From an optimization exercise on the open Yosys and OpenROAD flow, aimed at small area and a short achievable clock period; shortcuts taken in it are not production practice. At most, simulation tests tie the RTL to the original design; equivalence was not proved. Not every run is shown, and edits may drop behaviour that the tests do not exercise. No functional check of the RTL was part of runs 1 to 8.

==> run_1/route_heat.png <==
34 x 34 tiles, from dark blue (low) to red (high), scaled to the fullest tile. Values are wire area over tile area, all layers added.
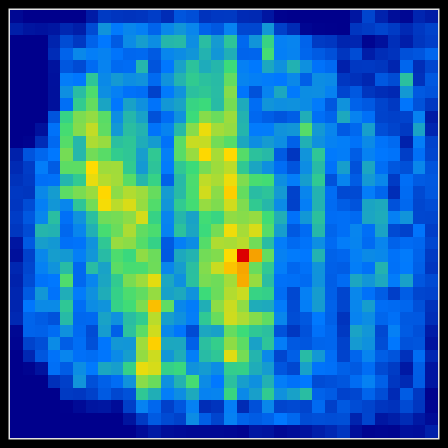
==> run_1/closeup.png <==
The bar under the picture is 10 um long. Region (157, 226) to (187, 256) um. Cells in grey, sequential cells in the stronger grey; small squares are vias.
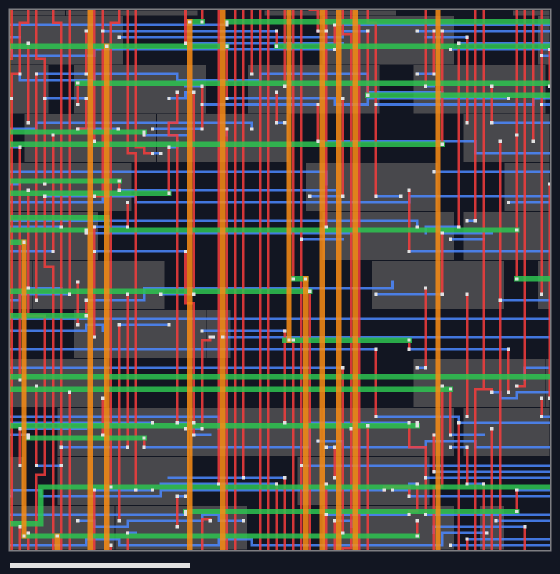
==> run_1/util_map.png <==
The bar under the picture is 100 um long. 34 x 34 tiles, from dark blue (low) to red (high), 0 to 100% covered.
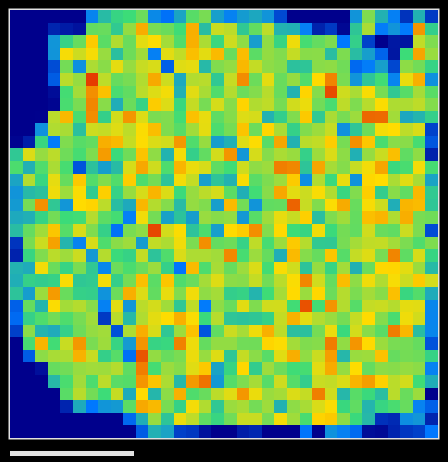
## flow/design.v in outline (module list and top-level ports)
// module fir: 2287 lines
// module fir_fa: 6 lines
// module fir_sreg: 5 lines
// module fir_ha: 6 lines
// module fir_bandstop: 21 lines
module fir_bandstop ( clk, in, out );
  // ...
==> flow/flow/run.sh <==
#!/bin/bash
set -euo pipefail
export BUFFER_PORTS_ARGS="-buffer_cell sky130_fd_sc_hd__buf_2"
export SETUP_SLACK_MARGIN=8.45
bash standard.sh > standard.log 2>&1
==> flow/standard.sh <==
#!/bin/bash
# synth_recipe.tcl (not shown) runs the flow's synth.tcl, then flattens the netlist and writes it again
# the make line also repeats each setting of config.mk as NAME=value (left out here)
make -C /OpenROAD-flow-scripts/flow DESIGN_CONFIG=/design/flow/config.mk WORK_HOME=/design/flow/orfs CLKGATE_MAP_FILE= SYNTH_SCRIPT=/design/flow/synth_recipe.tcl "${@:-finish}"
==> flow/config.mk <==
export PLATFORM = sky130hd
export DESIGN_NAME = fir_bandstop
export DESIGN_NICKNAME = fir_bandstop
export VERILOG_FILES = /design/flow/design.v
export SDC_FILE = /design/flow/constraint.sdc
export NUM_CORES = 4
export LEC_CHECK = 0
export CAP_MARGIN = 20
export CORE_MARGIN = 2
export CORE_UTILIZATION = 50
export CTS_CLUSTER_DIAMETER = 60
export CTS_CLUSTER_SIZE = 30
export SLEW_MARGIN = 20
export SYNTH_HIERARCHICAL = 1
export SYNTH_MINIMUM_KEEP_SIZE = 0
==> flow/constraint.sdc <==
create_clock -name core_clock -period 12.0 [get_ports {clk}]
set_input_delay 2.4000 -clock core_clock [delete_from_list [all_inputs] [get_ports {clk}]]
set_output_delay 2.4000 -clock core_clock [all_outputs]
set_load 0.01 [all_outputs]
==> flow_metrics.py, run 1 <==
metrics = {
    "status": {
        "outcome": "no timing/DRC/antenna violations",
    },
    "finish": {
        "drive_above_1_share_pct": 8.50,
        "design_area_sq_mm": 0.0647,
        "antenna_cells": 0,
        "final_common_cell": "fa_1",
    },
    "setup_path": {
        "cp_top_family": "adder cells",
        "rr_worst_depth": 5,
        "cp.required_ns": 12.55,
        "worstPathArrival_ns": 4.10,
        "critPathMaxStageDelay_ns": 0.95,
        "r2r_setup_slack_ns": 8.45,
        "crit_slowest_cell": "dfxtp_1",
        "path_buf_inv": 0,
        "cp.depth": 5,
        "startpoint_type": "register",
        "crit_path_frequent_cell": "fa_1",
    },
    "yosys": {
        "yosys_warnings": 8,
        "synth_seq_cells": 1025,
        "synth_flop_cell": "dfxtp_1",
        "synth_cells": 3808,
        "synth_edf_count": 0,
        "synth_async_sr_flop_share_pct": 0,
        "synthesis.area_sq_mm": 0.0581,
        "synth_cell_types": 68,
    },
    "sta": {
        "setup_viol_count_final": 0,
        "period_minus_slack_ns": 3.55,
        "final_max_slew_viol_count": 0,
        "finalSetupTns_ns": 0,
        "fmax_mhz": 282,
        "skew_ns": 0.0450,
        "whs_ns": 0.309,
        "rsz0062_at_grt": "true",
    },
    "die": {
        "dieArea_sq_mm": 0.119,
        "rows": 125,
        "num_io_pins": 75,
        "die_h_um": 345,
    },
    "route": {
        "dr.pass1.iters": 7,
        "drc_errors": 0,
        "drt_first_iter_violations": 2418,
        "drtAntennaViolNets": 0,
    },
    "clock_network": {
        "clkTransAtPathRegs_ns": 0.10,
        "cts_root_buf": "clkbuf_16",
        "cts_buffer_depth": 3,
        "clk_latency_ns": 0.71,
    },
    "grt": {
        "grt_pass1_wl_um": 232000,
        "grt_overflow": 0,
        "grt_max_degree": 30,
    },
    "place": {
        "dpl.hpwl_um": 128000,
        "place_area_sq_mm": 0.0607,
    },
    "min_path": {
        "hold_path.class": "reg -> reg",
    },
}
Back to the opening pictures, route_heat.png:
mean over tiles: 0.22
densest ninth of the die: centre
fullest tile: 0.77
tiles over half the peak: 15%
total wire length: 158000 um
total track usage: 28.0%
drt wl/cell: 28.0 um
routed vias: 30.0k

Back to the opening pictures, closeup.png:
[blue] M1
[orange] M4
[green] M3
[red] M2
sequential cells in the window: 0
most frequent: fa_1 (27), inv_1 (2)
cells with their middle in the window: 29

Back to the opening pictures, util_map.png:
fullest tile: 93%
mean over tiles: 53%
tiles over 75% full: 12%
core box area: 0.116 sq mm
fin util: 55.9%
Initial Utilization: 50.2%

run 1: metal layers:
layer  vias up  global-route usage, %  wire length, um
li1      12500                      -                -
met1     16100                   37.1            64200
met2      1086                   45.6            74900
met3       338                   4.90            10600
met4         0                   12.8             8110
met5         -                      0                0
run 1: metrics by stage:
step / cells / utilization, %
2_1_floorplan: 3825 / -
3_3_place_gp: 5459 / 52.5
3_5_place_dp: 5459 / 52.5
4_1_cts: 5642 / 55.7
5_1_grt: 5643 / 55.9
6_report: 5643 / 55.9
run 1: synthesized netlist by cell type, drive strengths merged, types with 15 or more instances:
master / number / area, sq um
xor2: 35 / 307
a21oi: 112 / 564
nor3: 18 / 90.1
fa: 1437 / 28800
o21a: 19 / 143
a31oi: 15 / 93.8
nand2b: 19 / 119
xnor2: 119 / 1040
a21o: 60 / 450
o21bai: 22 / 165
nand3: 23 / 115
nand2: 52 / 195
ha: 178 / 2230
dfxtp: 1025 / 20500
inv: 362 / 1360
nor2b: 16 / 100
and3: 19 / 119
o21ai: 61 / 313
nor2: 86 / 323
run 1: final cells by class:
type	instances	area [sq um]
clock inverter	80	1240
sequential	1025	20600
tap	1524	1910
inverter	364	1370
clock buffer	100	2480
timing repair buffer	113	826
fill	9399	51000
multi-input combinational	2437	36300
run 1: repair_timing:
action | 4_1_cts | 5_1_grt
buffers inserted | 1 | 1
gates resized for setup | 11 | 58
cloned | 2 | 0
endpoints found under the setup margin | 81 | 99
hold buffers | 0 | 0
pin swaps | 2 | 2
run 1: logic make-up after synthesis:
group	Yosys count	synth area share, %
flip-flops	1025	35.3
buffers and inverters	365	2.36
AND/OR/NAND/NOR	269	2.26
other	2	0.0129
XOR/XNOR	154	2.32
adder cells (fa/ha/maj)	1615	53.4
multiplexers	1	0.0172
AO/OA/AOI/OAI	377	4.33
==> run_1/class_map.png <==
The bar under the picture is 100 um long.
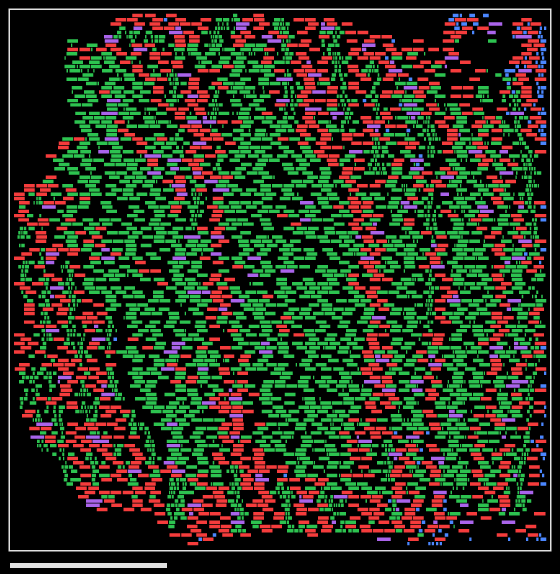

==> run 2: too many edits to list; what changed since run 1 <==
flow/design.v: 2325 -> 1931 lines; modules unchanged: 4
  fir: edited, 2287 -> 1893 lines
==> run_2/class_map.png <==
The bar under the picture is 100 um long.
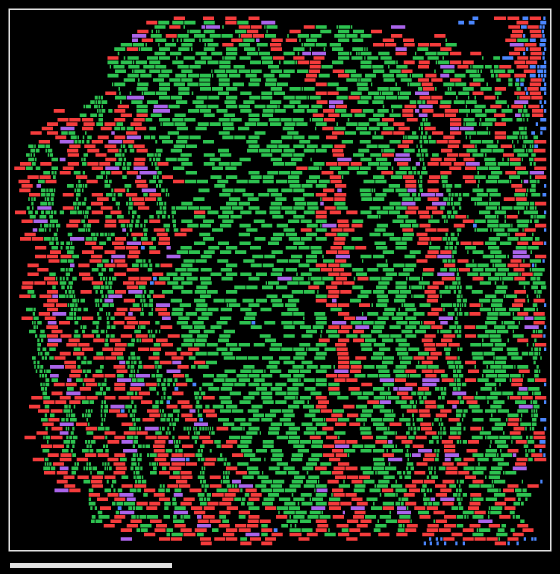
[green] remaining logic cells | cells: 2764 | share of their area: 61%
[red] registers | cells: 937 | share of their area: 33%
[blue] remaining buffers and delay cells | cells: 95 | share of their area: 1.1%
[purple] clock drivers and dummy loads | cells: 150 | share of their area: 5.2%

==> run_2/routed.png <==
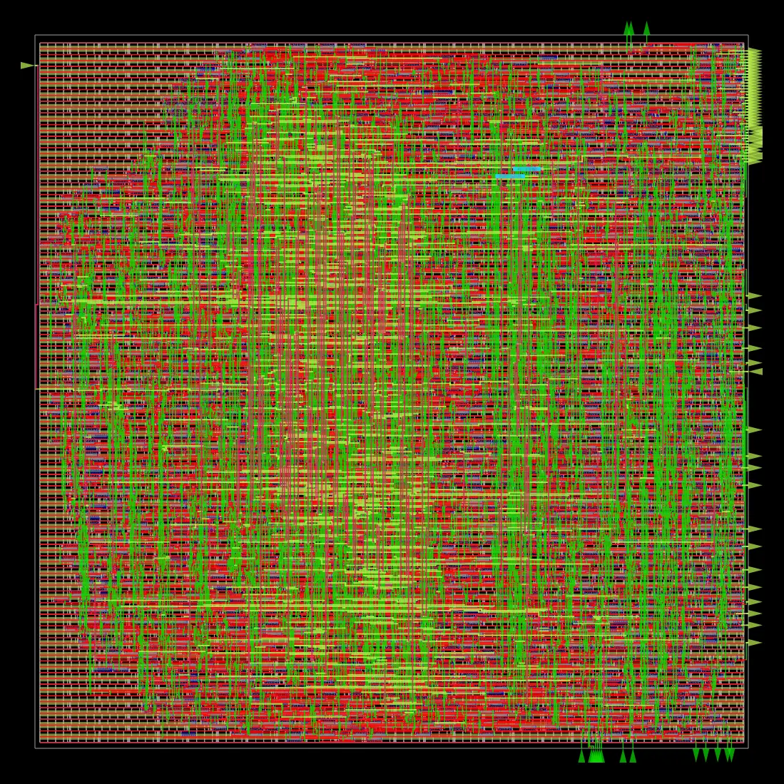
routed vias: 29.5k
total wire length: 160000 um
WL met1: 63600 um

==> run 2 against run 1 <==
Against the previous run: fmax shrank 16%; final area shrank 7.7%; clock-buffer cell count down 15; utilization down 0.17 points; sequential share of layout area shrank 0.13 points; still clean.
==> flow_metrics.py, run 2 <==
metrics = {
    "status": {
        "outcome": "no timing/DRC/antenna violations",
    },
    "finish": {
        "mostFrequentLayoutCells": "fa_1 (1256), dfxtp_1 (818), inv_1 (300)",
        "n_fill_cell": 8689,
        "drive_above_1_share_pct": 10.4,
        "final_common_cell": "fa_1",
        "multiInputGateArea_sq_mm": 0.0343,
        "ff_latch_area_sq_mm": 0.0189,
        "syn2layout_area_growth_pct": 10.5,
    },
    "die": {
        "num_io_pins": 75,
        "die_h_um": 333,
        "dieArea_sq_mm": 0.111,
        "start_util_pct": 50.4,
        "core-area_sq_mm": 0.107,
        "rows": 120,
    },
    "yosys": {
        "synthesis.area_sq_mm": 0.0541,
        "synth_async_sr_flop_share_pct": 0,
        "synth_cell_types": 79,
        "synth_area_leaders": "fa_1 (47%), dfxtp_1 (35%), ha_1 (4.7%), inv_1 (2.1%), xnor2_1 (2.0%)",
        "netlist.area_leader.share_pct": 46.7,
        "synth_edf_count": 0,
        "synth_seq_cells": 937,
        "synth_common_cells": "fa_1 (1261), dfxtp_1 (937), inv_1 (302)",
        "yosysMostFrequentCell": "fa_1",
        "yosys_warnings": 8,
        "synth_cells": 3706,
        "synth_flop_cell": "dfxtp_1",
        "synth.largest_area_cell": "fa_1",
    },
    "setup_path": {
        "startpoint_type": "register",
        "worstSetupPathType": "reg -> reg",
        "rr_worst_depth": 14,
        "r2r_setup_slack_ns": 7.77,
        "cp.required_ns": 12.59,
        "worstPathArrival_ns": 4.82,
    },
    "place": {
        "dpl.hpwl_um": 135000,
        "gp_congestion": 1.03,
        "dp_worst_setup_slack_ns": 7.48,
    },
    "clock_network": {
        "cts_buffer_depth": 3,
        "clock-sinks": 937,
        "clk_latency_ns": 0.70,
        "h-tree-depth": 3,
        "cts_root_buf": "clkbuf_16",
        "holdBufCountCts": 0,
        "clkTransAtPathRegs_ns": 0.09,
    },
    "sta": {
        "setup_viol_count_final": 0,
        "final_max_slew_viol_count": 0,
        "fin_crit_sh_pct": 35.3,
        "fmax_mhz": 236,
        "tightestPinTransition_ns": 1.01,
        "finalSetupTns_ns": 0,
        "finalHoldViolCount": 0,
        "rsz0062_at_grt": "true",
        "skew_ns": 0.0495,
        "period_minus_slack_ns": 4.23,
    },
    "grt": {
        "grt_overflow": 0,
        "grt_use_total_pct": 30.1,
        "grt_pass1_wl_um": 231000,
        "grt_max_degree": 28,
        "antenna_found_initial": 8,
        "grt_pass1_vias": 32900,
    },
    "route": {
        "drc_errors": 0,
        "drt_first_iter_violations": 2132,
        "drtAntennaViolNets": 0,
        "dr.pass1.iters": 7,
        "wl_per_cell_um": 29.9,
    },
    "min_path": {
        "hold_path.class": "reg -> reg",
    },
}
==> run 2: cell count changes in the layout (fill, tap and decap cells not counted), moves of 22 or more <==
cell and delta:
ha_1 +26, dfxtp_1 -168, fa_1 -181, inv_1 -62
nand2_1 +27, xor2_1 +22, o21ai_0 +40, dfxtp_2 +77
==> run 2: kinds of logic (layout without fill, tap and decap cells) <==
family	Yosys count	after routing	share of synthesized area (%)
adders and majority gates	1466	1466	51.4
other	2	20	0.0139
xor gates and xnor gates	181	181	2.93
muxes	11	11	0.222
and+or+nand+nor	352	352	3.18
buffers and inverters	322	547	2.24
AOI/OAI and AO/OA	435	436	5.29
DFF	937	937	34.7
==> run 2: area by class of cell <==
type                            instances  share of cell area, %
Inverter                              302                   1.90
Timing Repair Buffer                   95                   1.08
Antenna cell                            4                 0.0168
Clock buffer                           85                   3.49
Multi-Input combinational cell       2462                   57.4
Sequential cell                       937                   31.7
Clock inverter                         65                   1.57
Tap cell                             1403                   2.94
==> run 2: per-stage QoR <==
stage,hold slack [ns],instances,util [%],area (sq um)
2_1_floorplan,0.310,3720,-,54200
3_3_place_gp,0.310,5190,52.5,56300
3_5_place_dp,0.312,5190,52.5,56300
4_1_cts,0.323,5346,55.6,59600
5_1_grt,0.329,5349,55.7,59700
6_report,0.323,5353,55.7,59800
==> run 2: timing repair <==
action | CTS | global route
resized for setup | 86 | 67
endpoints found under the setup margin | 122 | 107
cloned | 1 | 0
pin swaps | 10 | 6
setup buffers | 5 | 3
==> run 2: per-layer routing <==
metal	share of wire, %	GRT usage [%]
met1	40	38.7
met5	0.014	0
met2	46	47.6
met3	8.6	7.74
met4	5.9	15.1
==> run 2: worst max-delay path, cell delays in order, from the launching register on <==
cell and delay, ns:
dfxtp_2 0.33, fa_1 0.50, fa_2 0.42, fa_2 0.38, fa_2 0.35, fa_2 0.35
fa_2 0.48, nor3_4 0.16, and3_4 0.24, nand3_2 0.09, o21bai_4 0.19, a21boi_2 0.18
o2111a_2 0.28, a211oi_4 0.07, buf_12 0.15
==> run_2/util_map.png <==
The bar under the picture is 100 um long. 33 x 33 tiles, from dark blue (low) to red (high), 0 to 100% covered.
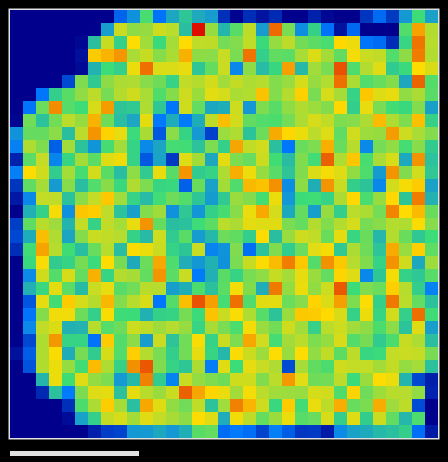

## Run 3: large edit since run 2, in outline
flow/design.v: 1931 -> 2135 lines; modules unchanged: 4
  fir: edited, 1893 -> 2097 lines
==> run_3/util_map.png <==
The bar under the picture is 100 um long. 34 x 34 tiles, from dark blue (low) to red (high), 0 to 100% covered.
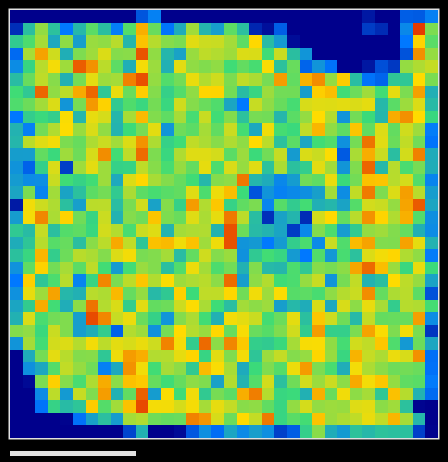
nearly empty tiles: 6.9%
mean over tiles: 53%
emptiest ninth of the die: upper right
fullest tile: 93%
tiles over 75% full: 11%
fin util: 56.2%
Initial Utilization: 50.6%

==> run 3 against run 2 <==
Against the previous run: critical path type is now reg -> out; flip-flop and latch count up 50; die area up 3.8%; fmax up 21%; highest routed layer unchanged; critical endpoint is now out[5]; synthesized cell count up 2.9%; via count about the same; critical path depth down 13; hold slack worse by 0.0045 ns.
==> flow_metrics.py, run 3 <==
metrics = {
    "status": {
        "outcome": "no timing/DRC/antenna violations",
    },
    "die": {
        "num_io_pins": 75,
        "dieArea_sq_mm": 0.115,
    },
    "setup_path": {
        "rr_worst_depth": 6,
        "cp_top_family": "flip-flops",
        "startpoint_type": "register",
        "path_cells": "buf_2",
        "r2r_setup_slack_ns": 8.49,
        "worstPathArrival_ns": 1.11,
        "cp_max_fo": 1,
        "path_buf_inv": 1,
        "worstSetupPathType": "reg -> out",
        "critPathMaxStageDelay_ns": 0.32,
        "cp.depth": 1,
        "cp.required_ns": 9.60,
        "crit_slowest_cell": "dfxtp_1",
    },
    "yosys": {
        "synth_async_sr_flop_share_pct": 0,
        "synth_common_cells": "fa_1 (1332), dfxtp_1 (987), inv_1 (380)",
        "yosys_warnings": 8,
        "synth.largest_area_cell": "fa_1",
        "synth_cells": 3815,
        "synth_flop_cell": "dfxtp_1",
        "yosysMostFrequentCell": "fa_1",
        "synth_edf_count": 0,
        "netlist.area_leader.share_pct": 47.5,
        "synth_area_leaders": "fa_1 (47%), dfxtp_1 (35%), ha_1 (4.3%), inv_1 (2.5%), xnor2_1 (1.8%)",
        "synthesis.area_sq_mm": 0.0562,
        "synth_seq_cells": 987,
        "synth_cell_types": 68,
    },
    "clock_network": {
        "clk_latency_ns": 0.69,
        "cts_tree": "built",
        "clkTransAtPathRegs_ns": 0.08,
        "cts_buffer_depth": 3,
        "cts_root_buf": "clkbuf_16",
        "clock-sinks": 987,
        "h-tree-depth": 3,
    },
    "sta": {
        "final_max_slew_viol_count": 0,
        "finalHoldViolCount": 0,
        "fmax_mhz": 285,
        "fin_crit_sh_pct": 29.2,
        "skew_ns": 0.0338,
        "setup_viol_count_final": 0,
        "slew_headroom_pct": 31.7,
        "period_minus_slack_ns": 3.51,
        "finalSetupTns_ns": 0,
        "rsz0062_at_grt": "true",
        "tightestPinTransition_ns": 1.02,
        "setup_ws_ns": 8.49,
    },
    "route": {
        "dr.pass1.iters": 5,
        "drtAntennaViolNets": 0,
        "num_vias": 29500,
        "drc_errors": 0,
        "drt_first_iter_violations": 1938,
        "wl_per_cell_um": 28.5,
        "routed_wl_um": 159000,
    },
    "grt": {
        "antenna_found_initial": 14,
        "grt_pass1_wl_um": 231000,
        "grt_overflow": 0,
        "grt_pass1_vias": 33700,
        "grt_max_degree": 30,
        "grt_use_total_pct": 28.7,
    },
    "place": {
        "dpl.hpwl_um": 132000,
        "dp_worst_setup_slack_ns": 7.90,
        "placed_cells": 5406,
        "gp_congestion": 0.970,
    },
    "min_path": {
        "hold_path.class": "reg -> reg",
    },
    "finish": {
        "mostFrequentLayoutCells": "fa_1 (1330), dfxtp_1 (792), inv_1 (380)",
        "layout.cells.non_filler": 5571,
        "syn2layout_area_growth_pct": 11.0,
        "final_common_cell": "fa_1",
        "drive_above_1_share_pct": 12.2,
    },
}
==> run_3/class_map.png <==
The bar under the picture is 100 um long.
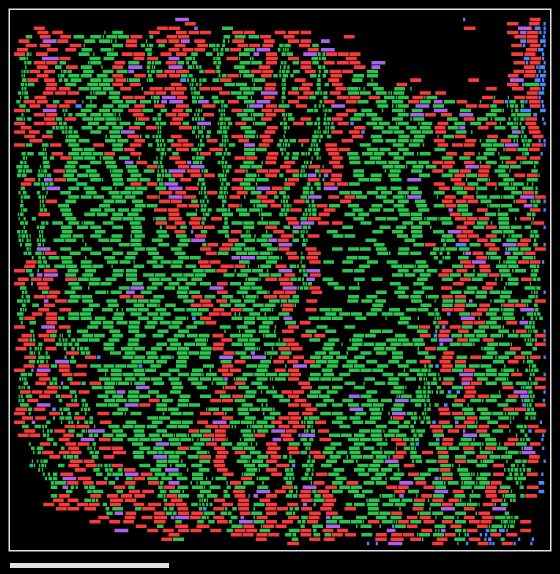
[blue] remaining buffers and delay cells | cells: 105 | share of their area: 1.2%
[red] registers | cells: 987 | share of their area: 33%
[green] remaining logic cells | cells: 2834 | share of their area: 60%
[purple] clock drivers and dummy loads | cells: 155 | share of their area: 5.1%
row cnt: 122
core box area: 0.111 sq mm
register fraction of the total cell area: 32.3%

==> run 3: cell count changes in the layout (fill, tap and decap cells not counted), sizes merged, moves of 10 or more <==
cell / delta
o21bai: +12
dfxtp: +50
ha: -11
a31oi: -12
nand3: -11
nand2b: +12
fa: +71
buf: +10
nand2: -25
a21oi: +16
xnor2: -11
inv: +69
==> run 3: repair_timing <==
action | CTS | global route
setup buffers | 2 | 5
pin swaps | 4 | 4
gates resized for setup | 162 | 110
endpoints found under the setup margin | 120 | 93
gates cloned | 1 | 0
==> run 3: metrics by stage <==
| step | cell area, sq um | utilization (%) | hold slack [ns] |
|---|---|---|---|
| floorplan | 56200 | - | 0.310 |
| global placement | 58600 | 52.8 | 0.310 |
| detailed placement | 58600 | 52.8 | 0.312 |
| CTS | 62100 | 55.9 | 0.310 |
| global route | 62400 | 56.2 | 0.305 |
| finish | 62400 | 56.2 | 0.319 |
==> run 3: metal layers <==
layer,vias to the layer above,GRT usage [%],wire length [um]
met3,320,5.50,9610
met2,1018,48.2,77100
li1,12500,-,-
met5,-,0,13
met4,2,12.1,7880
met1,15600,36.5,64200
==> run 3: cell type report <==
class,instances,area (sq um)
tap,1488,1860
fill,9125,48600
clock inverter,62,857
multi-input combinational,2454,35100
clock buffer,93,2240
antenna,2,5.00
timing repair buffer,105,723
sequential,987,20100
inverter,380,1430
==> run 3: logic make-up (layout without fill, tap and decap cells) <==
| kind of cell | Yosys count | count (layout) | share of synthesized area (%) |
|---|---|---|---|
| AOI/OAI and AO/OA | 440 | 441 | 5.17 |
| xor gates and xnor gates | 171 | 171 | 2.67 |
| adders and majority gates | 1526 | 1526 | 51.8 |
| buffers and inverters | 391 | 640 | 2.61 |
| DFF | 987 | 987 | 35.2 |
| muxes | 1 | 1 | 0.0178 |
| other | 2 | 20 | 0.0134 |
| and+or+nand+nor | 297 | 297 | 2.54 |
==> run_3/route_heat.png <==
34 x 34 tiles, from dark blue (low) to red (high), scaled to the fullest tile. Values are wire area over tile area, all layers added.
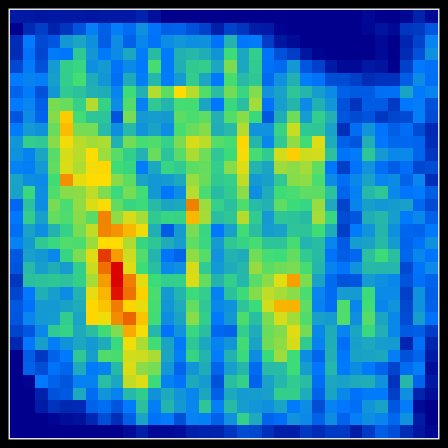

--- run 4 (diff from run 3) ---
==> flow/flow/run.sh (replaced) <==
#!/bin/bash
set -euo pipefail
export BUFFER_PORTS_ARGS="-buffer_cell sky130_fd_sc_hd__buf_2"
export SETUP_SLACK_MARGIN=8.6
export CTS_ARGS="-sink_clustering_enable -repair_clock_nets -sink_clustering_size 20 -sink_clustering_max_diameter 50 -root_buf sky130_fd_sc_hd__clkbuf_16 -sink_clustering_buffer sky130_fd_sc_hd__clkbuf_8 -dont_use_dummy_load"
bash standard.sh > standard.log 2>&1   # ORFS's own logs stay under orfs/logs/
==> run_4/route_heat.png <==
34 x 34 tiles, from dark blue (low) to red (high), scaled to the fullest tile. Values are wire area over tile area, all layers added.
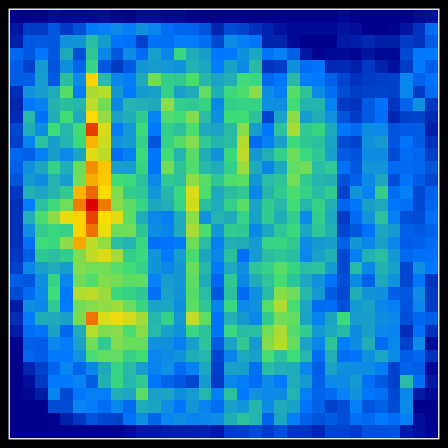
fullest tile: 0.72
mean over tiles: 0.23
nearly empty tiles: 5.9%
tiles over half the peak: 14%
densest ninth of the die: middle left

==> run_4/closeup.png <==
The bar under the picture is 10 um long. Region (155, 222) to (185, 252) um. Cells in grey, sequential cells in the stronger grey; small squares are vias.
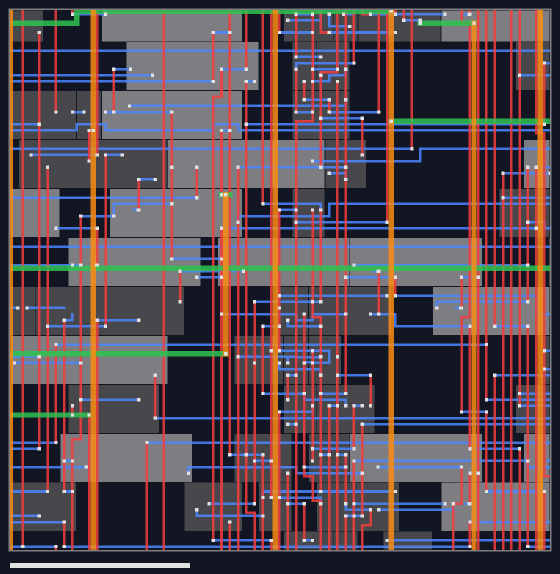
[green] M3
[orange] M4
[red] M2
[blue] M1
sequential cells in the window: 14
cells with their middle in the window: 42
most frequent: dfxtp_1 (10), a21oi_1 (4), ha_1 (4)

==> run 4 against run 3 <==
Against the previous run: synthesized area is the same; still clean on timing, DRC and antenna; sequential share of layout area rose by 0.65 points; non-clock buffer count rose by 50; clock-buffer cell count is 13 higher; final area decreased by 0.74%; utilization decreased by 0.41 points.
==> flow_metrics.py, run 4 <==
metrics = {
    "status": {
        "outcome": "no timing/DRC/antenna violations",
    },
    "clock_network": {
        "cts_root_buf": "clkbuf_16",
        "cts_tree": "built",
        "h-tree-depth": 3,
        "clkTransAtPathRegs_ns": 0.10,
        "clock-sinks": 987,
        "cts_buffer_depth": 3,
        "clk_latency_ns": 0.68,
    },
    "finish": {
        "mostFrequentLayoutCells": "fa_1 (1229), dfxtp_1 (732), inv_1 (377)",
        "design_area_sq_mm": 0.0619,
        "n_fill_cell": 9109,
        "syn2layout_area_growth_pct": 10.2,
        "final_common_cell": "fa_1",
        "drive_above_1_share_pct": 16.5,
    },
    "yosys": {
        "synth_cell_types": 68,
        "netlist.area_leader.share_pct": 47.5,
        "synth_flop_cell": "dfxtp_1",
        "synth_edf_count": 0,
        "synth_common_cells": "fa_1 (1332), dfxtp_1 (987), inv_1 (380)",
        "synth_cells": 3815,
        "synth_seq_cells": 987,
        "synthesis.area_sq_mm": 0.0562,
        "yosys_warnings": 8,
        "synth_area_leaders": "fa_1 (47%), dfxtp_1 (35%), ha_1 (4.3%), inv_1 (2.5%), xnor2_1 (1.8%)",
        "synth_async_sr_flop_share_pct": 0,
        "yosysMostFrequentCell": "fa_1",
        "synth.largest_area_cell": "fa_1",
    },
    "sta": {
        "final_max_slew_viol_count": 0,
        "slew_headroom_pct": 28.2,
        "fmax_mhz": 283,
        "setup_viol_count_final": 0,
        "finalSetupTns_ns": 0,
        "period_minus_slack_ns": 3.54,
        "skew_ns": 0.0924,
        "tightestPinTransition_ns": 1.07,
        "fin_crit_sh_pct": 29.5,
        "rsz0062_at_grt": "true",
        "finalHoldViolCount": 0,
        "whs_ns": 0.285,
    },
    "route": {
        "routed_wl_um": 161000,
        "wl_per_cell_um": 28.9,
        "num_vias": 29600,
        "drt_first_iter_violations": 1857,
        "drtAntennaViolNets": 0,
        "drc_errors": 0,
    },
    "place": {
        "dpl.hpwl_um": 133000,
        "gp_congestion": 0.960,
        "place_area_sq_mm": 0.0586,
    },
    "setup_path": {
        "worstPathArrival_ns": 1.14,
        "cp_top_family": "flip-flops",
        "critPathMaxStageDelay_ns": 0.33,
        "cp_max_fo": 1,
        "crit_slowest_cell": "dfxtp_1",
        "startpoint_type": "register",
        "path_cells": "buf_2",
        "cp.required_ns": 9.60,
        "r2r_setup_slack_ns": 8.56,
        "worstSetupPathType": "reg -> out",
        "path_buf_inv": 1,
        "cp.depth": 1,
        "rr_worst_depth": 6,
    },
    "die": {
        "start_util_pct": 50.6,
        "num_io_pins": 75,
        "dieArea_sq_mm": 0.115,
        "rows": 122,
        "die_h_um": 339,
    },
    "min_path": {
        "hold_path.class": "reg -> reg",
    },
    "grt": {
        "antenna_found_initial": 5,
        "grt_pass1_vias": 34000,
        "grt_overflow": 0,
        "grt_use_total_pct": 29.1,
        "grt_max_degree": 21,
    },
}
==> run 4: cell counts after synthesis <==
Identical to the previous run, type by type.
==> run 4: cells by family (layout without fill, tap and decap cells) <==
family	count (synthesis)	count (layout)	share of synthesized area (%)
compound gates	440	441	5.17
xor+xnor	171	171	2.67
fa+ha+maj	1526	1526	51.8
buf+inv	391	641	2.61
flops	987	987	35.2
mux	1	1	0.0178
other cells	2	21	0.0134
simple gates	297	297	2.54
==> run 4: per-layer routing <==
metal	GRT usage, %	part of all wire (%)
met1	36.6	40
met2	49.6	49
met3	5.48	5.4
met4	12.1	4.8
met5	0	0
==> run 4: area by class of cell <==
type / count / area [sq um] / area share, %
multi-input cells: 2454 / 35500 / 57.3
inverters: 380 / 1430 / 2.31
diodes: 3 / 7.51 / 0.0121
clock buffers: 106 / 1560 / 2.52
well taps: 1488 / 1860 / 3.01
repair buffers: 155 / 1220 / 1.97
flip-flops and latches: 987 / 20400 / 32.9
==> run 4: repair_timing <==
item	CTS	global route
setup endpoints to repair	264	146
pin swaps	16	39
hold buffers	0	0
resized for setup	344	192
setup buffers	27	30
cloned	1	0
==> run 4: through the flow <==
step	setup slack (ns)	util [%]	cells
6_report	8.46	55.8	5573
5_1_grt	8.39	55.8	5570
4_1_cts	8.41	55.0	5540
3_5_place_dp	7.91	52.8	5406
3_3_place_gp	7.96	52.8	5406
2_1_floorplan	8.64	-	3831
==> run_4/class_map.png <==
The bar under the picture is 100 um long.
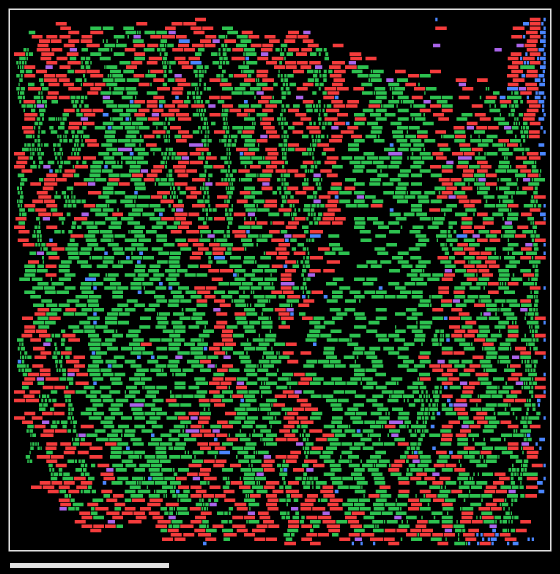

--- run 5: outline of the changes from run 4 ---
flow/design.v: 2135 -> 2058 lines; modules unchanged: 4
  fir: edited, 2097 -> 2020 lines
==> flow/flow/run.sh (replaced) <==
#!/bin/bash
set -euo pipefail
export BUFFER_PORTS_ARGS="-buffer_cell sky130_fd_sc_hd__buf_2"
export SETUP_SLACK_MARGIN=8.45
bash standard.sh > standard.log 2>&1
==> run_5/class_map.png <==
The bar under the picture is 100 um long.
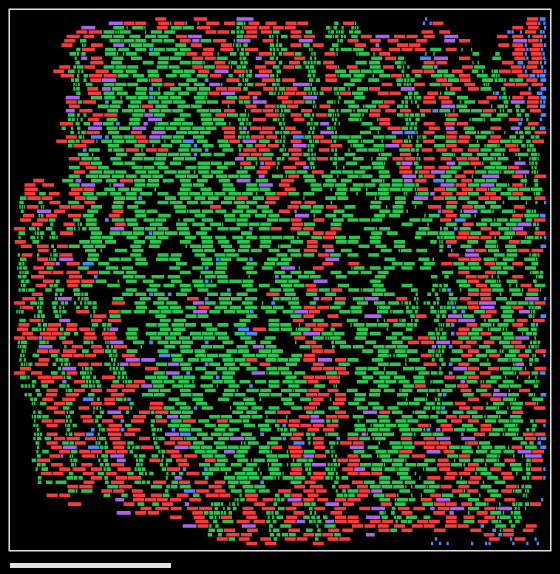
[purple] clock drivers and dummy loads | cells: 167 | share of their area: 5.7%
[blue] remaining buffers and delay cells | cells: 161 | share of their area: 2.2%
[red] registers | cells: 949 | share of their area: 32%
[green] remaining logic cells | cells: 2768 | share of their area: 60%

==> run_5/route_heat.png <==
34 x 34 tiles, from dark blue (low) to red (high), scaled to the fullest tile. Values are wire area over tile area, all layers added.
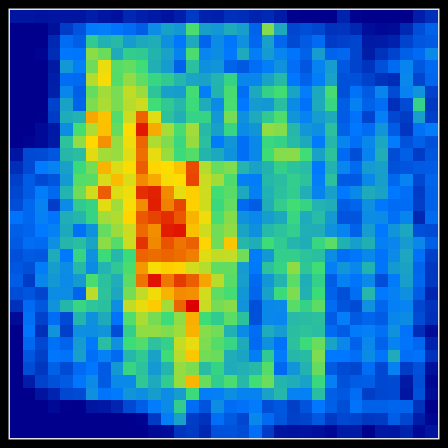
nearly empty tiles: 6.8%
tiles over half the peak: 21%
fullest tile: 0.76
densest ninth of the die: centre
drt wl/cell: 30.4 um
routed vias: 29.9k
total wire length: 168000 um
total track usage: 31.1%

==> run 5 against run 4 <==
Against the previous run: via count up 1.0%; routed wire length up 4.5%; clock-buffer cell count down 12; fmax down 0.86%; first-iteration DRC count up 29%.
==> flow_metrics.py, run 5 <==
metrics = {
    "grt": {
        "antenna_found_initial": 9,
        "grt_pass1_wl_um": 240000,
        "grt_overflow": 0,
        "grt_max_degree": 30,
    },
    "setup_path": {
        "worstPathArrival_ns": 1.17,
        "r2r_setup_slack_ns": 8.45,
        "cp_top_family": "flip-flops",
        "path_cells": "buf_6",
        "rr_worst_depth": 8,
        "crit_slowest_cell": "dfxtp_2",
        "critPathMaxStageDelay_ns": 0.34,
        "cp.depth": 1,
        "cp.required_ns": 9.60,
        "worstSetupPathType": "reg -> out",
    },
    "yosys": {
        "netlist.area_leader.share_pct": 48.4,
        "yosysMostFrequentCell": "fa_1",
        "synth_async_sr_flop_share_pct": 0,
        "synth_flop_cell": "dfxtp_1",
        "synth_edf_count": 0,
        "yosys_warnings": 8,
        "synthesis.area_sq_mm": 0.0551,
        "synth_area_leaders": "fa_1 (48%), dfxtp_1 (34%), ha_1 (4.4%), inv_1 (2.2%), xnor2_1 (2.1%)",
        "synth_cells": 3701,
        "synth_cell_types": 63,
        "synth.largest_area_cell": "fa_1",
        "synth_common_cells": "fa_1 (1332), dfxtp_1 (949), inv_1 (322)",
    },
    "sta": {
        "fin_crit_sh_pct": 29.7,
        "setup_viol_count_final": 0,
        "finalSetupTns_ns": 0,
        "fmax_mhz": 280,
        "finalHoldViolCount": 0,
        "final_max_slew_viol_count": 0,
        "tightestPinTransition_ns": 1.01,
        "period_minus_slack_ns": 3.57,
        "rsz0062_at_grt": "true",
        "skew_ns": 0.0488,
    },
    "die": {
        "core-area_sq_mm": 0.109,
        "dieArea_sq_mm": 0.113,
        "num_io_pins": 75,
        "die_h_um": 336,
    },
    "clock_network": {
        "clock-sinks": 949,
        "h-tree-depth": 3,
        "clkTransAtPathRegs_ns": 0.10,
        "cts_root_buf": "clkbuf_16",
        "clk_latency_ns": 0.72,
        "cts_buffer_depth": 3,
        "holdBufCountCts": 0,
    },
    "route": {
        "drtAntennaViolNets": 0,
    },
    "finish": {
        "drive_above_1_share_pct": 15.8,
        "layout.cells.non_filler": 5526,
        "utilization_pct": 57.5,
        "final_common_cell": "fa_1",
        "mostFrequentLayoutCells": "fa_1 (1261), dfxtp_1 (739), inv_1 (322)",
        "syn2layout_area_growth_pct": 13.8,
    },
    "status": {
        "outcome": "no timing/DRC/antenna violations",
    },
    "place": {
        "placed_cells": 5291,
        "dpl.hpwl_um": 138000,
    },
    "min_path": {
        "hold_path.class": "reg -> reg",
    },
}
## run 5: cell families (layout without fill, tap and decap cells)
kind of cell             Yosys count  after routing  share of synthesized area (%)
AO/OA/AOI/OAI                    422            423                           5.14
adder cells (fa/ha/maj)         1525           1525                           52.8
buffers and inverters            322            650                           2.19
flip-flops                       949            949                           34.5
XOR/XNOR                         175            175                           2.78
AND/OR/NAND/NOR                  306            306                           2.66
other                              2             22                         0.0136
## run 5: per-layer routing
layer / vias up / global-route usage [%] / wire [um]
met1: 15700 / 39.4 / 65100
met4: 6 / 15.6 / 10000
met5: - / 0 / 46
met2: 1351 / 48.3 / 76000
met3: 413 / 10.2 / 17100
li1: 12400 / - / -
## run 5: stage by stage
stage / hold WS [ns] / cell area (sq um) / setup WS (ns)
3_5_place_dp: 0.312 / 57600 / 7.81
2_1_floorplan: 0.310 / 55200 / 8.45
5_1_grt: 0.312 / 62700 / 8.37
6_report: 0.310 / 62800 / 8.43
4_1_cts: 0.305 / 61800 / 8.37
3_3_place_gp: 0.309 / 57600 / 7.89
## run 5: final cells by class
class                      instances  area (sq um)  area share (%)
antenna                            5          12.5          0.0199
clock buffer                      94          2270            3.61
clock inverter                    73          1200            1.92
inverter                         322          1210            1.93
multi-input combinational       2446         35200            56.2
sequential                       949         19600            31.3
tap                             1476          1850            2.94
timing repair buffer             161          1350            2.15
## run 5: timing repair
action	CTS	global route
setup buffers	9	53
gates resized for setup	309	160
setup endpoints to repair	182	131
pin swaps	6	40
cloned	0	1
==> run_5/routed.png <==
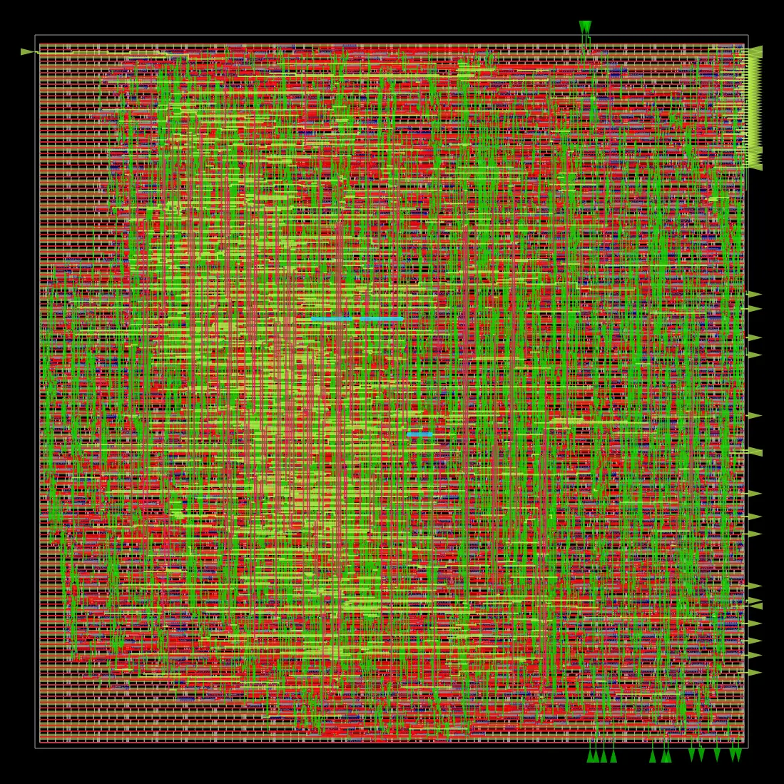

==> run 6: too many edits to list; what changed since run 5 <==
flow/design.v: 2058 -> 2015 lines; modules unchanged: 4
  fir: edited, 2020 -> 1977 lines
==> flow/flow/run.sh (replaced) <==
#!/bin/bash
set -euo pipefail
export BUFFER_PORTS_ARGS="-buffer_cell sky130_fd_sc_hd__buf_2"
export SETUP_SLACK_MARGIN=8.6
export CTS_ARGS="-sink_clustering_enable -repair_clock_nets -sink_clustering_size 20 -sink_clustering_max_diameter 50 -root_buf sky130_fd_sc_hd__clkbuf_16 -sink_clustering_buffer sky130_fd_sc_hd__clkbuf_8 -dont_use_dummy_load"
bash standard.sh > standard.log 2>&1   # ORFS's own logs stay under orfs/logs/
==> run_6/routed.png <==
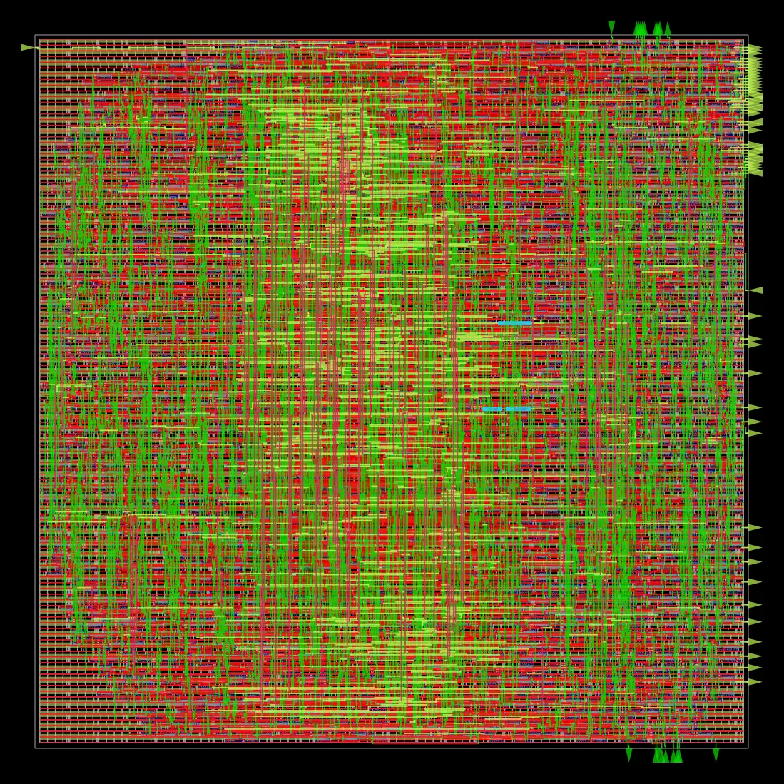
routed vias: 30.8k
drt wl/cell: 33.7 um

==> run_6/closeup.png <==
The bar under the picture is 10 um long. Region (155, 223) to (185, 253) um. Cells in grey, sequential cells in the stronger grey; small squares are vias.
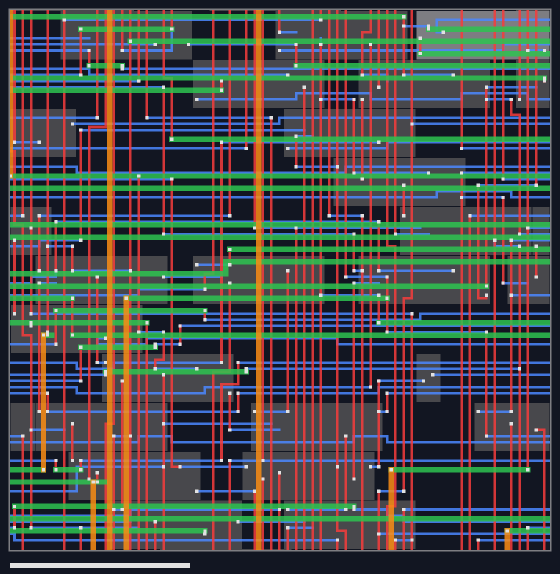
[green] M3
[orange] M4
[red] M2
[blue] M1
most frequent: fa_1 (20), inv_1 (1), dfxtp_2 (1)
cells with their middle in the window: 22
sequential cells in the window: 1

==> run 6 against run 5 <==
Against the previous run: synthesized area up 2.1%; hold slack lost 0.035 ns; clock-buffer cell count is 8 higher; flip-flop and latch count decreased by 1; worst setup slack got worse by 0.050 ns; non-clock buffer count decreased by 43; critical endpoint is now sign[20].r.q; global-route usage grew 2.3 points; sequential share of layout area is 0.37 points higher; fmax is 1.4% lower; critical path depth up 13; final area down 2.5%; via count is 3.0% higher.
==> flow_metrics.py, run 6 <==
metrics = {
    "status": {
        "outcome": "no timing/DRC/antenna violations",
    },
    "yosys": {
        "synth.largest_area_cell": "fa_1",
        "synth_seq_cells": 948,
        "yosys_warnings": 8,
        "netlist.area_leader.share_pct": 48.6,
        "synth_common_cells": "fa_1 (1367), dfxtp_1 (948), inv_1 (269)",
        "synth_area_leaders": "fa_1 (49%), dfxtp_1 (34%), ha_1 (4.5%), xnor2_1 (1.9%), inv_1 (1.8%)",
        "yosysSeqAreaShare_pct": 33.7,
        "synthesis.area_sq_mm": 0.0563,
        "synth_edf_count": 0,
        "syn_avg_cell_area_sq_um": 14.9,
        "synth_cells": 3779,
        "synth_async_sr_flop_share_pct": 0,
        "yosysMostFrequentCell": "fa_1",
        "synth_cell_types": 69,
        "synth_flop_cell": "dfxtp_1",
    },
    "min_path": {
        "hold_path.class": "reg -> reg",
        "holdPathStages": 0,
    },
    "setup_path": {
        "cp-end-kind": "register",
        "crit_path_frequent_cell": "fa_2",
        "critPathMaxStageDelay_ns": 0.40,
        "worstSetupPathType": "reg -> reg",
        "crit_slowest_cell": "fa_2",
        "path_cells": "inv_2, fa_2, fa_2, fa_2, fa_2, ha_4, and4_4, and2_1, nand4_1, nand3_4, a21o_1, a31oi_4, buf_12, xor2_4",
        "worstPathArrival_ns": 4.10,
        "rr_worst_depth": 14,
        "r2r_setup_slack_ns": 8.38,
        "cp.required_ns": 12.48,
        "cp_max_fo": 7,
        "startpoint_type": "register",
    },
    "die": {
        "dieArea_sq_mm": 0.115,
        "num_io_pins": 75,
        "rows": 123,
        "start_util_pct": 50.2,
        "die_h_um": 339,
        "die_x_um": 339,
        "core-area_sq_mm": 0.112,
    },
    "finish": {
        "largest_reg_flops": 34,
        "design_area_sq_mm": 0.0612,
        "drive_above_1_share_pct": 13.2,
        "final_common_cell": "fa_1",
        "mostFrequentLayoutCells": "fa_1 (1344), dfxtp_1 (735), inv_1 (268)",
        "syn2layout_area_growth_pct": 8.75,
        "n_fill_cell": 9245,
        "nets": 5598,
    },
    "grt": {
        "grt_pass1_wl_um": 263000,
        "grt_overflow": 0,
        "grt_use_total_pct": 33.4,
        "antenna_found_initial": 11,
        "grt_pass1_vias": 34900,
        "grt_max_degree": 21,
    },
    "sta": {
        "skew_ns": 0.0945,
        "finalSetupTns_ns": 0,
        "final_max_slew_viol_count": 0,
        "fmax_mhz": 276,
        "finalHoldViolCount": 0,
        "setup_viol_count_final": 0,
        "setup_ws_ns": 8.38,
        "period_minus_slack_ns": 3.62,
        "rsz0062_at_grt": "true",
        "slew_headroom_pct": 28.2,
        "fin_crit_sh_pct": 30.1,
        "tightestPinTransition_ns": 1.08,
    },
    "clock_network": {
        "clk_latency_ns": 0.67,
        "cts_root_buf": "clkbuf_16",
        "h-tree-depth": 3,
        "cts_buffer_depth": 3,
        "cts_tree": "built",
        "numCtsBuffers": 102,
        "clkTransAtPathRegs_ns": 0.11,
        "clock-sinks": 948,
        "holdBufCountCts": 0,
    },
    "route": {
        "dr.pass1.iters": 5,
        "drc_errors": 0,
        "vias_per_cell": 5.60,
        "drtAntennaViolNets": 0,
        "routed_wl_um": 186000,
        "drt_first_iter_violations": 2650,
    },
    "place": {
        "place_area_sq_mm": 0.0588,
        "dp_worst_setup_slack_ns": 8.01,
        "gp_congestion": 1.04,
        "dpl.hpwl_um": 155000,
        "port_buffers": 74,
    },
    "run": {
        "drv_cap": 0,
    },
}
run 6: changes by cell type after synthesis, moves of 13 or more:
cell,before,now
fa_1,1332,1367
inv_1,322,269
nand2_1,50,63
nor2b_1,10,23
nor3_1,42,24
o21ai_0,54,82
run 6: cell families (layout without fill, tap and decap cells):
group / after synthesis / in the layout / share of synthesized area [%]
multiplexers: 2 / 2 / 0.0400
XOR/XNOR: 169 / 172 / 2.63
other: 2 / 22 / 0.0133
flip-flops: 948 / 948 / 33.7
buffers and inverters: 278 / 489 / 1.85
AND/OR/NAND/NOR: 342 / 342 / 2.96
adder cells (fa/ha/maj): 1569 / 1569 / 53.1
AO/OA/AOI/OAI: 469 / 469 / 5.64
run 6: worst max-delay path: cells and delay by family (launching register included):
kind | cells | cell delay (ns)
fa+ha+maj | 5 | 1.74
simple gates | 4 | 0.75
xor+xnor | 1 | 0.17
buf+inv | 2 | 0.19
compound gates | 2 | 0.31
flops | 1 | 0.32
run 6: what timing repair did:
action / CTS / global route
gates cloned: 3 / 0
endpoints found under the setup margin: 206 / 123
pin swaps: 13 / 20
setup buffers: 4 / 16
gates resized for setup: 232 / 100
run 6: cell type report:
type	instances	area [sq um]	area share [%]
clock buffer	102	1510	2.46
tap	1500	1880	3.07
multi-input combinational	2573	36600	59.9
timing repair buffer	118	796	1.30
antenna	3	7.51	0.0123
inverter	269	1010	1.65
sequential	948	19400	31.7
run 6: per-stage QoR:
step / utilization [%] / hold WS, ns / instances
6_report: 54.6 / 0.275 / 5513
5_1_grt: 54.6 / 0.269 / 5510
4_1_cts: 54.3 / 0.276 / 5494
3_5_place_dp: 52.5 / 0.312 / 5385
3_3_place_gp: 52.5 / 0.310 / 5385
2_1_floorplan: - / 0.310 / 3796
run 6: metal layers:
metal  vias to the layer above  GRT usage (%)  share of wire (%)
met1                     16500           44.7                 41
met5                         -              0              0.017
met4                         6           14.4                5.2
li1                      12600              -                  -
met3                       431           9.03                9.0
met2                      1410           51.7                 45
==> run_6/class_map.png <==
The bar under the picture is 100 um long.
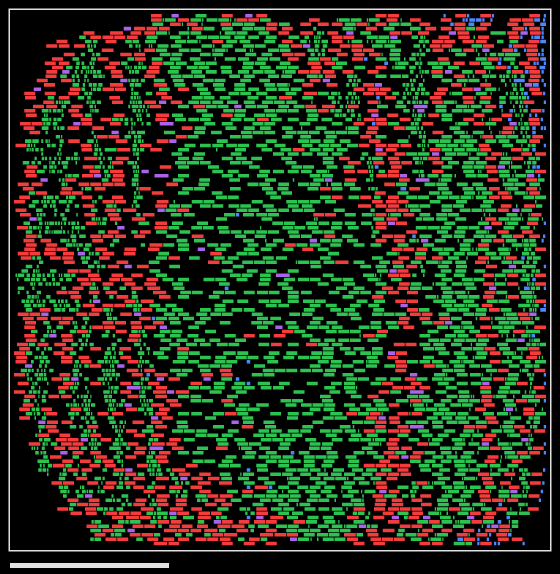

--- run 7: outline of the changes from run 6 ---
flow/design.v: 2015 -> 1881 lines; modules unchanged: 4
  fir: edited, 1977 -> 1843 lines
==> run_7/class_map.png <==
The bar under the picture is 100 um long.
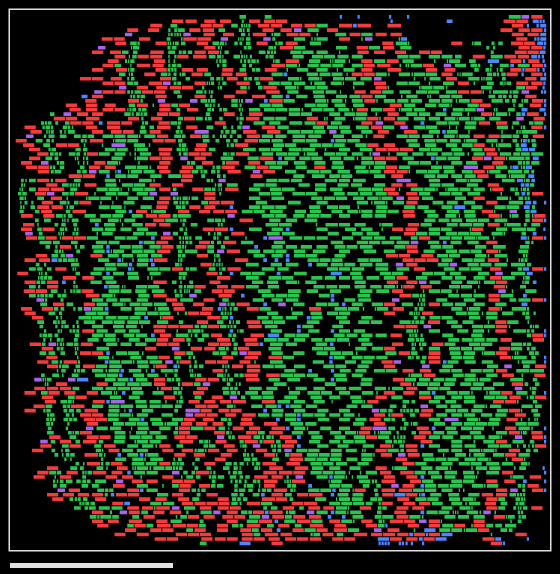
[purple] clock-net drivers | cells: 100 | share of their area: 2.5%
[blue] remaining buffers and delay cells | cells: 225 | share of their area: 3.1%
[red] registers | cells: 909 | share of their area: 32%
[green] remaining logic cells | cells: 2809 | share of their area: 62%

==> run_7/routed.png <==
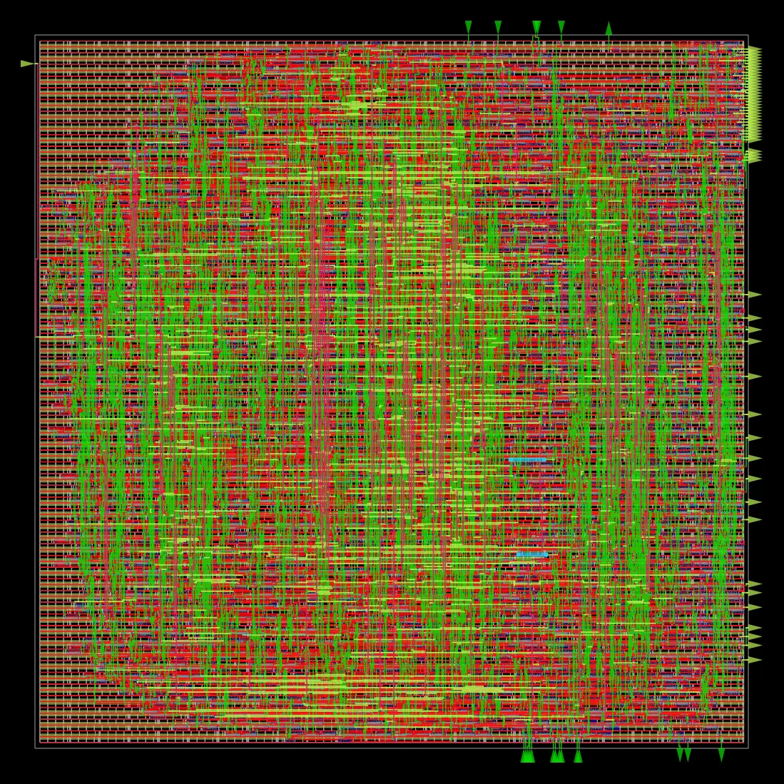
metal2 WL: 74400 um
WL met1: 62600 um

==> run 7 against run 6 <==
Against the previous run: routed wire length is 15% lower; non-clock buffer count is 107 higher; worst setup slack worse by 0.29 ns; die area is 4.4% lower; highest routed layer unchanged; synthesized cell count is 1.7% lower; final area is 1.6% lower; largest cell class unchanged.
==> flow_metrics.py, run 7 <==
metrics = {
    "yosys": {
        "synth_flop_cell": "dfxtp_1",
        "yosysSeqAreaShare_pct": 33.8,
        "syn_avg_cell_area_sq_um": 14.5,
        "synthesis.area_sq_mm": 0.0538,
        "synth_edf_count": 0,
        "synth_async_sr_flop_share_pct": 0,
        "synth_cell_types": 72,
        "synth_common_cells": "fa_1 (1254), dfxtp_1 (909), inv_1 (325)",
        "synth_cells": 3714,
        "netlist.area_leader.share_pct": 46.7,
        "yosys_warnings": 8,
        "synth.largest_area_cell": "fa_1",
        "yosysMostFrequentCell": "fa_1",
        "synth_seq_cells": 909,
        "synth_area_leaders": "fa_1 (47%), dfxtp_1 (34%), ha_1 (5.3%), inv_1 (2.3%), xnor2_1 (1.9%)",
    },
    "sta": {
        "setup_ws_ns": 8.09,
        "rsz0062_at_grt": "true",
        "setup_viol_count_final": 0,
        "fmax_mhz": 256,
        "final_max_slew_viol_count": 0,
        "tightestPinTransition_ns": 1.00,
        "period_minus_slack_ns": 3.91,
        "skew_ns": 0.109,
        "finalSetupTns_ns": 0,
        "fin_crit_sh_pct": 32.6,
    },
    "setup_path": {
        "cp_max_fo": 7,
        "startpoint_type": "register",
        "crit_path_frequent_cell": "fa_2",
        "critPathMaxStageDelay_ns": 0.47,
        "cp.depth": 13,
        "cp-end-kind": "register",
        "rr_worst_depth": 13,
        "r2r_setup_slack_ns": 8.09,
        "path_cells": "fa_2, inv_2, fa_1, fa_2, fa_2, ha_4, nand4_1, nor4_1, nand4_1, nand3_4, o311ai_4, buf_12, o311a_4",
        "crit_slowest_cell": "fa_2",
        "cp_top_family": "adder cells",
        "path_buf_inv": 2,
        "cp.required_ns": 12.51,
        "worstSetupPathType": "reg -> reg",
        "worstPathArrival_ns": 4.42,
    },
    "finish": {
        "nets": 5544,
        "syn2layout_area_growth_pct": 12.0,
        "final_common_cell": "fa_1",
        "largest_reg_flops": 34,
        "drive_above_1_share_pct": 19.2,
        "mostFrequentLayoutCells": "fa_1 (1109), dfxtp_1 (672), inv_1 (321)",
    },
    "clock_network": {
        "cts_root_buf": "clkbuf_16",
        "clk_latency_ns": 0.69,
        "cts_tree": "built",
        "numCtsBuffers": 100,
        "clock-sinks": 909,
        "clkTransAtPathRegs_ns": 0.09,
        "cts_buffer_depth": 3,
        "h-tree-depth": 3,
    },
    "grt": {
        "antenna_found_initial": 12,
        "grt_overflow": 0,
        "grt_max_degree": 21,
        "grt_pass1_vias": 33000,
        "grt_use_total_pct": 29.6,
        "grt_pass1_wl_um": 229000,
    },
    "die": {
        "die_h_um": 332,
        "rows": 120,
        "dieArea_sq_mm": 0.110,
        "num_io_pins": 75,
        "start_util_pct": 50.3,
        "die_x_um": 332,
    },
    "route": {
        "drtAntennaViolNets": 0,
        "vias_per_cell": 5.46,
        "wl_per_cell_um": 29.0,
        "routed_wl_um": 158000,
        "dr.pass1.iters": 5,
        "drc_errors": 0,
        "drt_first_iter_violations": 2066,
        "num_vias": 29800,
    },
    "place": {
        "dp_worst_setup_slack_ns": 7.95,
        "gp_congestion": 1.05,
        "port_buffers": 74,
        "dpl.hpwl_um": 133000,
    },
    "run": {
        "drv_cap": 0,
    },
    "min_path": {
        "holdPathStages": 0,
        "hold_path.class": "reg -> reg",
    },
    "status": {
        "outcome": "no timing/DRC/antenna violations",
    },
}
[run 7: metal layers]
layer	share of wire [%]	up-vias	track usage, %
li1	-	12600	-
met1	40	15600	37.4
met2	47	1194	48.5
met3	7.7	420	6.91
met4	5.7	4	14.0
met5	0.018	-	0
[run 7: logic make-up after synthesis]
| group | count (synthesis) | share of synthesized area [%] |
|---|---|---|
| compound gates | 451 | 5.59 |
| xor+xnor | 179 | 2.92 |
| fa+ha+maj | 1482 | 52.0 |
| buf+inv | 337 | 2.35 |
| flops | 909 | 33.8 |
| mux | 2 | 0.0372 |
| other cells | 2 | 0.0140 |
| simple gates | 352 | 3.26 |
[run 7: through the flow]
stage	utilization (%)	cell area (sq um)	std cells	hold WS, ns
after floorplan	-	53900	3728	0.310
after global placement	52.5	56100	5213	0.310
after detailed placement	52.5	56100	5213	0.312
after CTS	55.0	58800	5351	0.280
after global routing	56.3	60200	5446	0.289
final	56.3	60200	5451	0.280
[run 7: area by class of cell]
| cell class | count | area [sq um] |
|---|---|---|
| Antenna cell | 5 | 12.5 |
| Clock buffer | 100 | 1480 |
| Fill cell | 8672 | 46700 |
| Inverter | 325 | 1220 |
| Multi-Input combinational cell | 2484 | 35200 |
| Sequential cell | 909 | 18800 |
| Tap cell | 1403 | 1760 |
| Timing Repair Buffer | 225 | 1790 |
[run 7: timing repair]
| action | CTS | global route |
|---|---|---|
| gates cloned | 2 | 0 |
| setup buffers | 36 | 95 |
| gates resized for setup | 412 | 212 |
| endpoints found under the setup margin | 230 | 146 |
| hold buffers | 0 | 0 |
| pin swaps | 30 | 91 |
==> run_7/closeup.png <==
The bar under the picture is 10 um long. Region (151, 217) to (181, 247) um. Cells in grey, sequential cells in the stronger grey; small squares are vias.
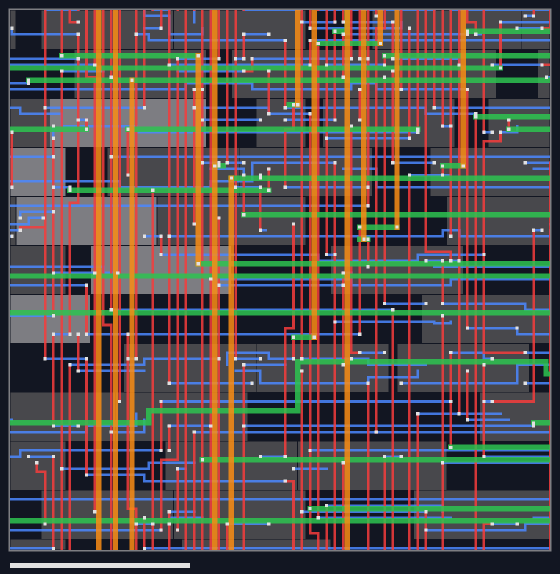

## Run 8: large edit since run 7, in outline
flow/design.v: 1881 -> 1856 lines; modules unchanged: 4
  fir: edited, 1843 -> 1818 lines
==> run_8/closeup.png <==
The bar under the picture is 10 um long. Region (151, 217) to (181, 247) um. Cells in grey, sequential cells in the stronger grey; small squares are vias.
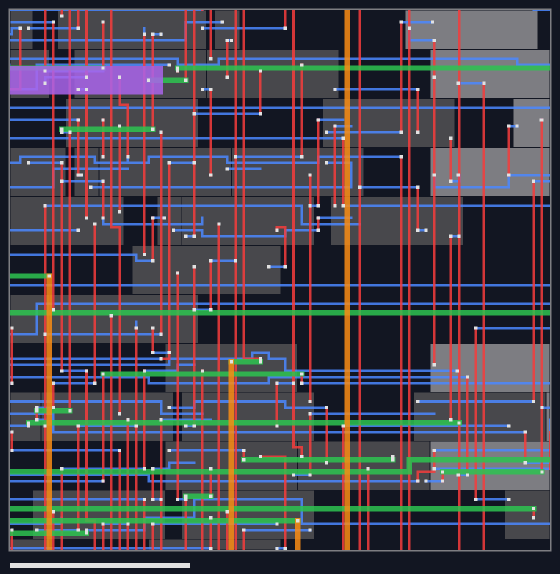
[purple] M5
[red] M2
[blue] M1
[green] M3
[orange] M4
cells with their middle in the window: 28
most frequent: fa_1 (16), dfxtp_1 (5), fa_2 (4)
sequential cells in the window: 5

==> run_8/class_map.png <==
The bar under the picture is 100 um long.
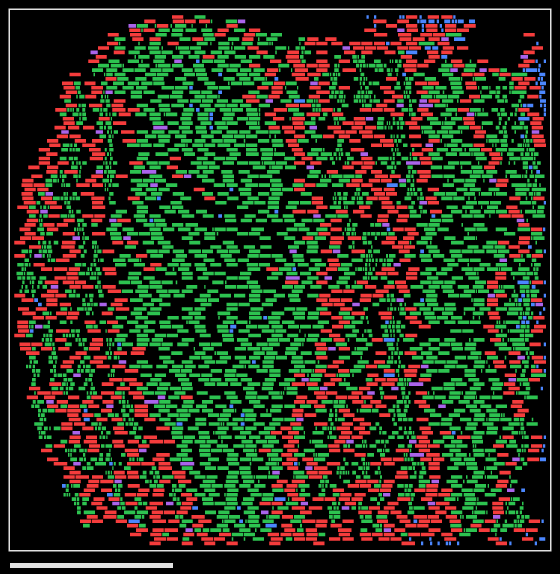
[red] registers | cells: 931 | share of their area: 33%
[blue] remaining buffers and delay cells | cells: 146 | share of their area: 2.0%
[purple] clock-net drivers | cells: 96 | share of their area: 2.5%
[green] remaining logic cells | cells: 2738 | share of their area: 62%

==> run 8 against run 7 <==
Against the previous run: highest routed layer unchanged; critical path depth up 1; critical endpoint is now sign[5].r.q; largest cell class unchanged; clock-buffer cell count fell by 4; fmax is 8.1% higher; still clean.
==> flow_metrics.py, run 8 <==
metrics = {
    "sta": {
        "fmax_mhz": 277,
        "period_minus_slack_ns": 3.61,
        "final_max_slew_viol_count": 0,
        "setup_viol_count_final": 0,
        "finalHoldViolCount": 0,
        "skew_ns": 0.0979,
        "setup_ws_ns": 8.39,
        "rsz0062_at_grt": "true",
        "fin_crit_sh_pct": 30.1,
    },
    "yosys": {
        "synth_area_leaders": "fa_1 (47%), dfxtp_1 (35%), ha_1 (5.3%), xnor2_1 (2.2%), inv_1 (1.9%)",
        "synth_cells": 3655,
        "synth_common_cells": "fa_1 (1254), dfxtp_1 (931), inv_1 (279)",
        "synth_async_sr_flop_share_pct": 0,
        "synthesis.area_sq_mm": 0.0538,
        "synth_flop_cell": "dfxtp_1",
        "netlist.area_leader.share_pct": 46.6,
        "synth_seq_cells": 931,
        "yosys_warnings": 8,
        "yosysMostFrequentCell": "fa_1",
        "synth_edf_count": 0,
        "syn_avg_cell_area_sq_um": 14.7,
        "synth_cell_types": 71,
        "synth.largest_area_cell": "fa_1",
        "yosysSeqAreaShare_pct": 34.6,
    },
    "setup_path": {
        "worstPathArrival_ns": 4.18,
        "cp_max_fo": 13,
        "rr_worst_depth": 14,
        "path_cells": "fa_2, fa_2, fa_1, inv_2, ha_4, and2_4, a221o_1, nor2b_4, a211o_4, o2111ai_4, a211oi_4, buf_12, xnor2_4, buf_12",
        "worstSetupPathType": "reg -> reg",
        "cp.depth": 14,
        "cp-end-kind": "register",
        "r2r_setup_slack_ns": 8.39,
        "crit_slowest_cell": "fa_1",
        "cp_top_family": "adder cells",
        "cp.required_ns": 12.56,
    },
    "place": {
        "gp_congestion": 1.03,
        "dp_worst_setup_slack_ns": 7.83,
        "dpl.hpwl_um": 132000,
        "port_buffers": 74,
    },
    "clock_network": {
        "clock-sinks": 931,
        "cts_tree": "built",
        "clkTransAtPathRegs_ns": 0.09,
        "cts_root_buf": "clkbuf_16",
        "clk_latency_ns": 0.69,
        "holdBufCountCts": 0,
    },
    "route": {
        "dr.pass1.iters": 5,
        "drtAntennaViolNets": 0,
        "drt_first_iter_violations": 2284,
        "drc_errors": 0,
        "vias_per_cell": 5.57,
        "num_vias": 29600,
        "wl_per_cell_um": 30.3,
    },
    "grt": {
        "grt_pass1_wl_um": 231000,
        "grt_pass1_vias": 33300,
        "grt_max_degree": 21,
        "grt_use_total_pct": 30.3,
        "grt_overflow": 0,
    },
    "die": {
        "start_util_pct": 50.3,
        "dieArea_sq_mm": 0.110,
        "num_io_pins": 75,
        "core-area_sq_mm": 0.107,
        "die_x_um": 332,
        "rows": 120,
    },
    "finish": {
        "drive_above_1_share_pct": 15.9,
        "ff_latch_area_sq_mm": 0.0193,
        "final_common_cell": "fa_1",
        "mostFrequentLayoutCells": "fa_1 (1174), dfxtp_1 (695), inv_1 (275)",
        "nets": 5411,
    },
    "run": {
        "drv_cap": 0,
    },
    "status": {
        "outcome": "no timing/DRC/antenna violations",
    },
}
-- run 8: cell types whose count changed after synthesis, moves of 10 or more --
cell | before | now
o21bai_1 | 22 | 32
dfxtp_1 | 909 | 931
o41ai_1 | 3 | 13
a21o_1 | 88 | 74
inv_1 | 325 | 279
xor2_1 | 65 | 52
a21oi_1 | 135 | 148
clkbuf_1 | 11 | 1
xnor2_1 | 114 | 133
-- run 8: routing by layer --
metal,vias to the layer above,track usage (%),routed length [um]
met1,15500,37.9,61700
met2,1346,49.4,76300
met5,-,0,41
met4,6,15.0,9480
met3,479,7.23,13700
li1,12300,-,-
-- run 8: through the flow --
step / util (%) / cell area (sq um) / hold WS [ns] / cells
6_report: 55.6 / 59500 / 0.276 / 5315
5_1_grt: 55.6 / 59500 / 0.280 / 5314
4_1_cts: 54.9 / 58600 / 0.273 / 5281
3_5_place_dp: 52.5 / 56100 / 0.312 / 5156
3_3_place_gp: 52.5 / 56100 / 0.310 / 5156
2_1_floorplan: - / 53900 / 0.310 / 3668
-- run 8: layout make-up --
cell class              instances  share of cell area, %
diodes                          1                0.00421
clock buffers                  96                   2.39
inverters                     279                   1.76
multi-input cells            2459                   58.5
flip-flops and latches        931                   32.4
well taps                    1403                   2.95
repair buffers                146                   1.97
-- run 8: cell families (layout without fill, tap and decap cells) --
family                   after synthesis  count (layout)  synth area share, %
other                                  2              16               0.0140
adder cells (fa/ha/maj)             1481            1481                 51.9
buffers and inverters                280             521                 1.95
AO/OA/AOI/OAI                        456             456                 5.55
XOR/XNOR                             185             187                 3.01
multiplexers                           1               1               0.0186
flip-flops                           931             931                 34.6
AND/OR/NAND/NOR                      319             319                 2.90
-- run 8: what timing repair did --
item | 4_1_cts | 5_1_grt
resized for setup | 370 | 163
pin swaps | 21 | 36
gates cloned | 2 | 0
setup buffers | 27 | 33
setup endpoints to repair | 229 | 138
==> run_8/routed.png <==
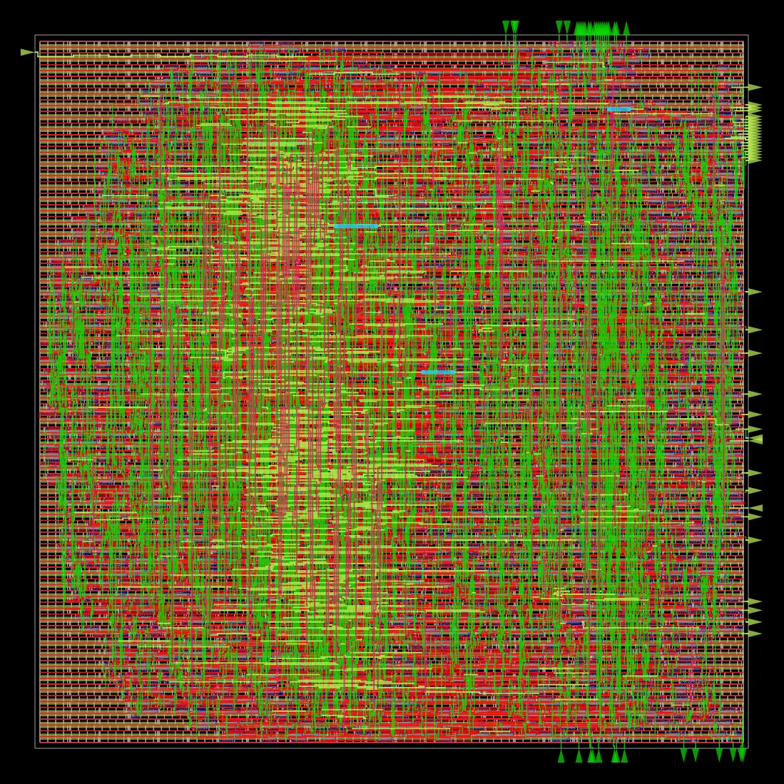

==> run 9: too many edits to list; what changed since run 8 <==
flow/design.v: 1856 -> 1912 lines; modules unchanged: 4
  fir: edited, 1818 -> 1874 lines
==> flow/flow/run.sh (replaced) <==
#!/bin/bash
set -euo pipefail
export BUFFER_PORTS_ARGS="-buffer_cell sky130_fd_sc_hd__buf_2"
export SETUP_SLACK_MARGIN=8.5
export CTS_ARGS="-sink_clustering_enable -repair_clock_nets -sink_clustering_size 20 -sink_clustering_max_diameter 50 -root_buf sky130_fd_sc_hd__clkbuf_16 -sink_clustering_buffer sky130_fd_sc_hd__clkbuf_8 -dont_use_dummy_load"
bash standard.sh > standard.log 2>&1   # ORFS's own logs stay under orfs/logs/
==> run_9/routed.png <==
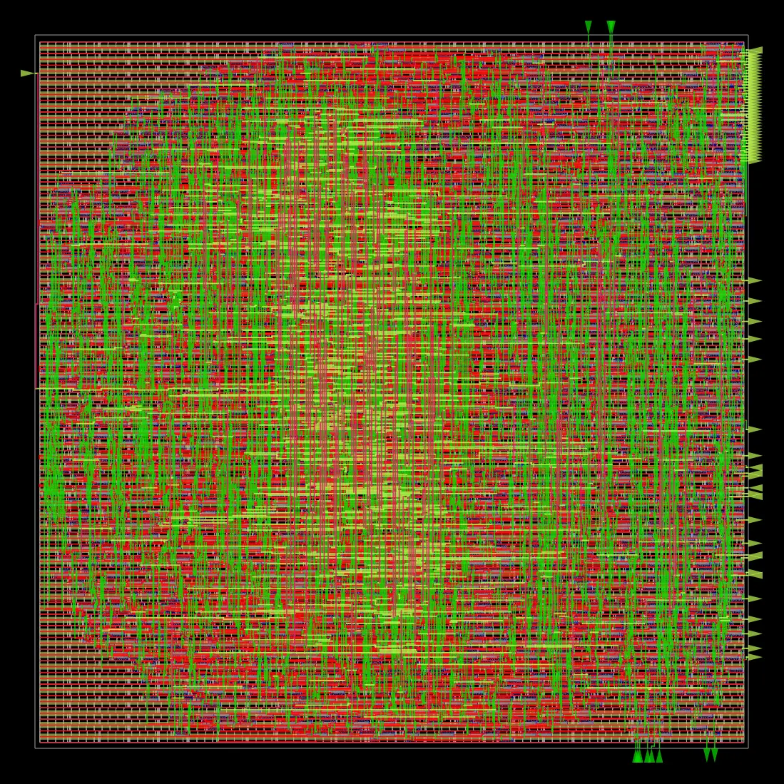
routed vias: 29.6k
top layer in use: met4
total track usage: 30.9%
metal3 WL: 13400 um

==> run_9/class_map.png <==
The bar under the picture is 100 um long.
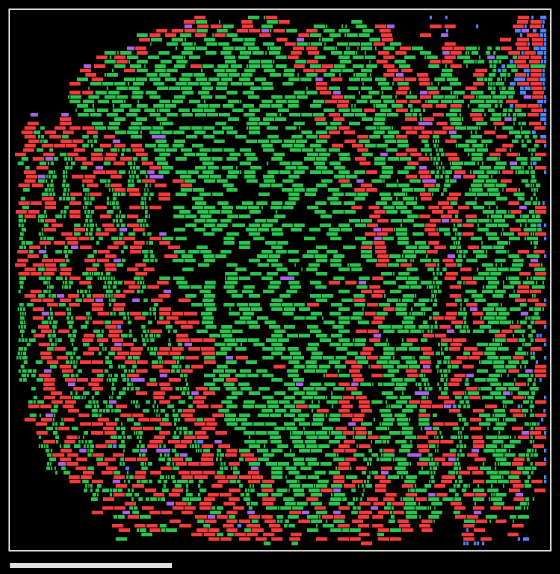
[purple] clock-net drivers | cells: 99 | share of their area: 2.6%
[green] remaining logic cells | cells: 2767 | share of their area: 63%
[red] registers | cells: 932 | share of their area: 33%
[blue] remaining buffers and delay cells | cells: 93 | share of their area: 1.1%

==> run 9 against run 8 <==
Against the previous run: clock skew increased by 0.0027 ns; first-iteration DRC count decreased by 7.0%; sequential share of layout area increased by 0.067 points; synthesized area increased by 0.18%; flip-flop and latch count increased by 1; final cell count decreased by 0.40%.
==> flow_metrics.py, run 9 <==
metrics = {
    "status": {
        "outcome": "no timing/DRC/antenna violations",
    },
    "setup_path": {
        "worstSetupPathType": "reg -> out",
        "critPathMaxStageDelay_ns": 0.33,
        "r2r_setup_slack_ns": 8.51,
        "cp.depth": 1,
        "startpoint_type": "register",
        "cp-end-kind": "output port",
        "path_cells": "buf_6",
        "rr_worst_depth": 6,
        "cp.required_ns": 9.60,
        "crit_slowest_cell": "dfxtp_2",
        "cp_max_fo": 1,
        "cp_top_family": "flip-flops",
        "path_buf_inv": 1,
        "worstPathArrival_ns": 1.12,
    },
    "sta": {
        "skew_ns": 0.101,
        "fmax_mhz": 284,
        "final_max_slew_viol_count": 0,
        "period_minus_slack_ns": 3.52,
        "finalSetupTns_ns": 0,
        "setup_viol_count_final": 0,
        "tightestPinTransition_ns": 1.17,
        "whs_ns": 0.302,
        "slew_headroom_pct": 20.8,
        "finalHoldViolCount": 0,
        "rsz0062_at_grt": "true",
        "fin_crit_sh_pct": 29.3,
    },
    "die": {
        "die_x_um": 332,
        "start_util_pct": 50.4,
        "num_io_pins": 75,
        "rows": 120,
        "dieArea_sq_mm": 0.110,
        "core-area_sq_mm": 0.107,
        "die_h_um": 332,
    },
    "finish": {
        "syn2layout_area_growth_pct": 8.23,
        "largest_reg_flops": 34,
        "nets": 5390,
        "utilization_pct": 54.5,
        "layout.cells.non_filler": 5294,
        "drive_above_1_share_pct": 11.4,
        "final_common_cell": "fa_1",
        "antenna_cells": 0,
        "mostFrequentLayoutCells": "fa_1 (1238), dfxtp_1 (746), inv_1 (322)",
    },
    "clock_network": {
        "holdBufCountCts": 0,
        "cts_tree": "built",
        "cts_root_buf": "clkbuf_16",
        "numCtsBuffers": 99,
        "clk_latency_ns": 0.67,
        "clkTransAtPathRegs_ns": 0.10,
        "h-tree-depth": 3,
        "cts_buffer_depth": 3,
        "clock-sinks": 932,
    },
    "place": {
        "gp_congestion": 1.04,
        "port_buffers": 74,
        "dpl.hpwl_um": 138000,
        "placed_cells": 5181,
    },
    "grt": {
        "grt_max_degree": 21,
        "antenna_found_initial": 5,
        "grt_pass1_wl_um": 237000,
        "grt_pass1_vias": 33700,
        "grt_overflow": 0,
    },
    "yosys": {
        "syn_avg_cell_area_sq_um": 14.6,
        "synth_cells": 3689,
        "synth_flop_cell": "dfxtp_1",
        "yosys_warnings": 8,
        "synth_seq_cells": 932,
        "netlist.area_leader.share_pct": 46.6,
        "yosysSeqAreaShare_pct": 34.6,
        "synth_cell_types": 64,
        "synth.largest_area_cell": "fa_1",
        "synth_edf_count": 0,
        "synth_async_sr_flop_share_pct": 0,
        "synth_area_leaders": "fa_1 (47%), dfxtp_1 (35%), ha_1 (5.2%), inv_1 (2.3%), xnor2_1 (2.0%)",
        "synthesis.area_sq_mm": 0.0539,
        "yosysMostFrequentCell": "fa_1",
        "synth_common_cells": "fa_1 (1256), dfxtp_1 (932), inv_1 (324)",
    },
    "route": {
        "routed_wl_um": 164000,
        "dr.pass1.iters": 6,
        "drt_first_iter_violations": 2125,
        "drc_errors": 0,
        "wl_per_cell_um": 31.0,
        "vias_per_cell": 5.59,
        "drtAntennaViolNets": 0,
    },
    "min_path": {
        "holdPathStages": 0,
        "hold_path.class": "reg -> reg",
    },
    "run": {
        "drv_cap": 0,
    },
}
==> run 9: area by class of cell <==
class                      count  area, sq um
tap                         1403         1760
timing repair buffer          93          624
inverter                     324         1220
fill                        8894        48700
clock buffer                  99         1460
sequential                   932        19000
multi-input combinational   2443        34300
==> run 9: stage by stage <==
| step | area [sq um] | setup slack, ns |
|---|---|---|
| after detailed placement | 56200 | 7.85 |
| after CTS | 58000 | 8.43 |
| after global routing | 58300 | 8.42 |
| after floorplan | 54000 | 8.43 |
| after global placement | 56200 | 7.95 |
| final | 58300 | 8.48 |
==> run 9: timing repair <==
action | in CTS | in global routing
setup endpoints to repair | 129 | 93
gates resized for setup | 163 | 97
endpoints found under the hold margin | 0 | 0
gates cloned | 1 | 0
pin swaps | 14 | 17
buffers inserted | 10 | 3
==> run 9: cells by family (layout without fill, tap and decap cells) <==
kind of cell             Yosys count  after routing  synth area share (%)
AO/OA/AOI/OAI                    454            455                  5.46
multiplexers                       1              1                0.0209
other                              2             14                0.0139
AND/OR/NAND/NOR                  311            311                  2.82
flip-flops                       932            932                  34.6
adder cells (fa/ha/maj)         1480           1480                  51.8
XOR/XNOR                         182            182                  2.96
buffers and inverters            327            516                  2.28
==> run 9: per-layer routing <==
layer / vias to the layer above / global-route usage, % / part of all wire [%]
met5: - / 0 / 0
met4: 0 / 14.9 / 5.8
met1: 15600 / 39.3 / 40
met2: 1271 / 49.8 / 46
met3: 467 / 7.83 / 8.2
li1: 12200 / - / -
==> run 9: worst register-to-register path: stages (launching register included) <==
cell	delay, ns
dfxtp_2	0.55
fa_1	0.53
fa_1	0.48
fa_1	0.48
fa_1	0.42
fa_1	0.52
fa_1	0.41
==> run_9/route_heat.png <==
33 x 33 tiles, from dark blue (low) to red (high), scaled to the fullest tile. Values are wire area over tile area, all layers added.
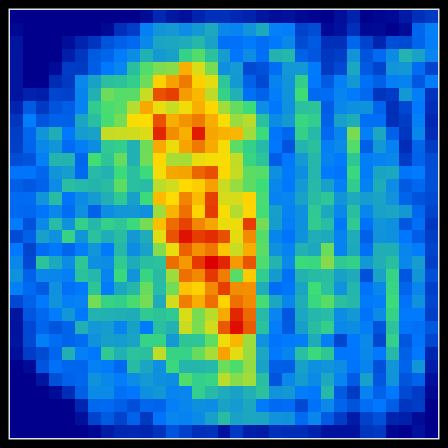

--- run 10 (diff from run 9) ---
==> flow/flow/run.sh (replaced) <==
#!/bin/bash
set -euo pipefail
export BUFFER_PORTS_ARGS="-buffer_cell sky130_fd_sc_hd__buf_2"
export SETUP_SLACK_MARGIN=8.6
export CTS_ARGS="-sink_clustering_enable -repair_clock_nets -sink_clustering_size 20 -sink_clustering_max_diameter 50 -root_buf sky130_fd_sc_hd__clkbuf_16 -sink_clustering_buffer sky130_fd_sc_hd__clkbuf_8 -dont_use_dummy_load"
bash standard.sh > standard.log 2>&1   # ORFS's own logs stay under orfs/logs/
==> run_10/route_heat.png <==
33 x 33 tiles, from dark blue (low) to red (high), scaled to the fullest tile. Values are wire area over tile area, all layers added.
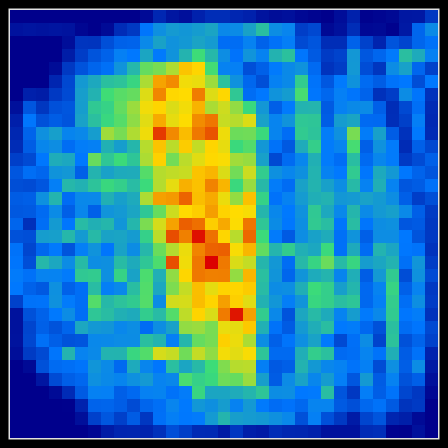
densest ninth of the die: centre
fullest tile: 0.76
tiles over half the peak: 19%
mean over tiles: 0.25
nearly empty tiles: 6.2%
routed vias: 29.6k
total wire length: 164000 um

==> run_10/routed.png <==
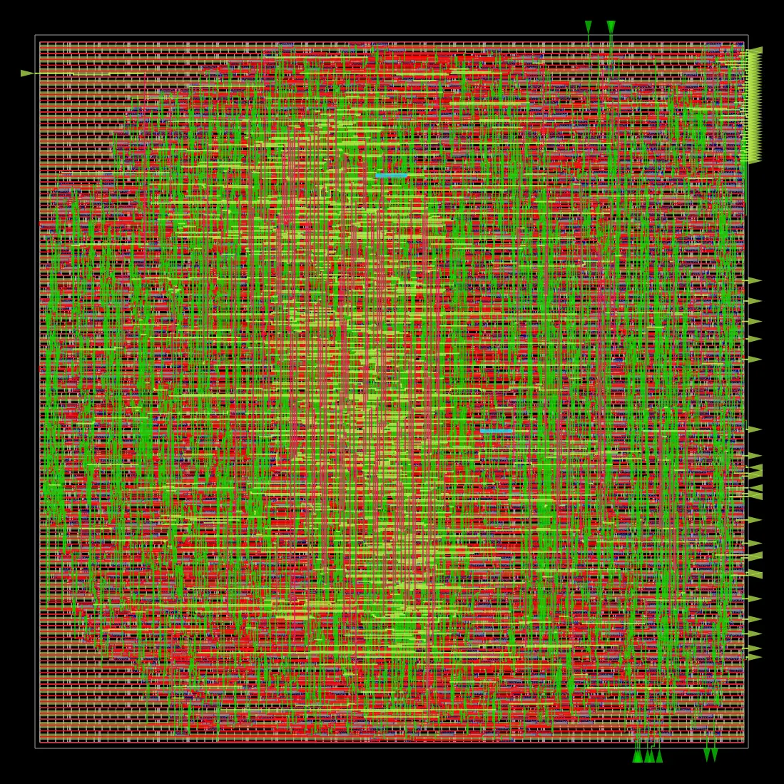
WL met1: 63900 um
total track usage: 30.9%

==> run 10 against run 9 <==
Against the previous run: sequential share of layout area increased by 0.059 points; hold slack got worse by 0.0025 ns; fmax about the same; clock-buffer cell count unchanged; routed wire length increased by 0.13%; non-clock buffer count increased by 15; register-to-register slack improved by 0.02 ns; via count about the same; critical endpoint is now out[46]; highest routed layer is now met5.
==> flow_metrics.py, run 10 <==
metrics = {
    "setup_path": {
        "r2r_setup_slack_ns": 8.53,
        "path_cells": "buf_2",
        "cp.depth": 1,
        "rr_worst_depth": 12,
        "crit_slowest_cell": "dfxtp_1",
        "cp-end-kind": "output port",
        "critPathMaxStageDelay_ns": 0.33,
        "cp_top_family": "flip-flops",
        "cp.required_ns": 9.60,
        "path_buf_inv": 1,
        "worstPathArrival_ns": 1.12,
        "worstSetupPathType": "reg -> out",
        "startpoint_type": "register",
        "cp_max_fo": 1,
    },
    "yosys": {
        "synth_cells": 3689,
        "synth_seq_cells": 932,
        "yosysMostFrequentCell": "fa_1",
        "synth_flop_cell": "dfxtp_1",
        "synth_cell_types": 64,
        "synth.largest_area_cell": "fa_1",
        "synth_common_cells": "fa_1 (1256), dfxtp_1 (932), inv_1 (324)",
        "synth_async_sr_flop_share_pct": 0,
        "yosys_warnings": 8,
        "yosysSeqAreaShare_pct": 34.6,
        "synth_edf_count": 0,
        "netlist.area_leader.share_pct": 46.6,
        "syn_avg_cell_area_sq_um": 14.6,
        "synthesis.area_sq_mm": 0.0539,
    },
    "min_path": {
        "hold_path.class": "reg -> reg",
        "holdPathStages": 0,
    },
    "sta": {
        "finalSetupTns_ns": 0,
        "fmax_mhz": 284,
        "whs_ns": 0.300,
        "slew_headroom_pct": 20.0,
        "setup_ws_ns": 8.48,
        "period_minus_slack_ns": 3.52,
        "setup_viol_count_final": 0,
        "finalHoldViolCount": 0,
    },
    "place": {
        "port_buffers": 74,
        "place_area_sq_mm": 0.0562,
        "gp_congestion": 1.04,
        "dpl.hpwl_um": 138000,
        "dp_worst_setup_slack_ns": 7.85,
    },
    "die": {
        "die_h_um": 332,
        "die_x_um": 332,
        "rows": 120,
        "start_util_pct": 50.4,
        "dieArea_sq_mm": 0.110,
        "core-area_sq_mm": 0.107,
        "num_io_pins": 75,
    },
    "route": {
        "wl_per_cell_um": 30.9,
        "drtAntennaViolNets": 0,
        "vias_per_cell": 5.57,
        "drc_errors": 0,
        "dr.pass1.iters": 5,
        "drt_first_iter_violations": 2108,
    },
    "finish": {
        "antenna_cells": 0,
        "final_common_cell": "fa_1",
        "drive_above_1_share_pct": 13.1,
        "nets": 5405,
        "syn2layout_area_growth_pct": 9.01,
        "largest_reg_flops": 34,
        "mostFrequentLayoutCells": "fa_1 (1219), dfxtp_1 (720), inv_1 (322)",
        "design_area_sq_mm": 0.0588,
        "utilization_pct": 54.9,
    },
    "clock_network": {
        "clkTransAtPathRegs_ns": 0.10,
        "numCtsBuffers": 99,
        "clock-sinks": 932,
        "clk_latency_ns": 0.67,
        "h-tree-depth": 3,
        "cts_root_buf": "clkbuf_16",
        "cts_buffer_depth": 3,
        "cts_tree": "built",
    },
    "grt": {
        "antenna_found_initial": 6,
        "grt_overflow": 0,
        "grt_pass1_wl_um": 237000,
        "grt_pass1_vias": 33800,
        "grt_max_degree": 21,
    },
    "status": {
        "outcome": "no timing/DRC/antenna violations",
    },
    "run": {
        "drv_cap": 0,
    },
}
[run 10: cell counts after synthesis]
Identical to the previous run, type by type.
[run 10: layer usage]
layer	vias up	wire (um)	track usage (%)
li1	12300	-	-
met1	15600	63900	38.7
met2	1279	76000	49.6
met5	-	25	0
met4	4	9560	15.1
met3	450	14600	8.75
[run 10: logic make-up (layout without fill, tap and decap cells)]
logic type | count (synthesis) | in the layout | share of synthesized area [%]
AOI/OAI and AO/OA | 454 | 455 | 5.46
xor gates and xnor gates | 182 | 182 | 2.96
DFF | 932 | 932 | 34.6
and+or+nand+nor | 311 | 311 | 2.82
adders and majority gates | 1480 | 1480 | 51.8
buffers and inverters | 327 | 531 | 2.28
muxes | 1 | 1 | 0.0209
other | 2 | 14 | 0.0139
[run 10: per-stage QoR]
step	std cells
global placement	5181
global route	5309
CTS	5292
finish	5309
floorplan	3701
detailed placement	5181
[run 10: layout make-up]
cell class / instances / area, sq um
well taps: 1403 / 1760
fillers: 8870 / 48300
inverters: 324 / 1220
repair buffers: 108 / 790
multi-input cells: 2443 / 34400
clock buffers: 99 / 1460
flip-flops and latches: 932 / 19100
[run 10: timing repair]
action / in CTS / in global routing
gates cloned: 1 / 0
endpoints found under the hold margin: 0 / 0
setup endpoints to repair: 195 / 132
pin swaps: 21 / 25
resized for setup: 256 / 124
buffers inserted: 11 / 17
hold buffers: 0 / 0
==> run_10/class_map.png <==
The bar under the picture is 100 um long.
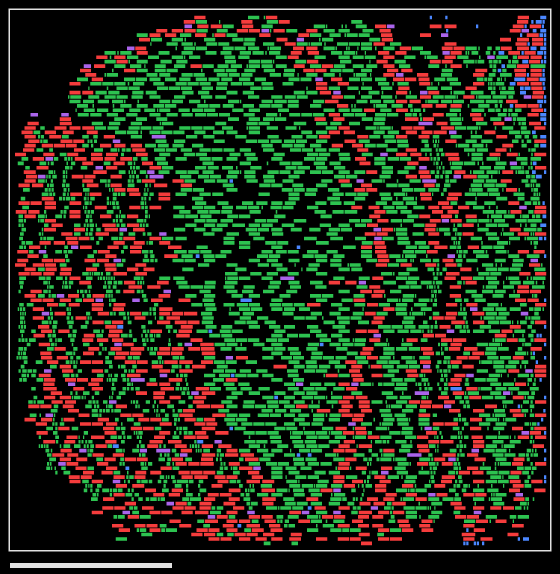

--- run 11 (diff from run 10) ---
==> flow/flow/run.sh (replaced) <==
#!/bin/bash
set -euo pipefail
export BUFFER_PORTS_ARGS="-buffer_cell sky130_fd_sc_hd__buf_2"
export SETUP_SLACK_MARGIN=8.6
export CTS_ARGS="-sink_clustering_enable -repair_clock_nets -sink_clustering_size 24 -sink_clustering_max_diameter 45 -root_buf sky130_fd_sc_hd__clkbuf_16 -sink_clustering_buffer sky130_fd_sc_hd__clkbuf_8 -dont_use_dummy_load"
bash standard.sh > standard.log 2>&1   # ORFS's own logs stay under orfs/logs/
==> run_11/class_map.png <==
The bar under the picture is 100 um long.
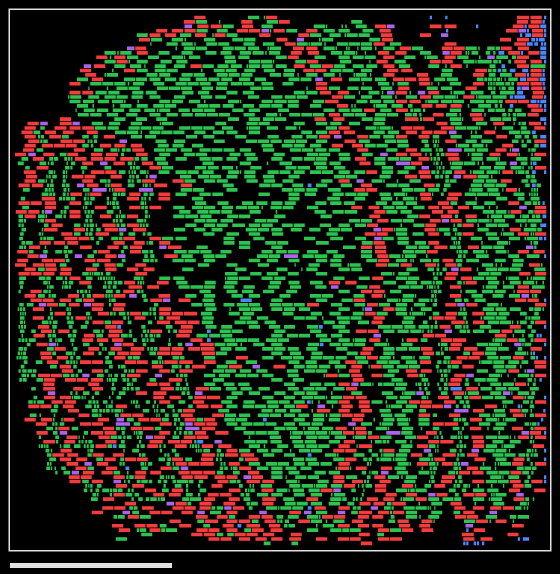
[red] registers | cells: 932 | share of their area: 33%
[green] remaining logic cells | cells: 2767 | share of their area: 62%
[purple] clock-net drivers | cells: 105 | share of their area: 2.7%
[blue] remaining buffers and delay cells | cells: 107 | share of their area: 1.4%

==> run 11 against run 10 <==
Against the previous run: clock-buffer cell count grew 6; critical endpoint is now out[55]; routed wire length about the same; die area unchanged; global-route usage is essentially flat; synthesized cell count is the same; via count hardly changed.
==> flow_metrics.py, run 11 <==
metrics = {
    "place": {
        "port_buffers": 74,
        "dp_worst_setup_slack_ns": 7.85,
        "dpl.hpwl_um": 138000,
        "gp_congestion": 1.04,
        "place_area_sq_mm": 0.0562,
    },
    "sta": {
        "fin_crit_sh_pct": 29.2,
        "period_minus_slack_ns": 3.51,
        "whs_ns": 0.287,
        "setup_ws_ns": 8.49,
        "setup_viol_count_final": 0,
        "final_max_slew_viol_count": 0,
        "tightestPinTransition_ns": 1.11,
        "fmax_mhz": 285,
        "skew_ns": 0.0758,
        "finalHoldViolCount": 0,
        "rsz0062_at_grt": "true",
        "slew_headroom_pct": 25.3,
        "finalSetupTns_ns": 0,
    },
    "yosys": {
        "synth_area_leaders": "fa_1 (47%), dfxtp_1 (35%), ha_1 (5.2%), inv_1 (2.3%), xnor2_1 (2.0%)",
        "synth_cell_types": 64,
        "synth_cells": 3689,
        "yosysSeqAreaShare_pct": 34.6,
        "synth_async_sr_flop_share_pct": 0,
        "syn_avg_cell_area_sq_um": 14.6,
        "synth_seq_cells": 932,
        "yosysMostFrequentCell": "fa_1",
        "synth_common_cells": "fa_1 (1256), dfxtp_1 (932), inv_1 (324)",
        "yosys_warnings": 8,
        "synth_edf_count": 0,
        "netlist.area_leader.share_pct": 46.6,
        "synth.largest_area_cell": "fa_1",
    },
    "finish": {
        "n_fill_cell": 8834,
        "antenna_cells": 0,
        "mostFrequentLayoutCells": "fa_1 (1220), dfxtp_1 (713), inv_1 (322)",
        "final_common_cell": "fa_1",
        "ff_latch_area_sq_mm": 0.0191,
        "drive_above_1_share_pct": 13.3,
        "design_area_sq_mm": 0.0588,
        "syn2layout_area_growth_pct": 9.13,
        "largest_reg_flops": 34,
        "multiInputGateArea_sq_mm": 0.0344,
    },
    "clock_network": {
        "clk_latency_ns": 0.67,
        "clock-sinks": 932,
        "cts_tree": "built",
        "numCtsBuffers": 105,
        "cts_root_buf": "clkbuf_16",
        "cts_buffer_depth": 3,
        "h-tree-depth": 3,
        "clkTransAtPathRegs_ns": 0.09,
    },
    "setup_path": {
        "critPathMaxStageDelay_ns": 0.33,
        "rr_worst_depth": 12,
        "startpoint_type": "register",
        "cp_max_fo": 1,
        "cp.required_ns": 9.60,
        "cp_top_family": "flip-flops",
        "crit_slowest_cell": "dfxtp_2",
        "worstPathArrival_ns": 1.11,
        "path_cells": "buf_6",
        "cp.depth": 1,
        "cp-end-kind": "output port",
        "path_buf_inv": 1,
        "worstSetupPathType": "reg -> out",
    },
    "route": {
        "num_vias": 29600,
        "routed_wl_um": 164000,
        "drt_first_iter_violations": 2194,
        "drtAntennaViolNets": 0,
        "dr.pass1.iters": 5,
        "wl_per_cell_um": 30.9,
        "vias_per_cell": 5.57,
        "drc_errors": 0,
    },
    "grt": {
        "antenna_found_initial": 6,
        "grt_use_total_pct": 30.9,
        "grt_pass1_vias": 33600,
        "grt_pass1_wl_um": 236000,
        "grt_max_degree": 21,
        "grt_overflow": 0,
    },
    "min_path": {
        "holdPathStages": 0,
        "hold_path.class": "reg -> reg",
    },
    "die": {
        "core-area_sq_mm": 0.107,
        "num_io_pins": 75,
        "start_util_pct": 50.4,
        "die_x_um": 332,
        "rows": 120,
        "dieArea_sq_mm": 0.110,
        "die_h_um": 332,
    },
    "run": {
        "drv_cap": 0,
    },
    "status": {
        "outcome": "no timing/DRC/antenna violations",
    },
}
==> run_11/closeup.png <==
The bar under the picture is 10 um long. Region (151, 218) to (181, 248) um. Cells in grey, sequential cells in the stronger grey; small squares are vias.
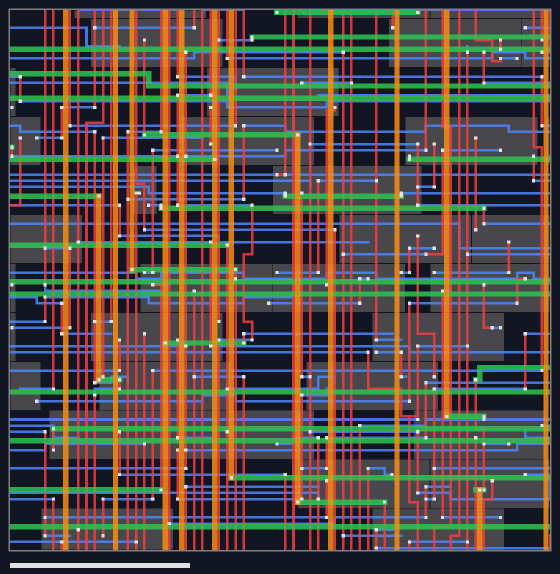
[green] M3
[red] M2
[orange] M4
[blue] M1
cells with their middle in the window: 24
most frequent: fa_1 (21), fa_2 (2), inv_1 (1)
sequential cells in the window: 0

## run 11: cell counts after synthesis
No cell type changed its count.
## run 11: kinds of logic after synthesis
family,synth area share [%]
other,0.0139
xor gates and xnor gates,2.96
and+or+nand+nor,2.82
buffers and inverters,2.28
muxes,0.0209
AOI/OAI and AO/OA,5.46
adders and majority gates,51.8
DFF,34.6
## run 11: layer usage
metal / routed length [um] / GRT usage [%]
met1: 64100 / 38.9
met2: 76300 / 49.8
met3: 14000 / 8.21
met4: 9640 / 15.0
met5: 22 / 0
## run 11: area by class of cell
type,instances,area share (%)
clock buffer,105,2.63
inverter,324,2.07
multi-input combinational,2443,58.5
tap,1403,2.98
sequential,932,32.5
timing repair buffer,107,1.32
## run 11: per-stage QoR
step                utilization, %  std cells
finish                        55.0       5314
CTS                           54.5       5298
floorplan                        -       3701
global route                  55.0       5314
global placement              52.5       5181
detailed placement            52.5       5181
## run 11: what timing repair did
| action | in CTS | in global routing |
|---|---|---|
| setup buffers | 11 | 16 |
| pin swaps | 20 | 34 |
| setup endpoints to repair | 190 | 135 |
| resized for setup | 249 | 125 |
| gates cloned | 1 | 0 |
==> run_11/util_map.png <==
The bar under the picture is 100 um long. 33 x 33 tiles, from dark blue (low) to red (high), 0 to 100% covered.
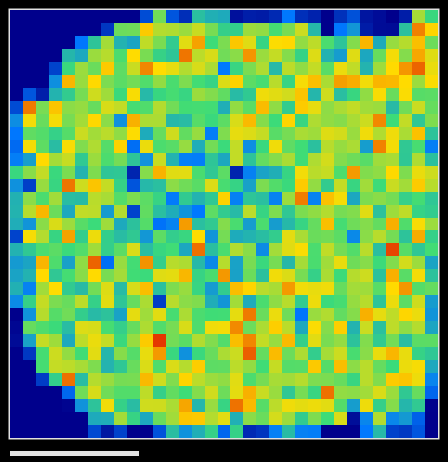

--- run 12 (diff from run 11) ---
==> flow/flow/run.sh (replaced) <==
#!/bin/bash
set -euo pipefail
export BUFFER_PORTS_ARGS="-buffer_cell sky130_fd_sc_hd__buf_2"
export SETUP_SLACK_MARGIN=8.5
export CTS_ARGS="-sink_clustering_enable -repair_clock_nets -sink_clustering_size 24 -sink_clustering_max_diameter 45 -root_buf sky130_fd_sc_hd__clkbuf_16 -sink_clustering_buffer sky130_fd_sc_hd__clkbuf_8 -dont_use_dummy_load"
bash standard.sh > standard.log 2>&1   # ORFS's own logs stay under orfs/logs/
--- a/flow/config.mk
+++ b/flow/config.mk
@@ -5,6 +5,7 @@
 export SDC_FILE = /design/flow/constraint.sdc
 export NUM_CORES = 4
 export LEC_CHECK = 0
+export ABC_AREA = 1
 export CAP_MARGIN = 20
 export CORE_MARGIN = 2
 export CORE_UTILIZATION = 50
==> run_12/util_map.png <==
The bar under the picture is 100 um long. 34 x 34 tiles, from dark blue (low) to red (high), 0 to 100% covered.
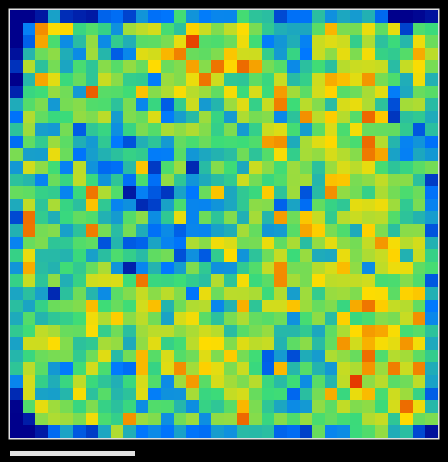
mean over tiles: 52%
tiles over 75% full: 8.3%
fullest tile: 93%
nearly empty tiles: 1.0%

==> run_12/class_map.png <==
The bar under the picture is 100 um long.
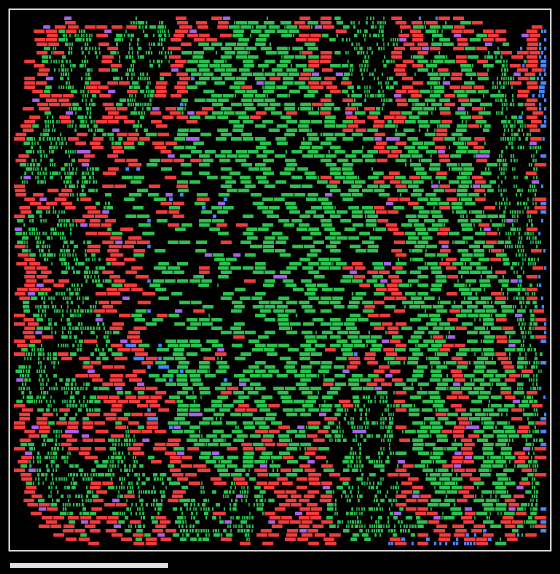
[blue] remaining buffers and delay cells | cells: 107 | share of their area: 1.3%
[green] remaining logic cells | cells: 3754 | share of their area: 64%
[red] registers | cells: 932 | share of their area: 32%
[purple] clock-net drivers | cells: 119 | share of their area: 2.9%

==> run 12 against run 11 <==
Against the previous run: global-route usage increased by 3.1 points; largest cell class unchanged; clock-buffer cell count increased by 14; routed wire length increased by 17%; final cell count increased by 21%; non-clock buffer count unchanged; die area increased by 5.4%; register-to-register slack got worse by 0.05 ns; final area increased by 5.1%; synthesized cell count increased by 27%.
==> flow_metrics.py, run 12 <==
metrics = {
    "yosys": {
        "synth_compound_area_share_pct": 2.76,
        "synth_edf_count": 0,
        "synth_top_family_by_area": "adder cells",
        "syn_avg_cell_area_sq_um": 12.2,
        "synth.largest_area_cell": "fa_1",
        "synth_cell_types": 32,
        "yosys_warnings": 8,
        "synthesis.area_sq_mm": 0.0568,
        "synthSimpleGateAreaFrac_pct": 9.51,
        "synth_cells": 4672,
        "synth_area_leaders": "fa_1 (44%), dfxtp_1 (33%), nand2_1 (5.1%), ha_1 (4.9%), inv_1 (3.7%)",
        "synth_common_cells": "fa_1 (1256), dfxtp_1 (932), nand2_1 (772)",
        "synthAdderAreaFrac_pct": 49.2,
        "netlist.area_leader.share_pct": 44.2,
        "synth_flop_cell": "dfxtp_1",
        "yosysMostFrequentCell": "fa_1",
        "synth_xor_area_share_pct": 2.08,
        "synth_mux_area_share_pct": 0,
        "yosysSeqAreaShare_pct": 32.8,
    },
    "setup_path": {
        "worstSetupPathType": "reg -> out",
        "cp.depth": 1,
        "cp.required_ns": 9.60,
        "path_cells": "buf_2",
        "crit_slowest_cell": "dfxtp_1",
        "cp-end-kind": "output port",
        "cp_max_fo": 1,
        "r2r_setup_slack_ns": 8.50,
        "path_buf_inv": 1,
        "cp_top_family": "flip-flops",
        "worstPathArrival_ns": 1.13,
    },
    "place": {
        "gp_congestion": 1.06,
        "placed_cells": 6266,
        "dp_worst_setup_slack_ns": 7.99,
        "dpl.hpwl_um": 165000,
        "place_area_sq_mm": 0.0592,
        "port_buffers": 74,
    },
    "finish": {
        "ff_latch_area_sq_mm": 0.0191,
        "multiInputGateArea_sq_mm": 0.0363,
        "n_fill_cell": 9656,
        "layout.cells.non_filler": 6416,
        "design_area_sq_mm": 0.0618,
        "drive_above_1_share_pct": 9.69,
        "largest_reg_flops": 34,
    },
    "clock_network": {
        "h-tree-depth": 3,
        "clk_latency_ns": 0.72,
        "numCtsBuffers": 119,
        "clock-sinks": 932,
        "cts_root_buf": "clkbuf_16",
        "clkTransAtPathRegs_ns": 0.12,
        "holdBufCountCts": 0,
        "cts_tree": "built",
        "cts_buffer_depth": 3,
    },
    "route": {
        "drc_errors": 0,
        "drtAntennaViolNets": 0,
        "vias_per_cell": 5.38,
        "wl_per_cell_um": 30.0,
        "routed_wl_um": 192000,
        "drt_first_iter_violations": 2926,
        "num_vias": 34500,
        "dr.pass1.iters": 6,
    },
    "sta": {
        "whs_ns": 0.251,
        "rsz0062_at_grt": "true",
        "tightestPinTransition_ns": 0.830,
        "setup_ws_ns": 8.47,
        "setup_viol_count_final": 0,
        "finalHoldViolCount": 0,
        "period_minus_slack_ns": 3.53,
        "skew_ns": 0.104,
    },
    "grt": {
        "antenna_found_initial": 7,
        "grt_pass1_vias": 37000,
        "grt_overflow": 0,
        "grt_max_degree": 26,
        "grt_pass1_wl_um": 271000,
        "grt_use_total_pct": 34.0,
    },
    "die": {
        "die_h_um": 341,
        "die_x_um": 341,
        "core-area_sq_mm": 0.113,
        "start_util_pct": 50.5,
        "num_io_pins": 75,
    },
    "min_path": {
        "hold_path.class": "reg -> reg",
    },
    "run": {
        "drv_cap": 0,
    },
    "status": {
        "outcome": "no timing/DRC/antenna violations",
    },
}
## run 12: cell types whose count changed in the layout (fill, tap and decap cells not counted), sizes merged, moves of 18 or more
cell / previous run / this run
nand3: 34 / 225
nand3b: 3 / 29
nor2: 89 / 215
xor2: 58 / 127
a21o: 75 / 31
and3: 18 / 0
o21ai: 68 / 40
nand2: 56 / 782
inv: 324 / 554
a31oi: 35 / 9
xnor2: 124 / 8
## run 12: what timing repair did
item,in CTS,in global routing
pin swaps,0,6
cloned,0,2
resized for setup,218,94
buffers inserted,0,25
endpoints found under the setup margin,170,130
## run 12: cell families (layout without fill, tap and decap cells)
group / count (synthesis) / in the layout
XOR/XNOR: 135 / 135
AO/OA/AOI/OAI: 272 / 272
adder cells (fa/ha/maj): 1480 / 1480
flip-flops: 932 / 932
AND/OR/NAND/NOR: 1297 / 1299
buffers and inverters: 554 / 780
other: 2 / 18
## run 12: layout make-up
class                   count  area share, %
well taps                1500           3.04
flip-flops and latches    932           30.8
diodes                      4         0.0162
repair buffers            107           1.25
clock buffers             119           2.81
multi-input cells        3200           58.7
inverters                 554           3.36
## run 12: metal layers
layer	global-route usage [%]	wire [um]	part of all wire [%]	vias to the layer above
met5	0	14	0.0073	-
met3	10.4	18300	9.5	452
met2	53.5	87600	46	1570
li1	-	-	-	14900
met1	43.9	76500	40	17700
met4	14.5	9780	5.1	2
==> run_12/route_heat.png <==
34 x 34 tiles, from dark blue (low) to red (high), scaled to the fullest tile. Values are wire area over tile area, all layers added.
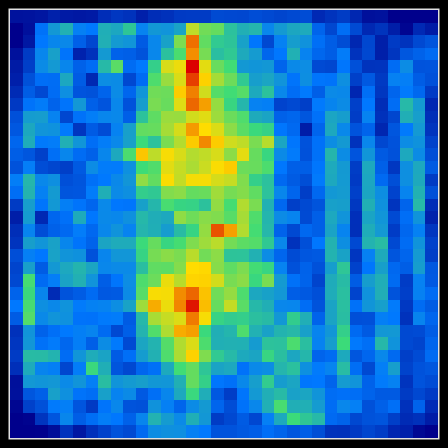

--- run 13 (diff from run 12) ---
--- a/flow/config.mk
+++ b/flow/config.mk
@@ -5,7 +5,6 @@
 export SDC_FILE = /design/flow/constraint.sdc
 export NUM_CORES = 4
 export LEC_CHECK = 0
-export ABC_AREA = 1
 export CAP_MARGIN = 20
 export CORE_MARGIN = 2
 export CORE_UTILIZATION = 50
==> run_13/route_heat.png <==
33 x 33 tiles, from dark blue (low) to red (high), scaled to the fullest tile. Values are wire area over tile area, all layers added.
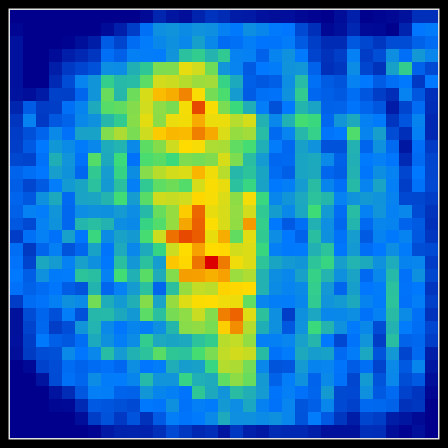
densest ninth of the die: centre
fullest tile: 0.80
tiles over half the peak: 17%
nearly empty tiles: 6.0%
mean over tiles: 0.25

==> run 13 against run 12 <==
Against the previous run: register-to-register slack better by 0.03 ns; global-route usage is 3.2 points lower; critical endpoint is now out[55]; final area shrank 5.4%; highest routed layer unchanged.
==> flow_metrics.py, run 13 <==
metrics = {
    "clock_network": {
        "cts_root_buf": "clkbuf_16",
        "clk_latency_ns": 0.67,
        "clkTransAtPathRegs_ns": 0.09,
        "numCtsBuffers": 105,
        "cts_tree": "built",
        "cts_buffer_depth": 3,
        "holdBufCountCts": 0,
        "clock-sinks": 932,
        "h-tree-depth": 3,
    },
    "finish": {
        "layout.cells.non_filler": 5303,
        "largest_reg_flops": 34,
        "nets": 5399,
        "mostFrequentLayoutCells": "fa_1 (1238), dfxtp_1 (742), inv_1 (322)",
        "drive_above_1_share_pct": 11.8,
        "design_area_sq_mm": 0.0585,
        "syn2layout_area_growth_pct": 8.50,
        "antenna_cells": 0,
        "final_common_cell": "fa_1",
    },
    "yosys": {
        "synth_async_sr_flop_share_pct": 0,
        "synth.largest_area_cell": "fa_1",
        "netlist.area_leader.share_pct": 46.6,
        "synth_flop_cell": "dfxtp_1",
        "yosysSeqAreaShare_pct": 34.6,
        "syn_avg_cell_area_sq_um": 14.6,
        "synth_cells": 3689,
        "synth_area_leaders": "fa_1 (47%), dfxtp_1 (35%), ha_1 (5.2%), inv_1 (2.3%), xnor2_1 (2.0%)",
        "yosysMostFrequentCell": "fa_1",
        "synthesis.area_sq_mm": 0.0539,
        "synth_seq_cells": 932,
        "synth_edf_count": 0,
        "synth_cell_types": 64,
        "synth_common_cells": "fa_1 (1256), dfxtp_1 (932), inv_1 (324)",
        "yosys_warnings": 8,
    },
    "setup_path": {
        "critPathMaxStageDelay_ns": 0.34,
        "cp_max_fo": 1,
        "path_cells": "buf_6",
        "crit_slowest_cell": "dfxtp_2",
        "cp_top_family": "flip-flops",
        "worstPathArrival_ns": 1.11,
        "cp-end-kind": "output port",
        "cp.depth": 1,
        "path_buf_inv": 1,
        "startpoint_type": "register",
        "rr_worst_depth": 6,
        "worstSetupPathType": "reg -> out",
        "r2r_setup_slack_ns": 8.53,
        "cp.required_ns": 9.60,
    },
    "sta": {
        "fin_crit_sh_pct": 29.3,
        "rsz0062_at_grt": "true",
        "finalSetupTns_ns": 0,
        "slew_headroom_pct": 21.9,
        "finalHoldViolCount": 0,
        "period_minus_slack_ns": 3.51,
        "final_max_slew_viol_count": 0,
        "tightestPinTransition_ns": 1.16,
        "setup_viol_count_final": 0,
        "fmax_mhz": 285,
        "whs_ns": 0.293,
        "skew_ns": 0.0695,
        "setup_ws_ns": 8.49,
    },
    "grt": {
        "grt_use_total_pct": 30.9,
        "grt_overflow": 0,
        "grt_max_degree": 21,
        "grt_pass1_vias": 33600,
        "antenna_found_initial": 6,
        "busiest_layer": "met2",
        "use_met2_pct": 49.7,
        "grt_pass1_wl_um": 236000,
        "met3_usage_pct": 8.73,
        "grt_use_met1_pct": 38.6,
    },
    "die": {
        "num_io_pins": 75,
        "die_h_um": 332,
        "die_x_um": 332,
        "dieArea_sq_mm": 0.110,
        "rows": 120,
    },
    "route": {
        "drtAntennaViolNets": 0,
        "dr.pass1.iters": 5,
        "num_vias": 29500,
        "wl_per_cell_um": 30.9,
        "vias_per_cell": 5.56,
        "routed_wl_um": 164000,
        "drc_errors": 0,
        "drt_first_iter_violations": 2314,
    },
    "place": {
        "port_buffers": 74,
        "place_area_sq_mm": 0.0562,
        "dpl.hpwl_um": 138000,
        "dp_worst_setup_slack_ns": 7.85,
        "placed_cells": 5181,
        "gp_congestion": 1.04,
    },
    "min_path": {
        "hold_path.class": "reg -> reg",
        "holdPathStages": 0,
    },
    "run": {
        "drv_cap": 0,
    },
    "status": {
        "outcome": "no timing/DRC/antenna violations",
    },
}
==> run_13/util_map.png <==
The bar under the picture is 100 um long. 33 x 33 tiles, from dark blue (low) to red (high), 0 to 100% covered.
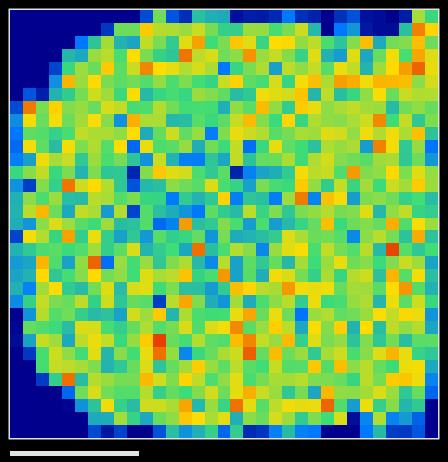
tiles over 75% full: 8.9%
nearly empty tiles: 6.6%
fullest tile: 93%
mean over tiles: 51%
fin util: 54.6%
Initial Utilization: 50.4%
core box area: 0.107 sq mm

==> run 13: layout make-up <==
cell class              instances  area, sq um
multi-input cells            2443        34400
repair buffers                 96          662
inverters                     324         1220
well taps                    1403         1760
flip-flops and latches        932        19000
fillers                      8845        48600
clock buffers                 105         1550
==> run 13: kinds of logic (layout without fill, tap and decap cells) <==
kind of cell,count (synthesis),in the layout,synth area share (%)
AOI/OAI and AO/OA,454,455,5.46
other,2,14,0.0139
and+or+nand+nor,311,311,2.82
DFF,932,932,34.6
buffers and inverters,327,525,2.28
xor gates and xnor gates,182,182,2.96
adders and majority gates,1480,1480,51.8
muxes,1,1,0.0209
==> run 13: per-layer routing <==
| metal | vias to the layer above | routed length [um] |
|---|---|---|
| li1 | 12300 | - |
| met1 | 15500 | 64200 |
| met2 | 1259 | 76300 |
| met3 | 465 | 13900 |
| met4 | 2 | 9440 |
| met5 | - | 12 |
==> run 13: timing repair <==
| item | in CTS | in global routing |
|---|---|---|
| pin swaps | 14 | 16 |
| endpoints found under the setup margin | 146 | 110 |
| resized for setup | 170 | 101 |
| cloned | 1 | 0 |
| buffers inserted | 10 | 6 |
| endpoints found under the hold margin | 0 | 0 |
--- run 14 (diff from run 13) ---
--- a/flow/config.mk
+++ b/flow/config.mk
@@ -5,6 +5,7 @@
 export SDC_FILE = /design/flow/constraint.sdc
 export NUM_CORES = 4
 export LEC_CHECK = 0
+export ABC_CLOCK_PERIOD_IN_PS = 3000
 export CAP_MARGIN = 20
 export CORE_MARGIN = 2
 export CORE_UTILIZATION = 50
==> run_14/closeup.png <==
The bar under the picture is 10 um long. Region (151, 218) to (181, 248) um. Cells in grey, sequential cells in the stronger grey; small squares are vias.
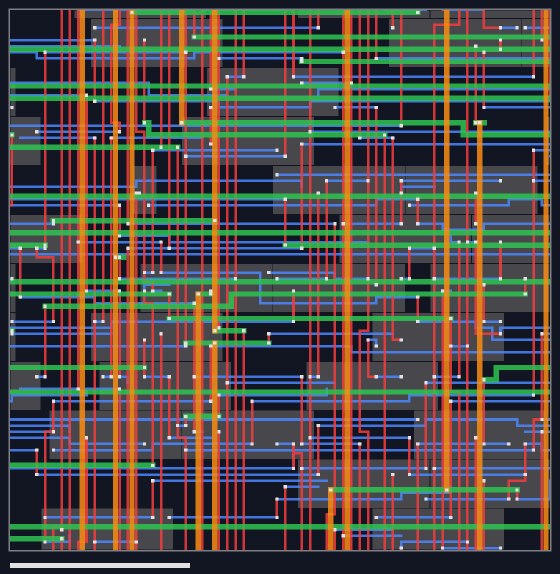
[green] M3
[red] M2
[blue] M1
[orange] M4
most frequent: fa_1 (23), inv_1 (1)
sequential cells in the window: 0
cells with their middle in the window: 24

==> run_14/class_map.png <==
The bar under the picture is 100 um long.
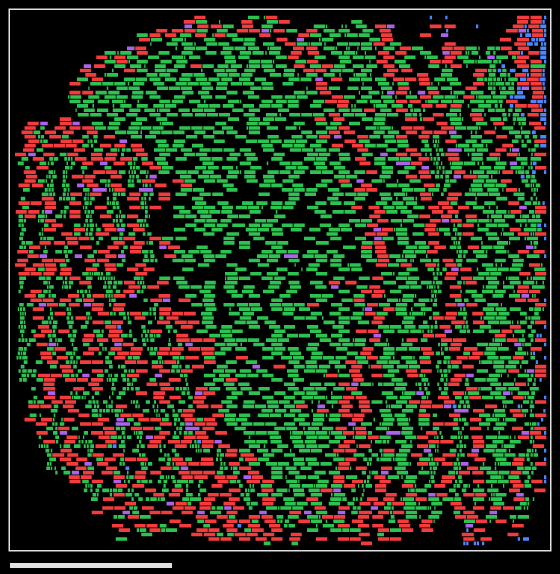
[purple] clock-net drivers | cells: 105 | share of their area: 2.7%
[blue] remaining buffers and delay cells | cells: 96 | share of their area: 1.2%
[green] remaining logic cells | cells: 2767 | share of their area: 63%
[red] registers | cells: 932 | share of their area: 33%
row cnt: 120
final cell area excluding filler cells: 0.0585 sq mm
register fraction of the total cell area: 32.4%

==> run 14 against run 13 <==
Against the previous run: still clean on timing, DRC and antenna; critical path depth unchanged.
==> flow_metrics.py, run 14 <==
metrics = {
    "yosys": {
        "yosysMostFrequentCell": "fa_1",
        "syn_avg_cell_area_sq_um": 14.6,
        "synth_area_leaders": "fa_1 (47%), dfxtp_1 (35%), ha_1 (5.2%), inv_1 (2.3%), xnor2_1 (2.0%)",
        "synth_cell_types": 64,
        "synth_flop_cell": "dfxtp_1",
        "synth_common_cells": "fa_1 (1256), dfxtp_1 (932), inv_1 (324)",
        "synth_edf_count": 0,
        "synth.largest_area_cell": "fa_1",
        "synth_async_sr_flop_share_pct": 0,
        "yosys_warnings": 8,
        "yosysSeqAreaShare_pct": 34.6,
        "netlist.area_leader.share_pct": 46.6,
    },
    "clock_network": {
        "clkTransAtPathRegs_ns": 0.09,
        "numCtsBuffers": 105,
        "clk_latency_ns": 0.67,
        "cts_buffer_depth": 3,
        "holdBufCountCts": 0,
        "clock-sinks": 932,
    },
    "route": {
        "top_layer_used": "met5",
        "drt_first_iter_violations": 2314,
        "drc_errors": 0,
        "dr.pass1.iters": 5,
        "m1WireLength_um": 64200,
        "drtAntennaViolNets": 0,
        "num_vias": 29500,
        "wl_per_cell_um": 30.9,
        "vias_per_cell": 5.56,
    },
    "die": {
        "dieArea_sq_mm": 0.110,
        "num_io_pins": 75,
        "core-area_sq_mm": 0.107,
        "start_util_pct": 50.4,
    },
    "finish": {
        "final_common_cell": "fa_1",
        "largest_reg_flops": 34,
        "drive_above_1_share_pct": 11.8,
        "nets": 5399,
        "syn2layout_area_growth_pct": 8.50,
        "antenna_cells": 0,
    },
    "place": {
        "dp_worst_setup_slack_ns": 7.85,
        "port_buffers": 74,
        "dpl.hpwl_um": 138000,
    },
    "grt": {
        "grt_use_total_pct": 30.9,
        "grt_overflow": 0,
        "grt_max_degree": 21,
    },
    "setup_path": {
        "crit_slowest_cell": "dfxtp_2",
        "critPathMaxStageDelay_ns": 0.34,
        "path_buf_inv": 1,
        "cp_max_fo": 1,
        "cp.depth": 1,
    },
    "sta": {
        "slew_headroom_pct": 21.9,
        "period_minus_slack_ns": 3.51,
        "tightestPinTransition_ns": 1.16,
        "setup_ws_ns": 8.49,
        "setup_viol_count_final": 0,
        "final_max_slew_viol_count": 0,
        "finalSetupTns_ns": 0,
        "fin_crit_sh_pct": 29.3,
        "rsz0062_at_grt": "true",
        "finalHoldViolCount": 0,
    },
    "status": {
        "outcome": "no timing/DRC/antenna violations",
    },
    "min_path": {
        "holdPathStages": 0,
    },
}
-- run 14: cell counts after synthesis --
Identical to the previous run, type by type.
-- run 14: kinds of logic after synthesis --
family | synth area share [%]
other cells | 0.0139
compound gates | 5.46
simple gates | 2.82
mux | 0.0209
fa+ha+maj | 51.8
xor+xnor | 2.96
buf+inv | 2.28
flops | 34.6
-- run 14: per-layer routing --
metal,vias up,track usage (%)
li1,12300,-
met1,15500,38.6
met2,1259,49.7
met3,465,8.73
met4,2,14.9
met5,-,0
-- run 14: timing repair --
item | CTS | global route
setup buffers | 10 | 6
gates cloned | 1 | 0
endpoints found under the setup margin | 146 | 110
gates resized for setup | 170 | 101
pin swaps | 14 | 16
-- run 14: area by class of cell --
class,instances,area (sq um)
Multi-Input combinational cell,2443,34400
Sequential cell,932,19000
Fill cell,8845,48600
Inverter,324,1220
Timing Repair Buffer,96,662
Tap cell,1403,1760
Clock buffer,105,1550
-- run 14: through the flow --
| stage | hold WS [ns] | instances | instance area (sq um) | util (%) |
|---|---|---|---|---|
| 2_1_floorplan | 0.310 | 3701 | 54000 | - |
| 6_report | 0.293 | 5303 | 58500 | 54.6 |
| 3_5_place_dp | 0.312 | 5181 | 56200 | 52.5 |
| 5_1_grt | 0.278 | 5303 | 58500 | 54.6 |
| 4_1_cts | 0.283 | 5297 | 58100 | 54.3 |
| 3_3_place_gp | 0.310 | 5181 | 56200 | 52.5 |

-- afterwards: timing with drivers on the ports --
Ports are ideal in the flow. The routed layouts listed here were re-timed in OpenROAD.
Step 1, drivers: a clkbuf_16 drives clk and a buf_2 each remaining input, both assumed.
Step 2 also shifts input and output timing later by t, the mid clock arrival at the registers, as if the neighbouring blocks saw the same clock.
Three values: no drivers, after step 1, after step 2; two values: the first two.
run | t, ns | setup slack, ns | worst hold slack (ns) | worst data-port slew with drivers (ns)
run 1 | 0.768 | 8.451 / 8.393 / 8.451 | 0.309 / 0.309 / 0.309 | 0.03
run 2 | 0.738 | 7.769 / 7.769 / 7.769 | 0.323 / 0.323 / 0.323 | 0.04
run 3 | 0.741 | 8.490 / 8.418 / 8.492 | 0.319 / 0.319 / 0.319 | 0.03
run 4 | 0.718 | 8.463 / 8.385 / 8.564 | 0.285 / 0.285 / 0.285 | 0.03
run 5 | 0.769 | 8.432 / 8.356 / 8.446 | 0.310 / 0.310 / 0.310 | 0.04
run 6 | 0.706 | 8.382 / 8.382 / 8.382 | 0.275 / 0.275 / 0.275 | 0.05
run 7 | 0.702 | 8.093 / 8.093 / 8.093 | 0.280 / 0.280 / 0.280 | 0.03
run 8 | 0.710 | 8.385 / 8.385 / 8.385 | 0.276 / 0.276 / 0.276 | 0.03
run 9 | 0.691 | 8.480 / 8.411 / 8.513 | 0.302 / 0.302 / 0.302 | 0.06
run 10 | 0.699 | 8.483 / 8.404 / 8.529 | 0.300 / 0.300 / 0.300 | 0.06
run 11 | 0.704 | 8.492 / 8.419 / 8.550 | 0.287 / 0.287 / 0.287 | 0.06
run 12 | 0.751 | 8.466 / 8.387 / 8.501 | 0.251 / 0.251 / 0.251 | 0.03
run 13 | 0.705 | 8.488 / 8.421 / 8.535 | 0.293 / 0.293 / 0.293 | 0.06
run 14 | 0.705 | 8.488 / 8.421 / 8.535 | 0.293 / 0.293 / 0.293 | 0.06
After both steps setup and hold are still met in every run listed.
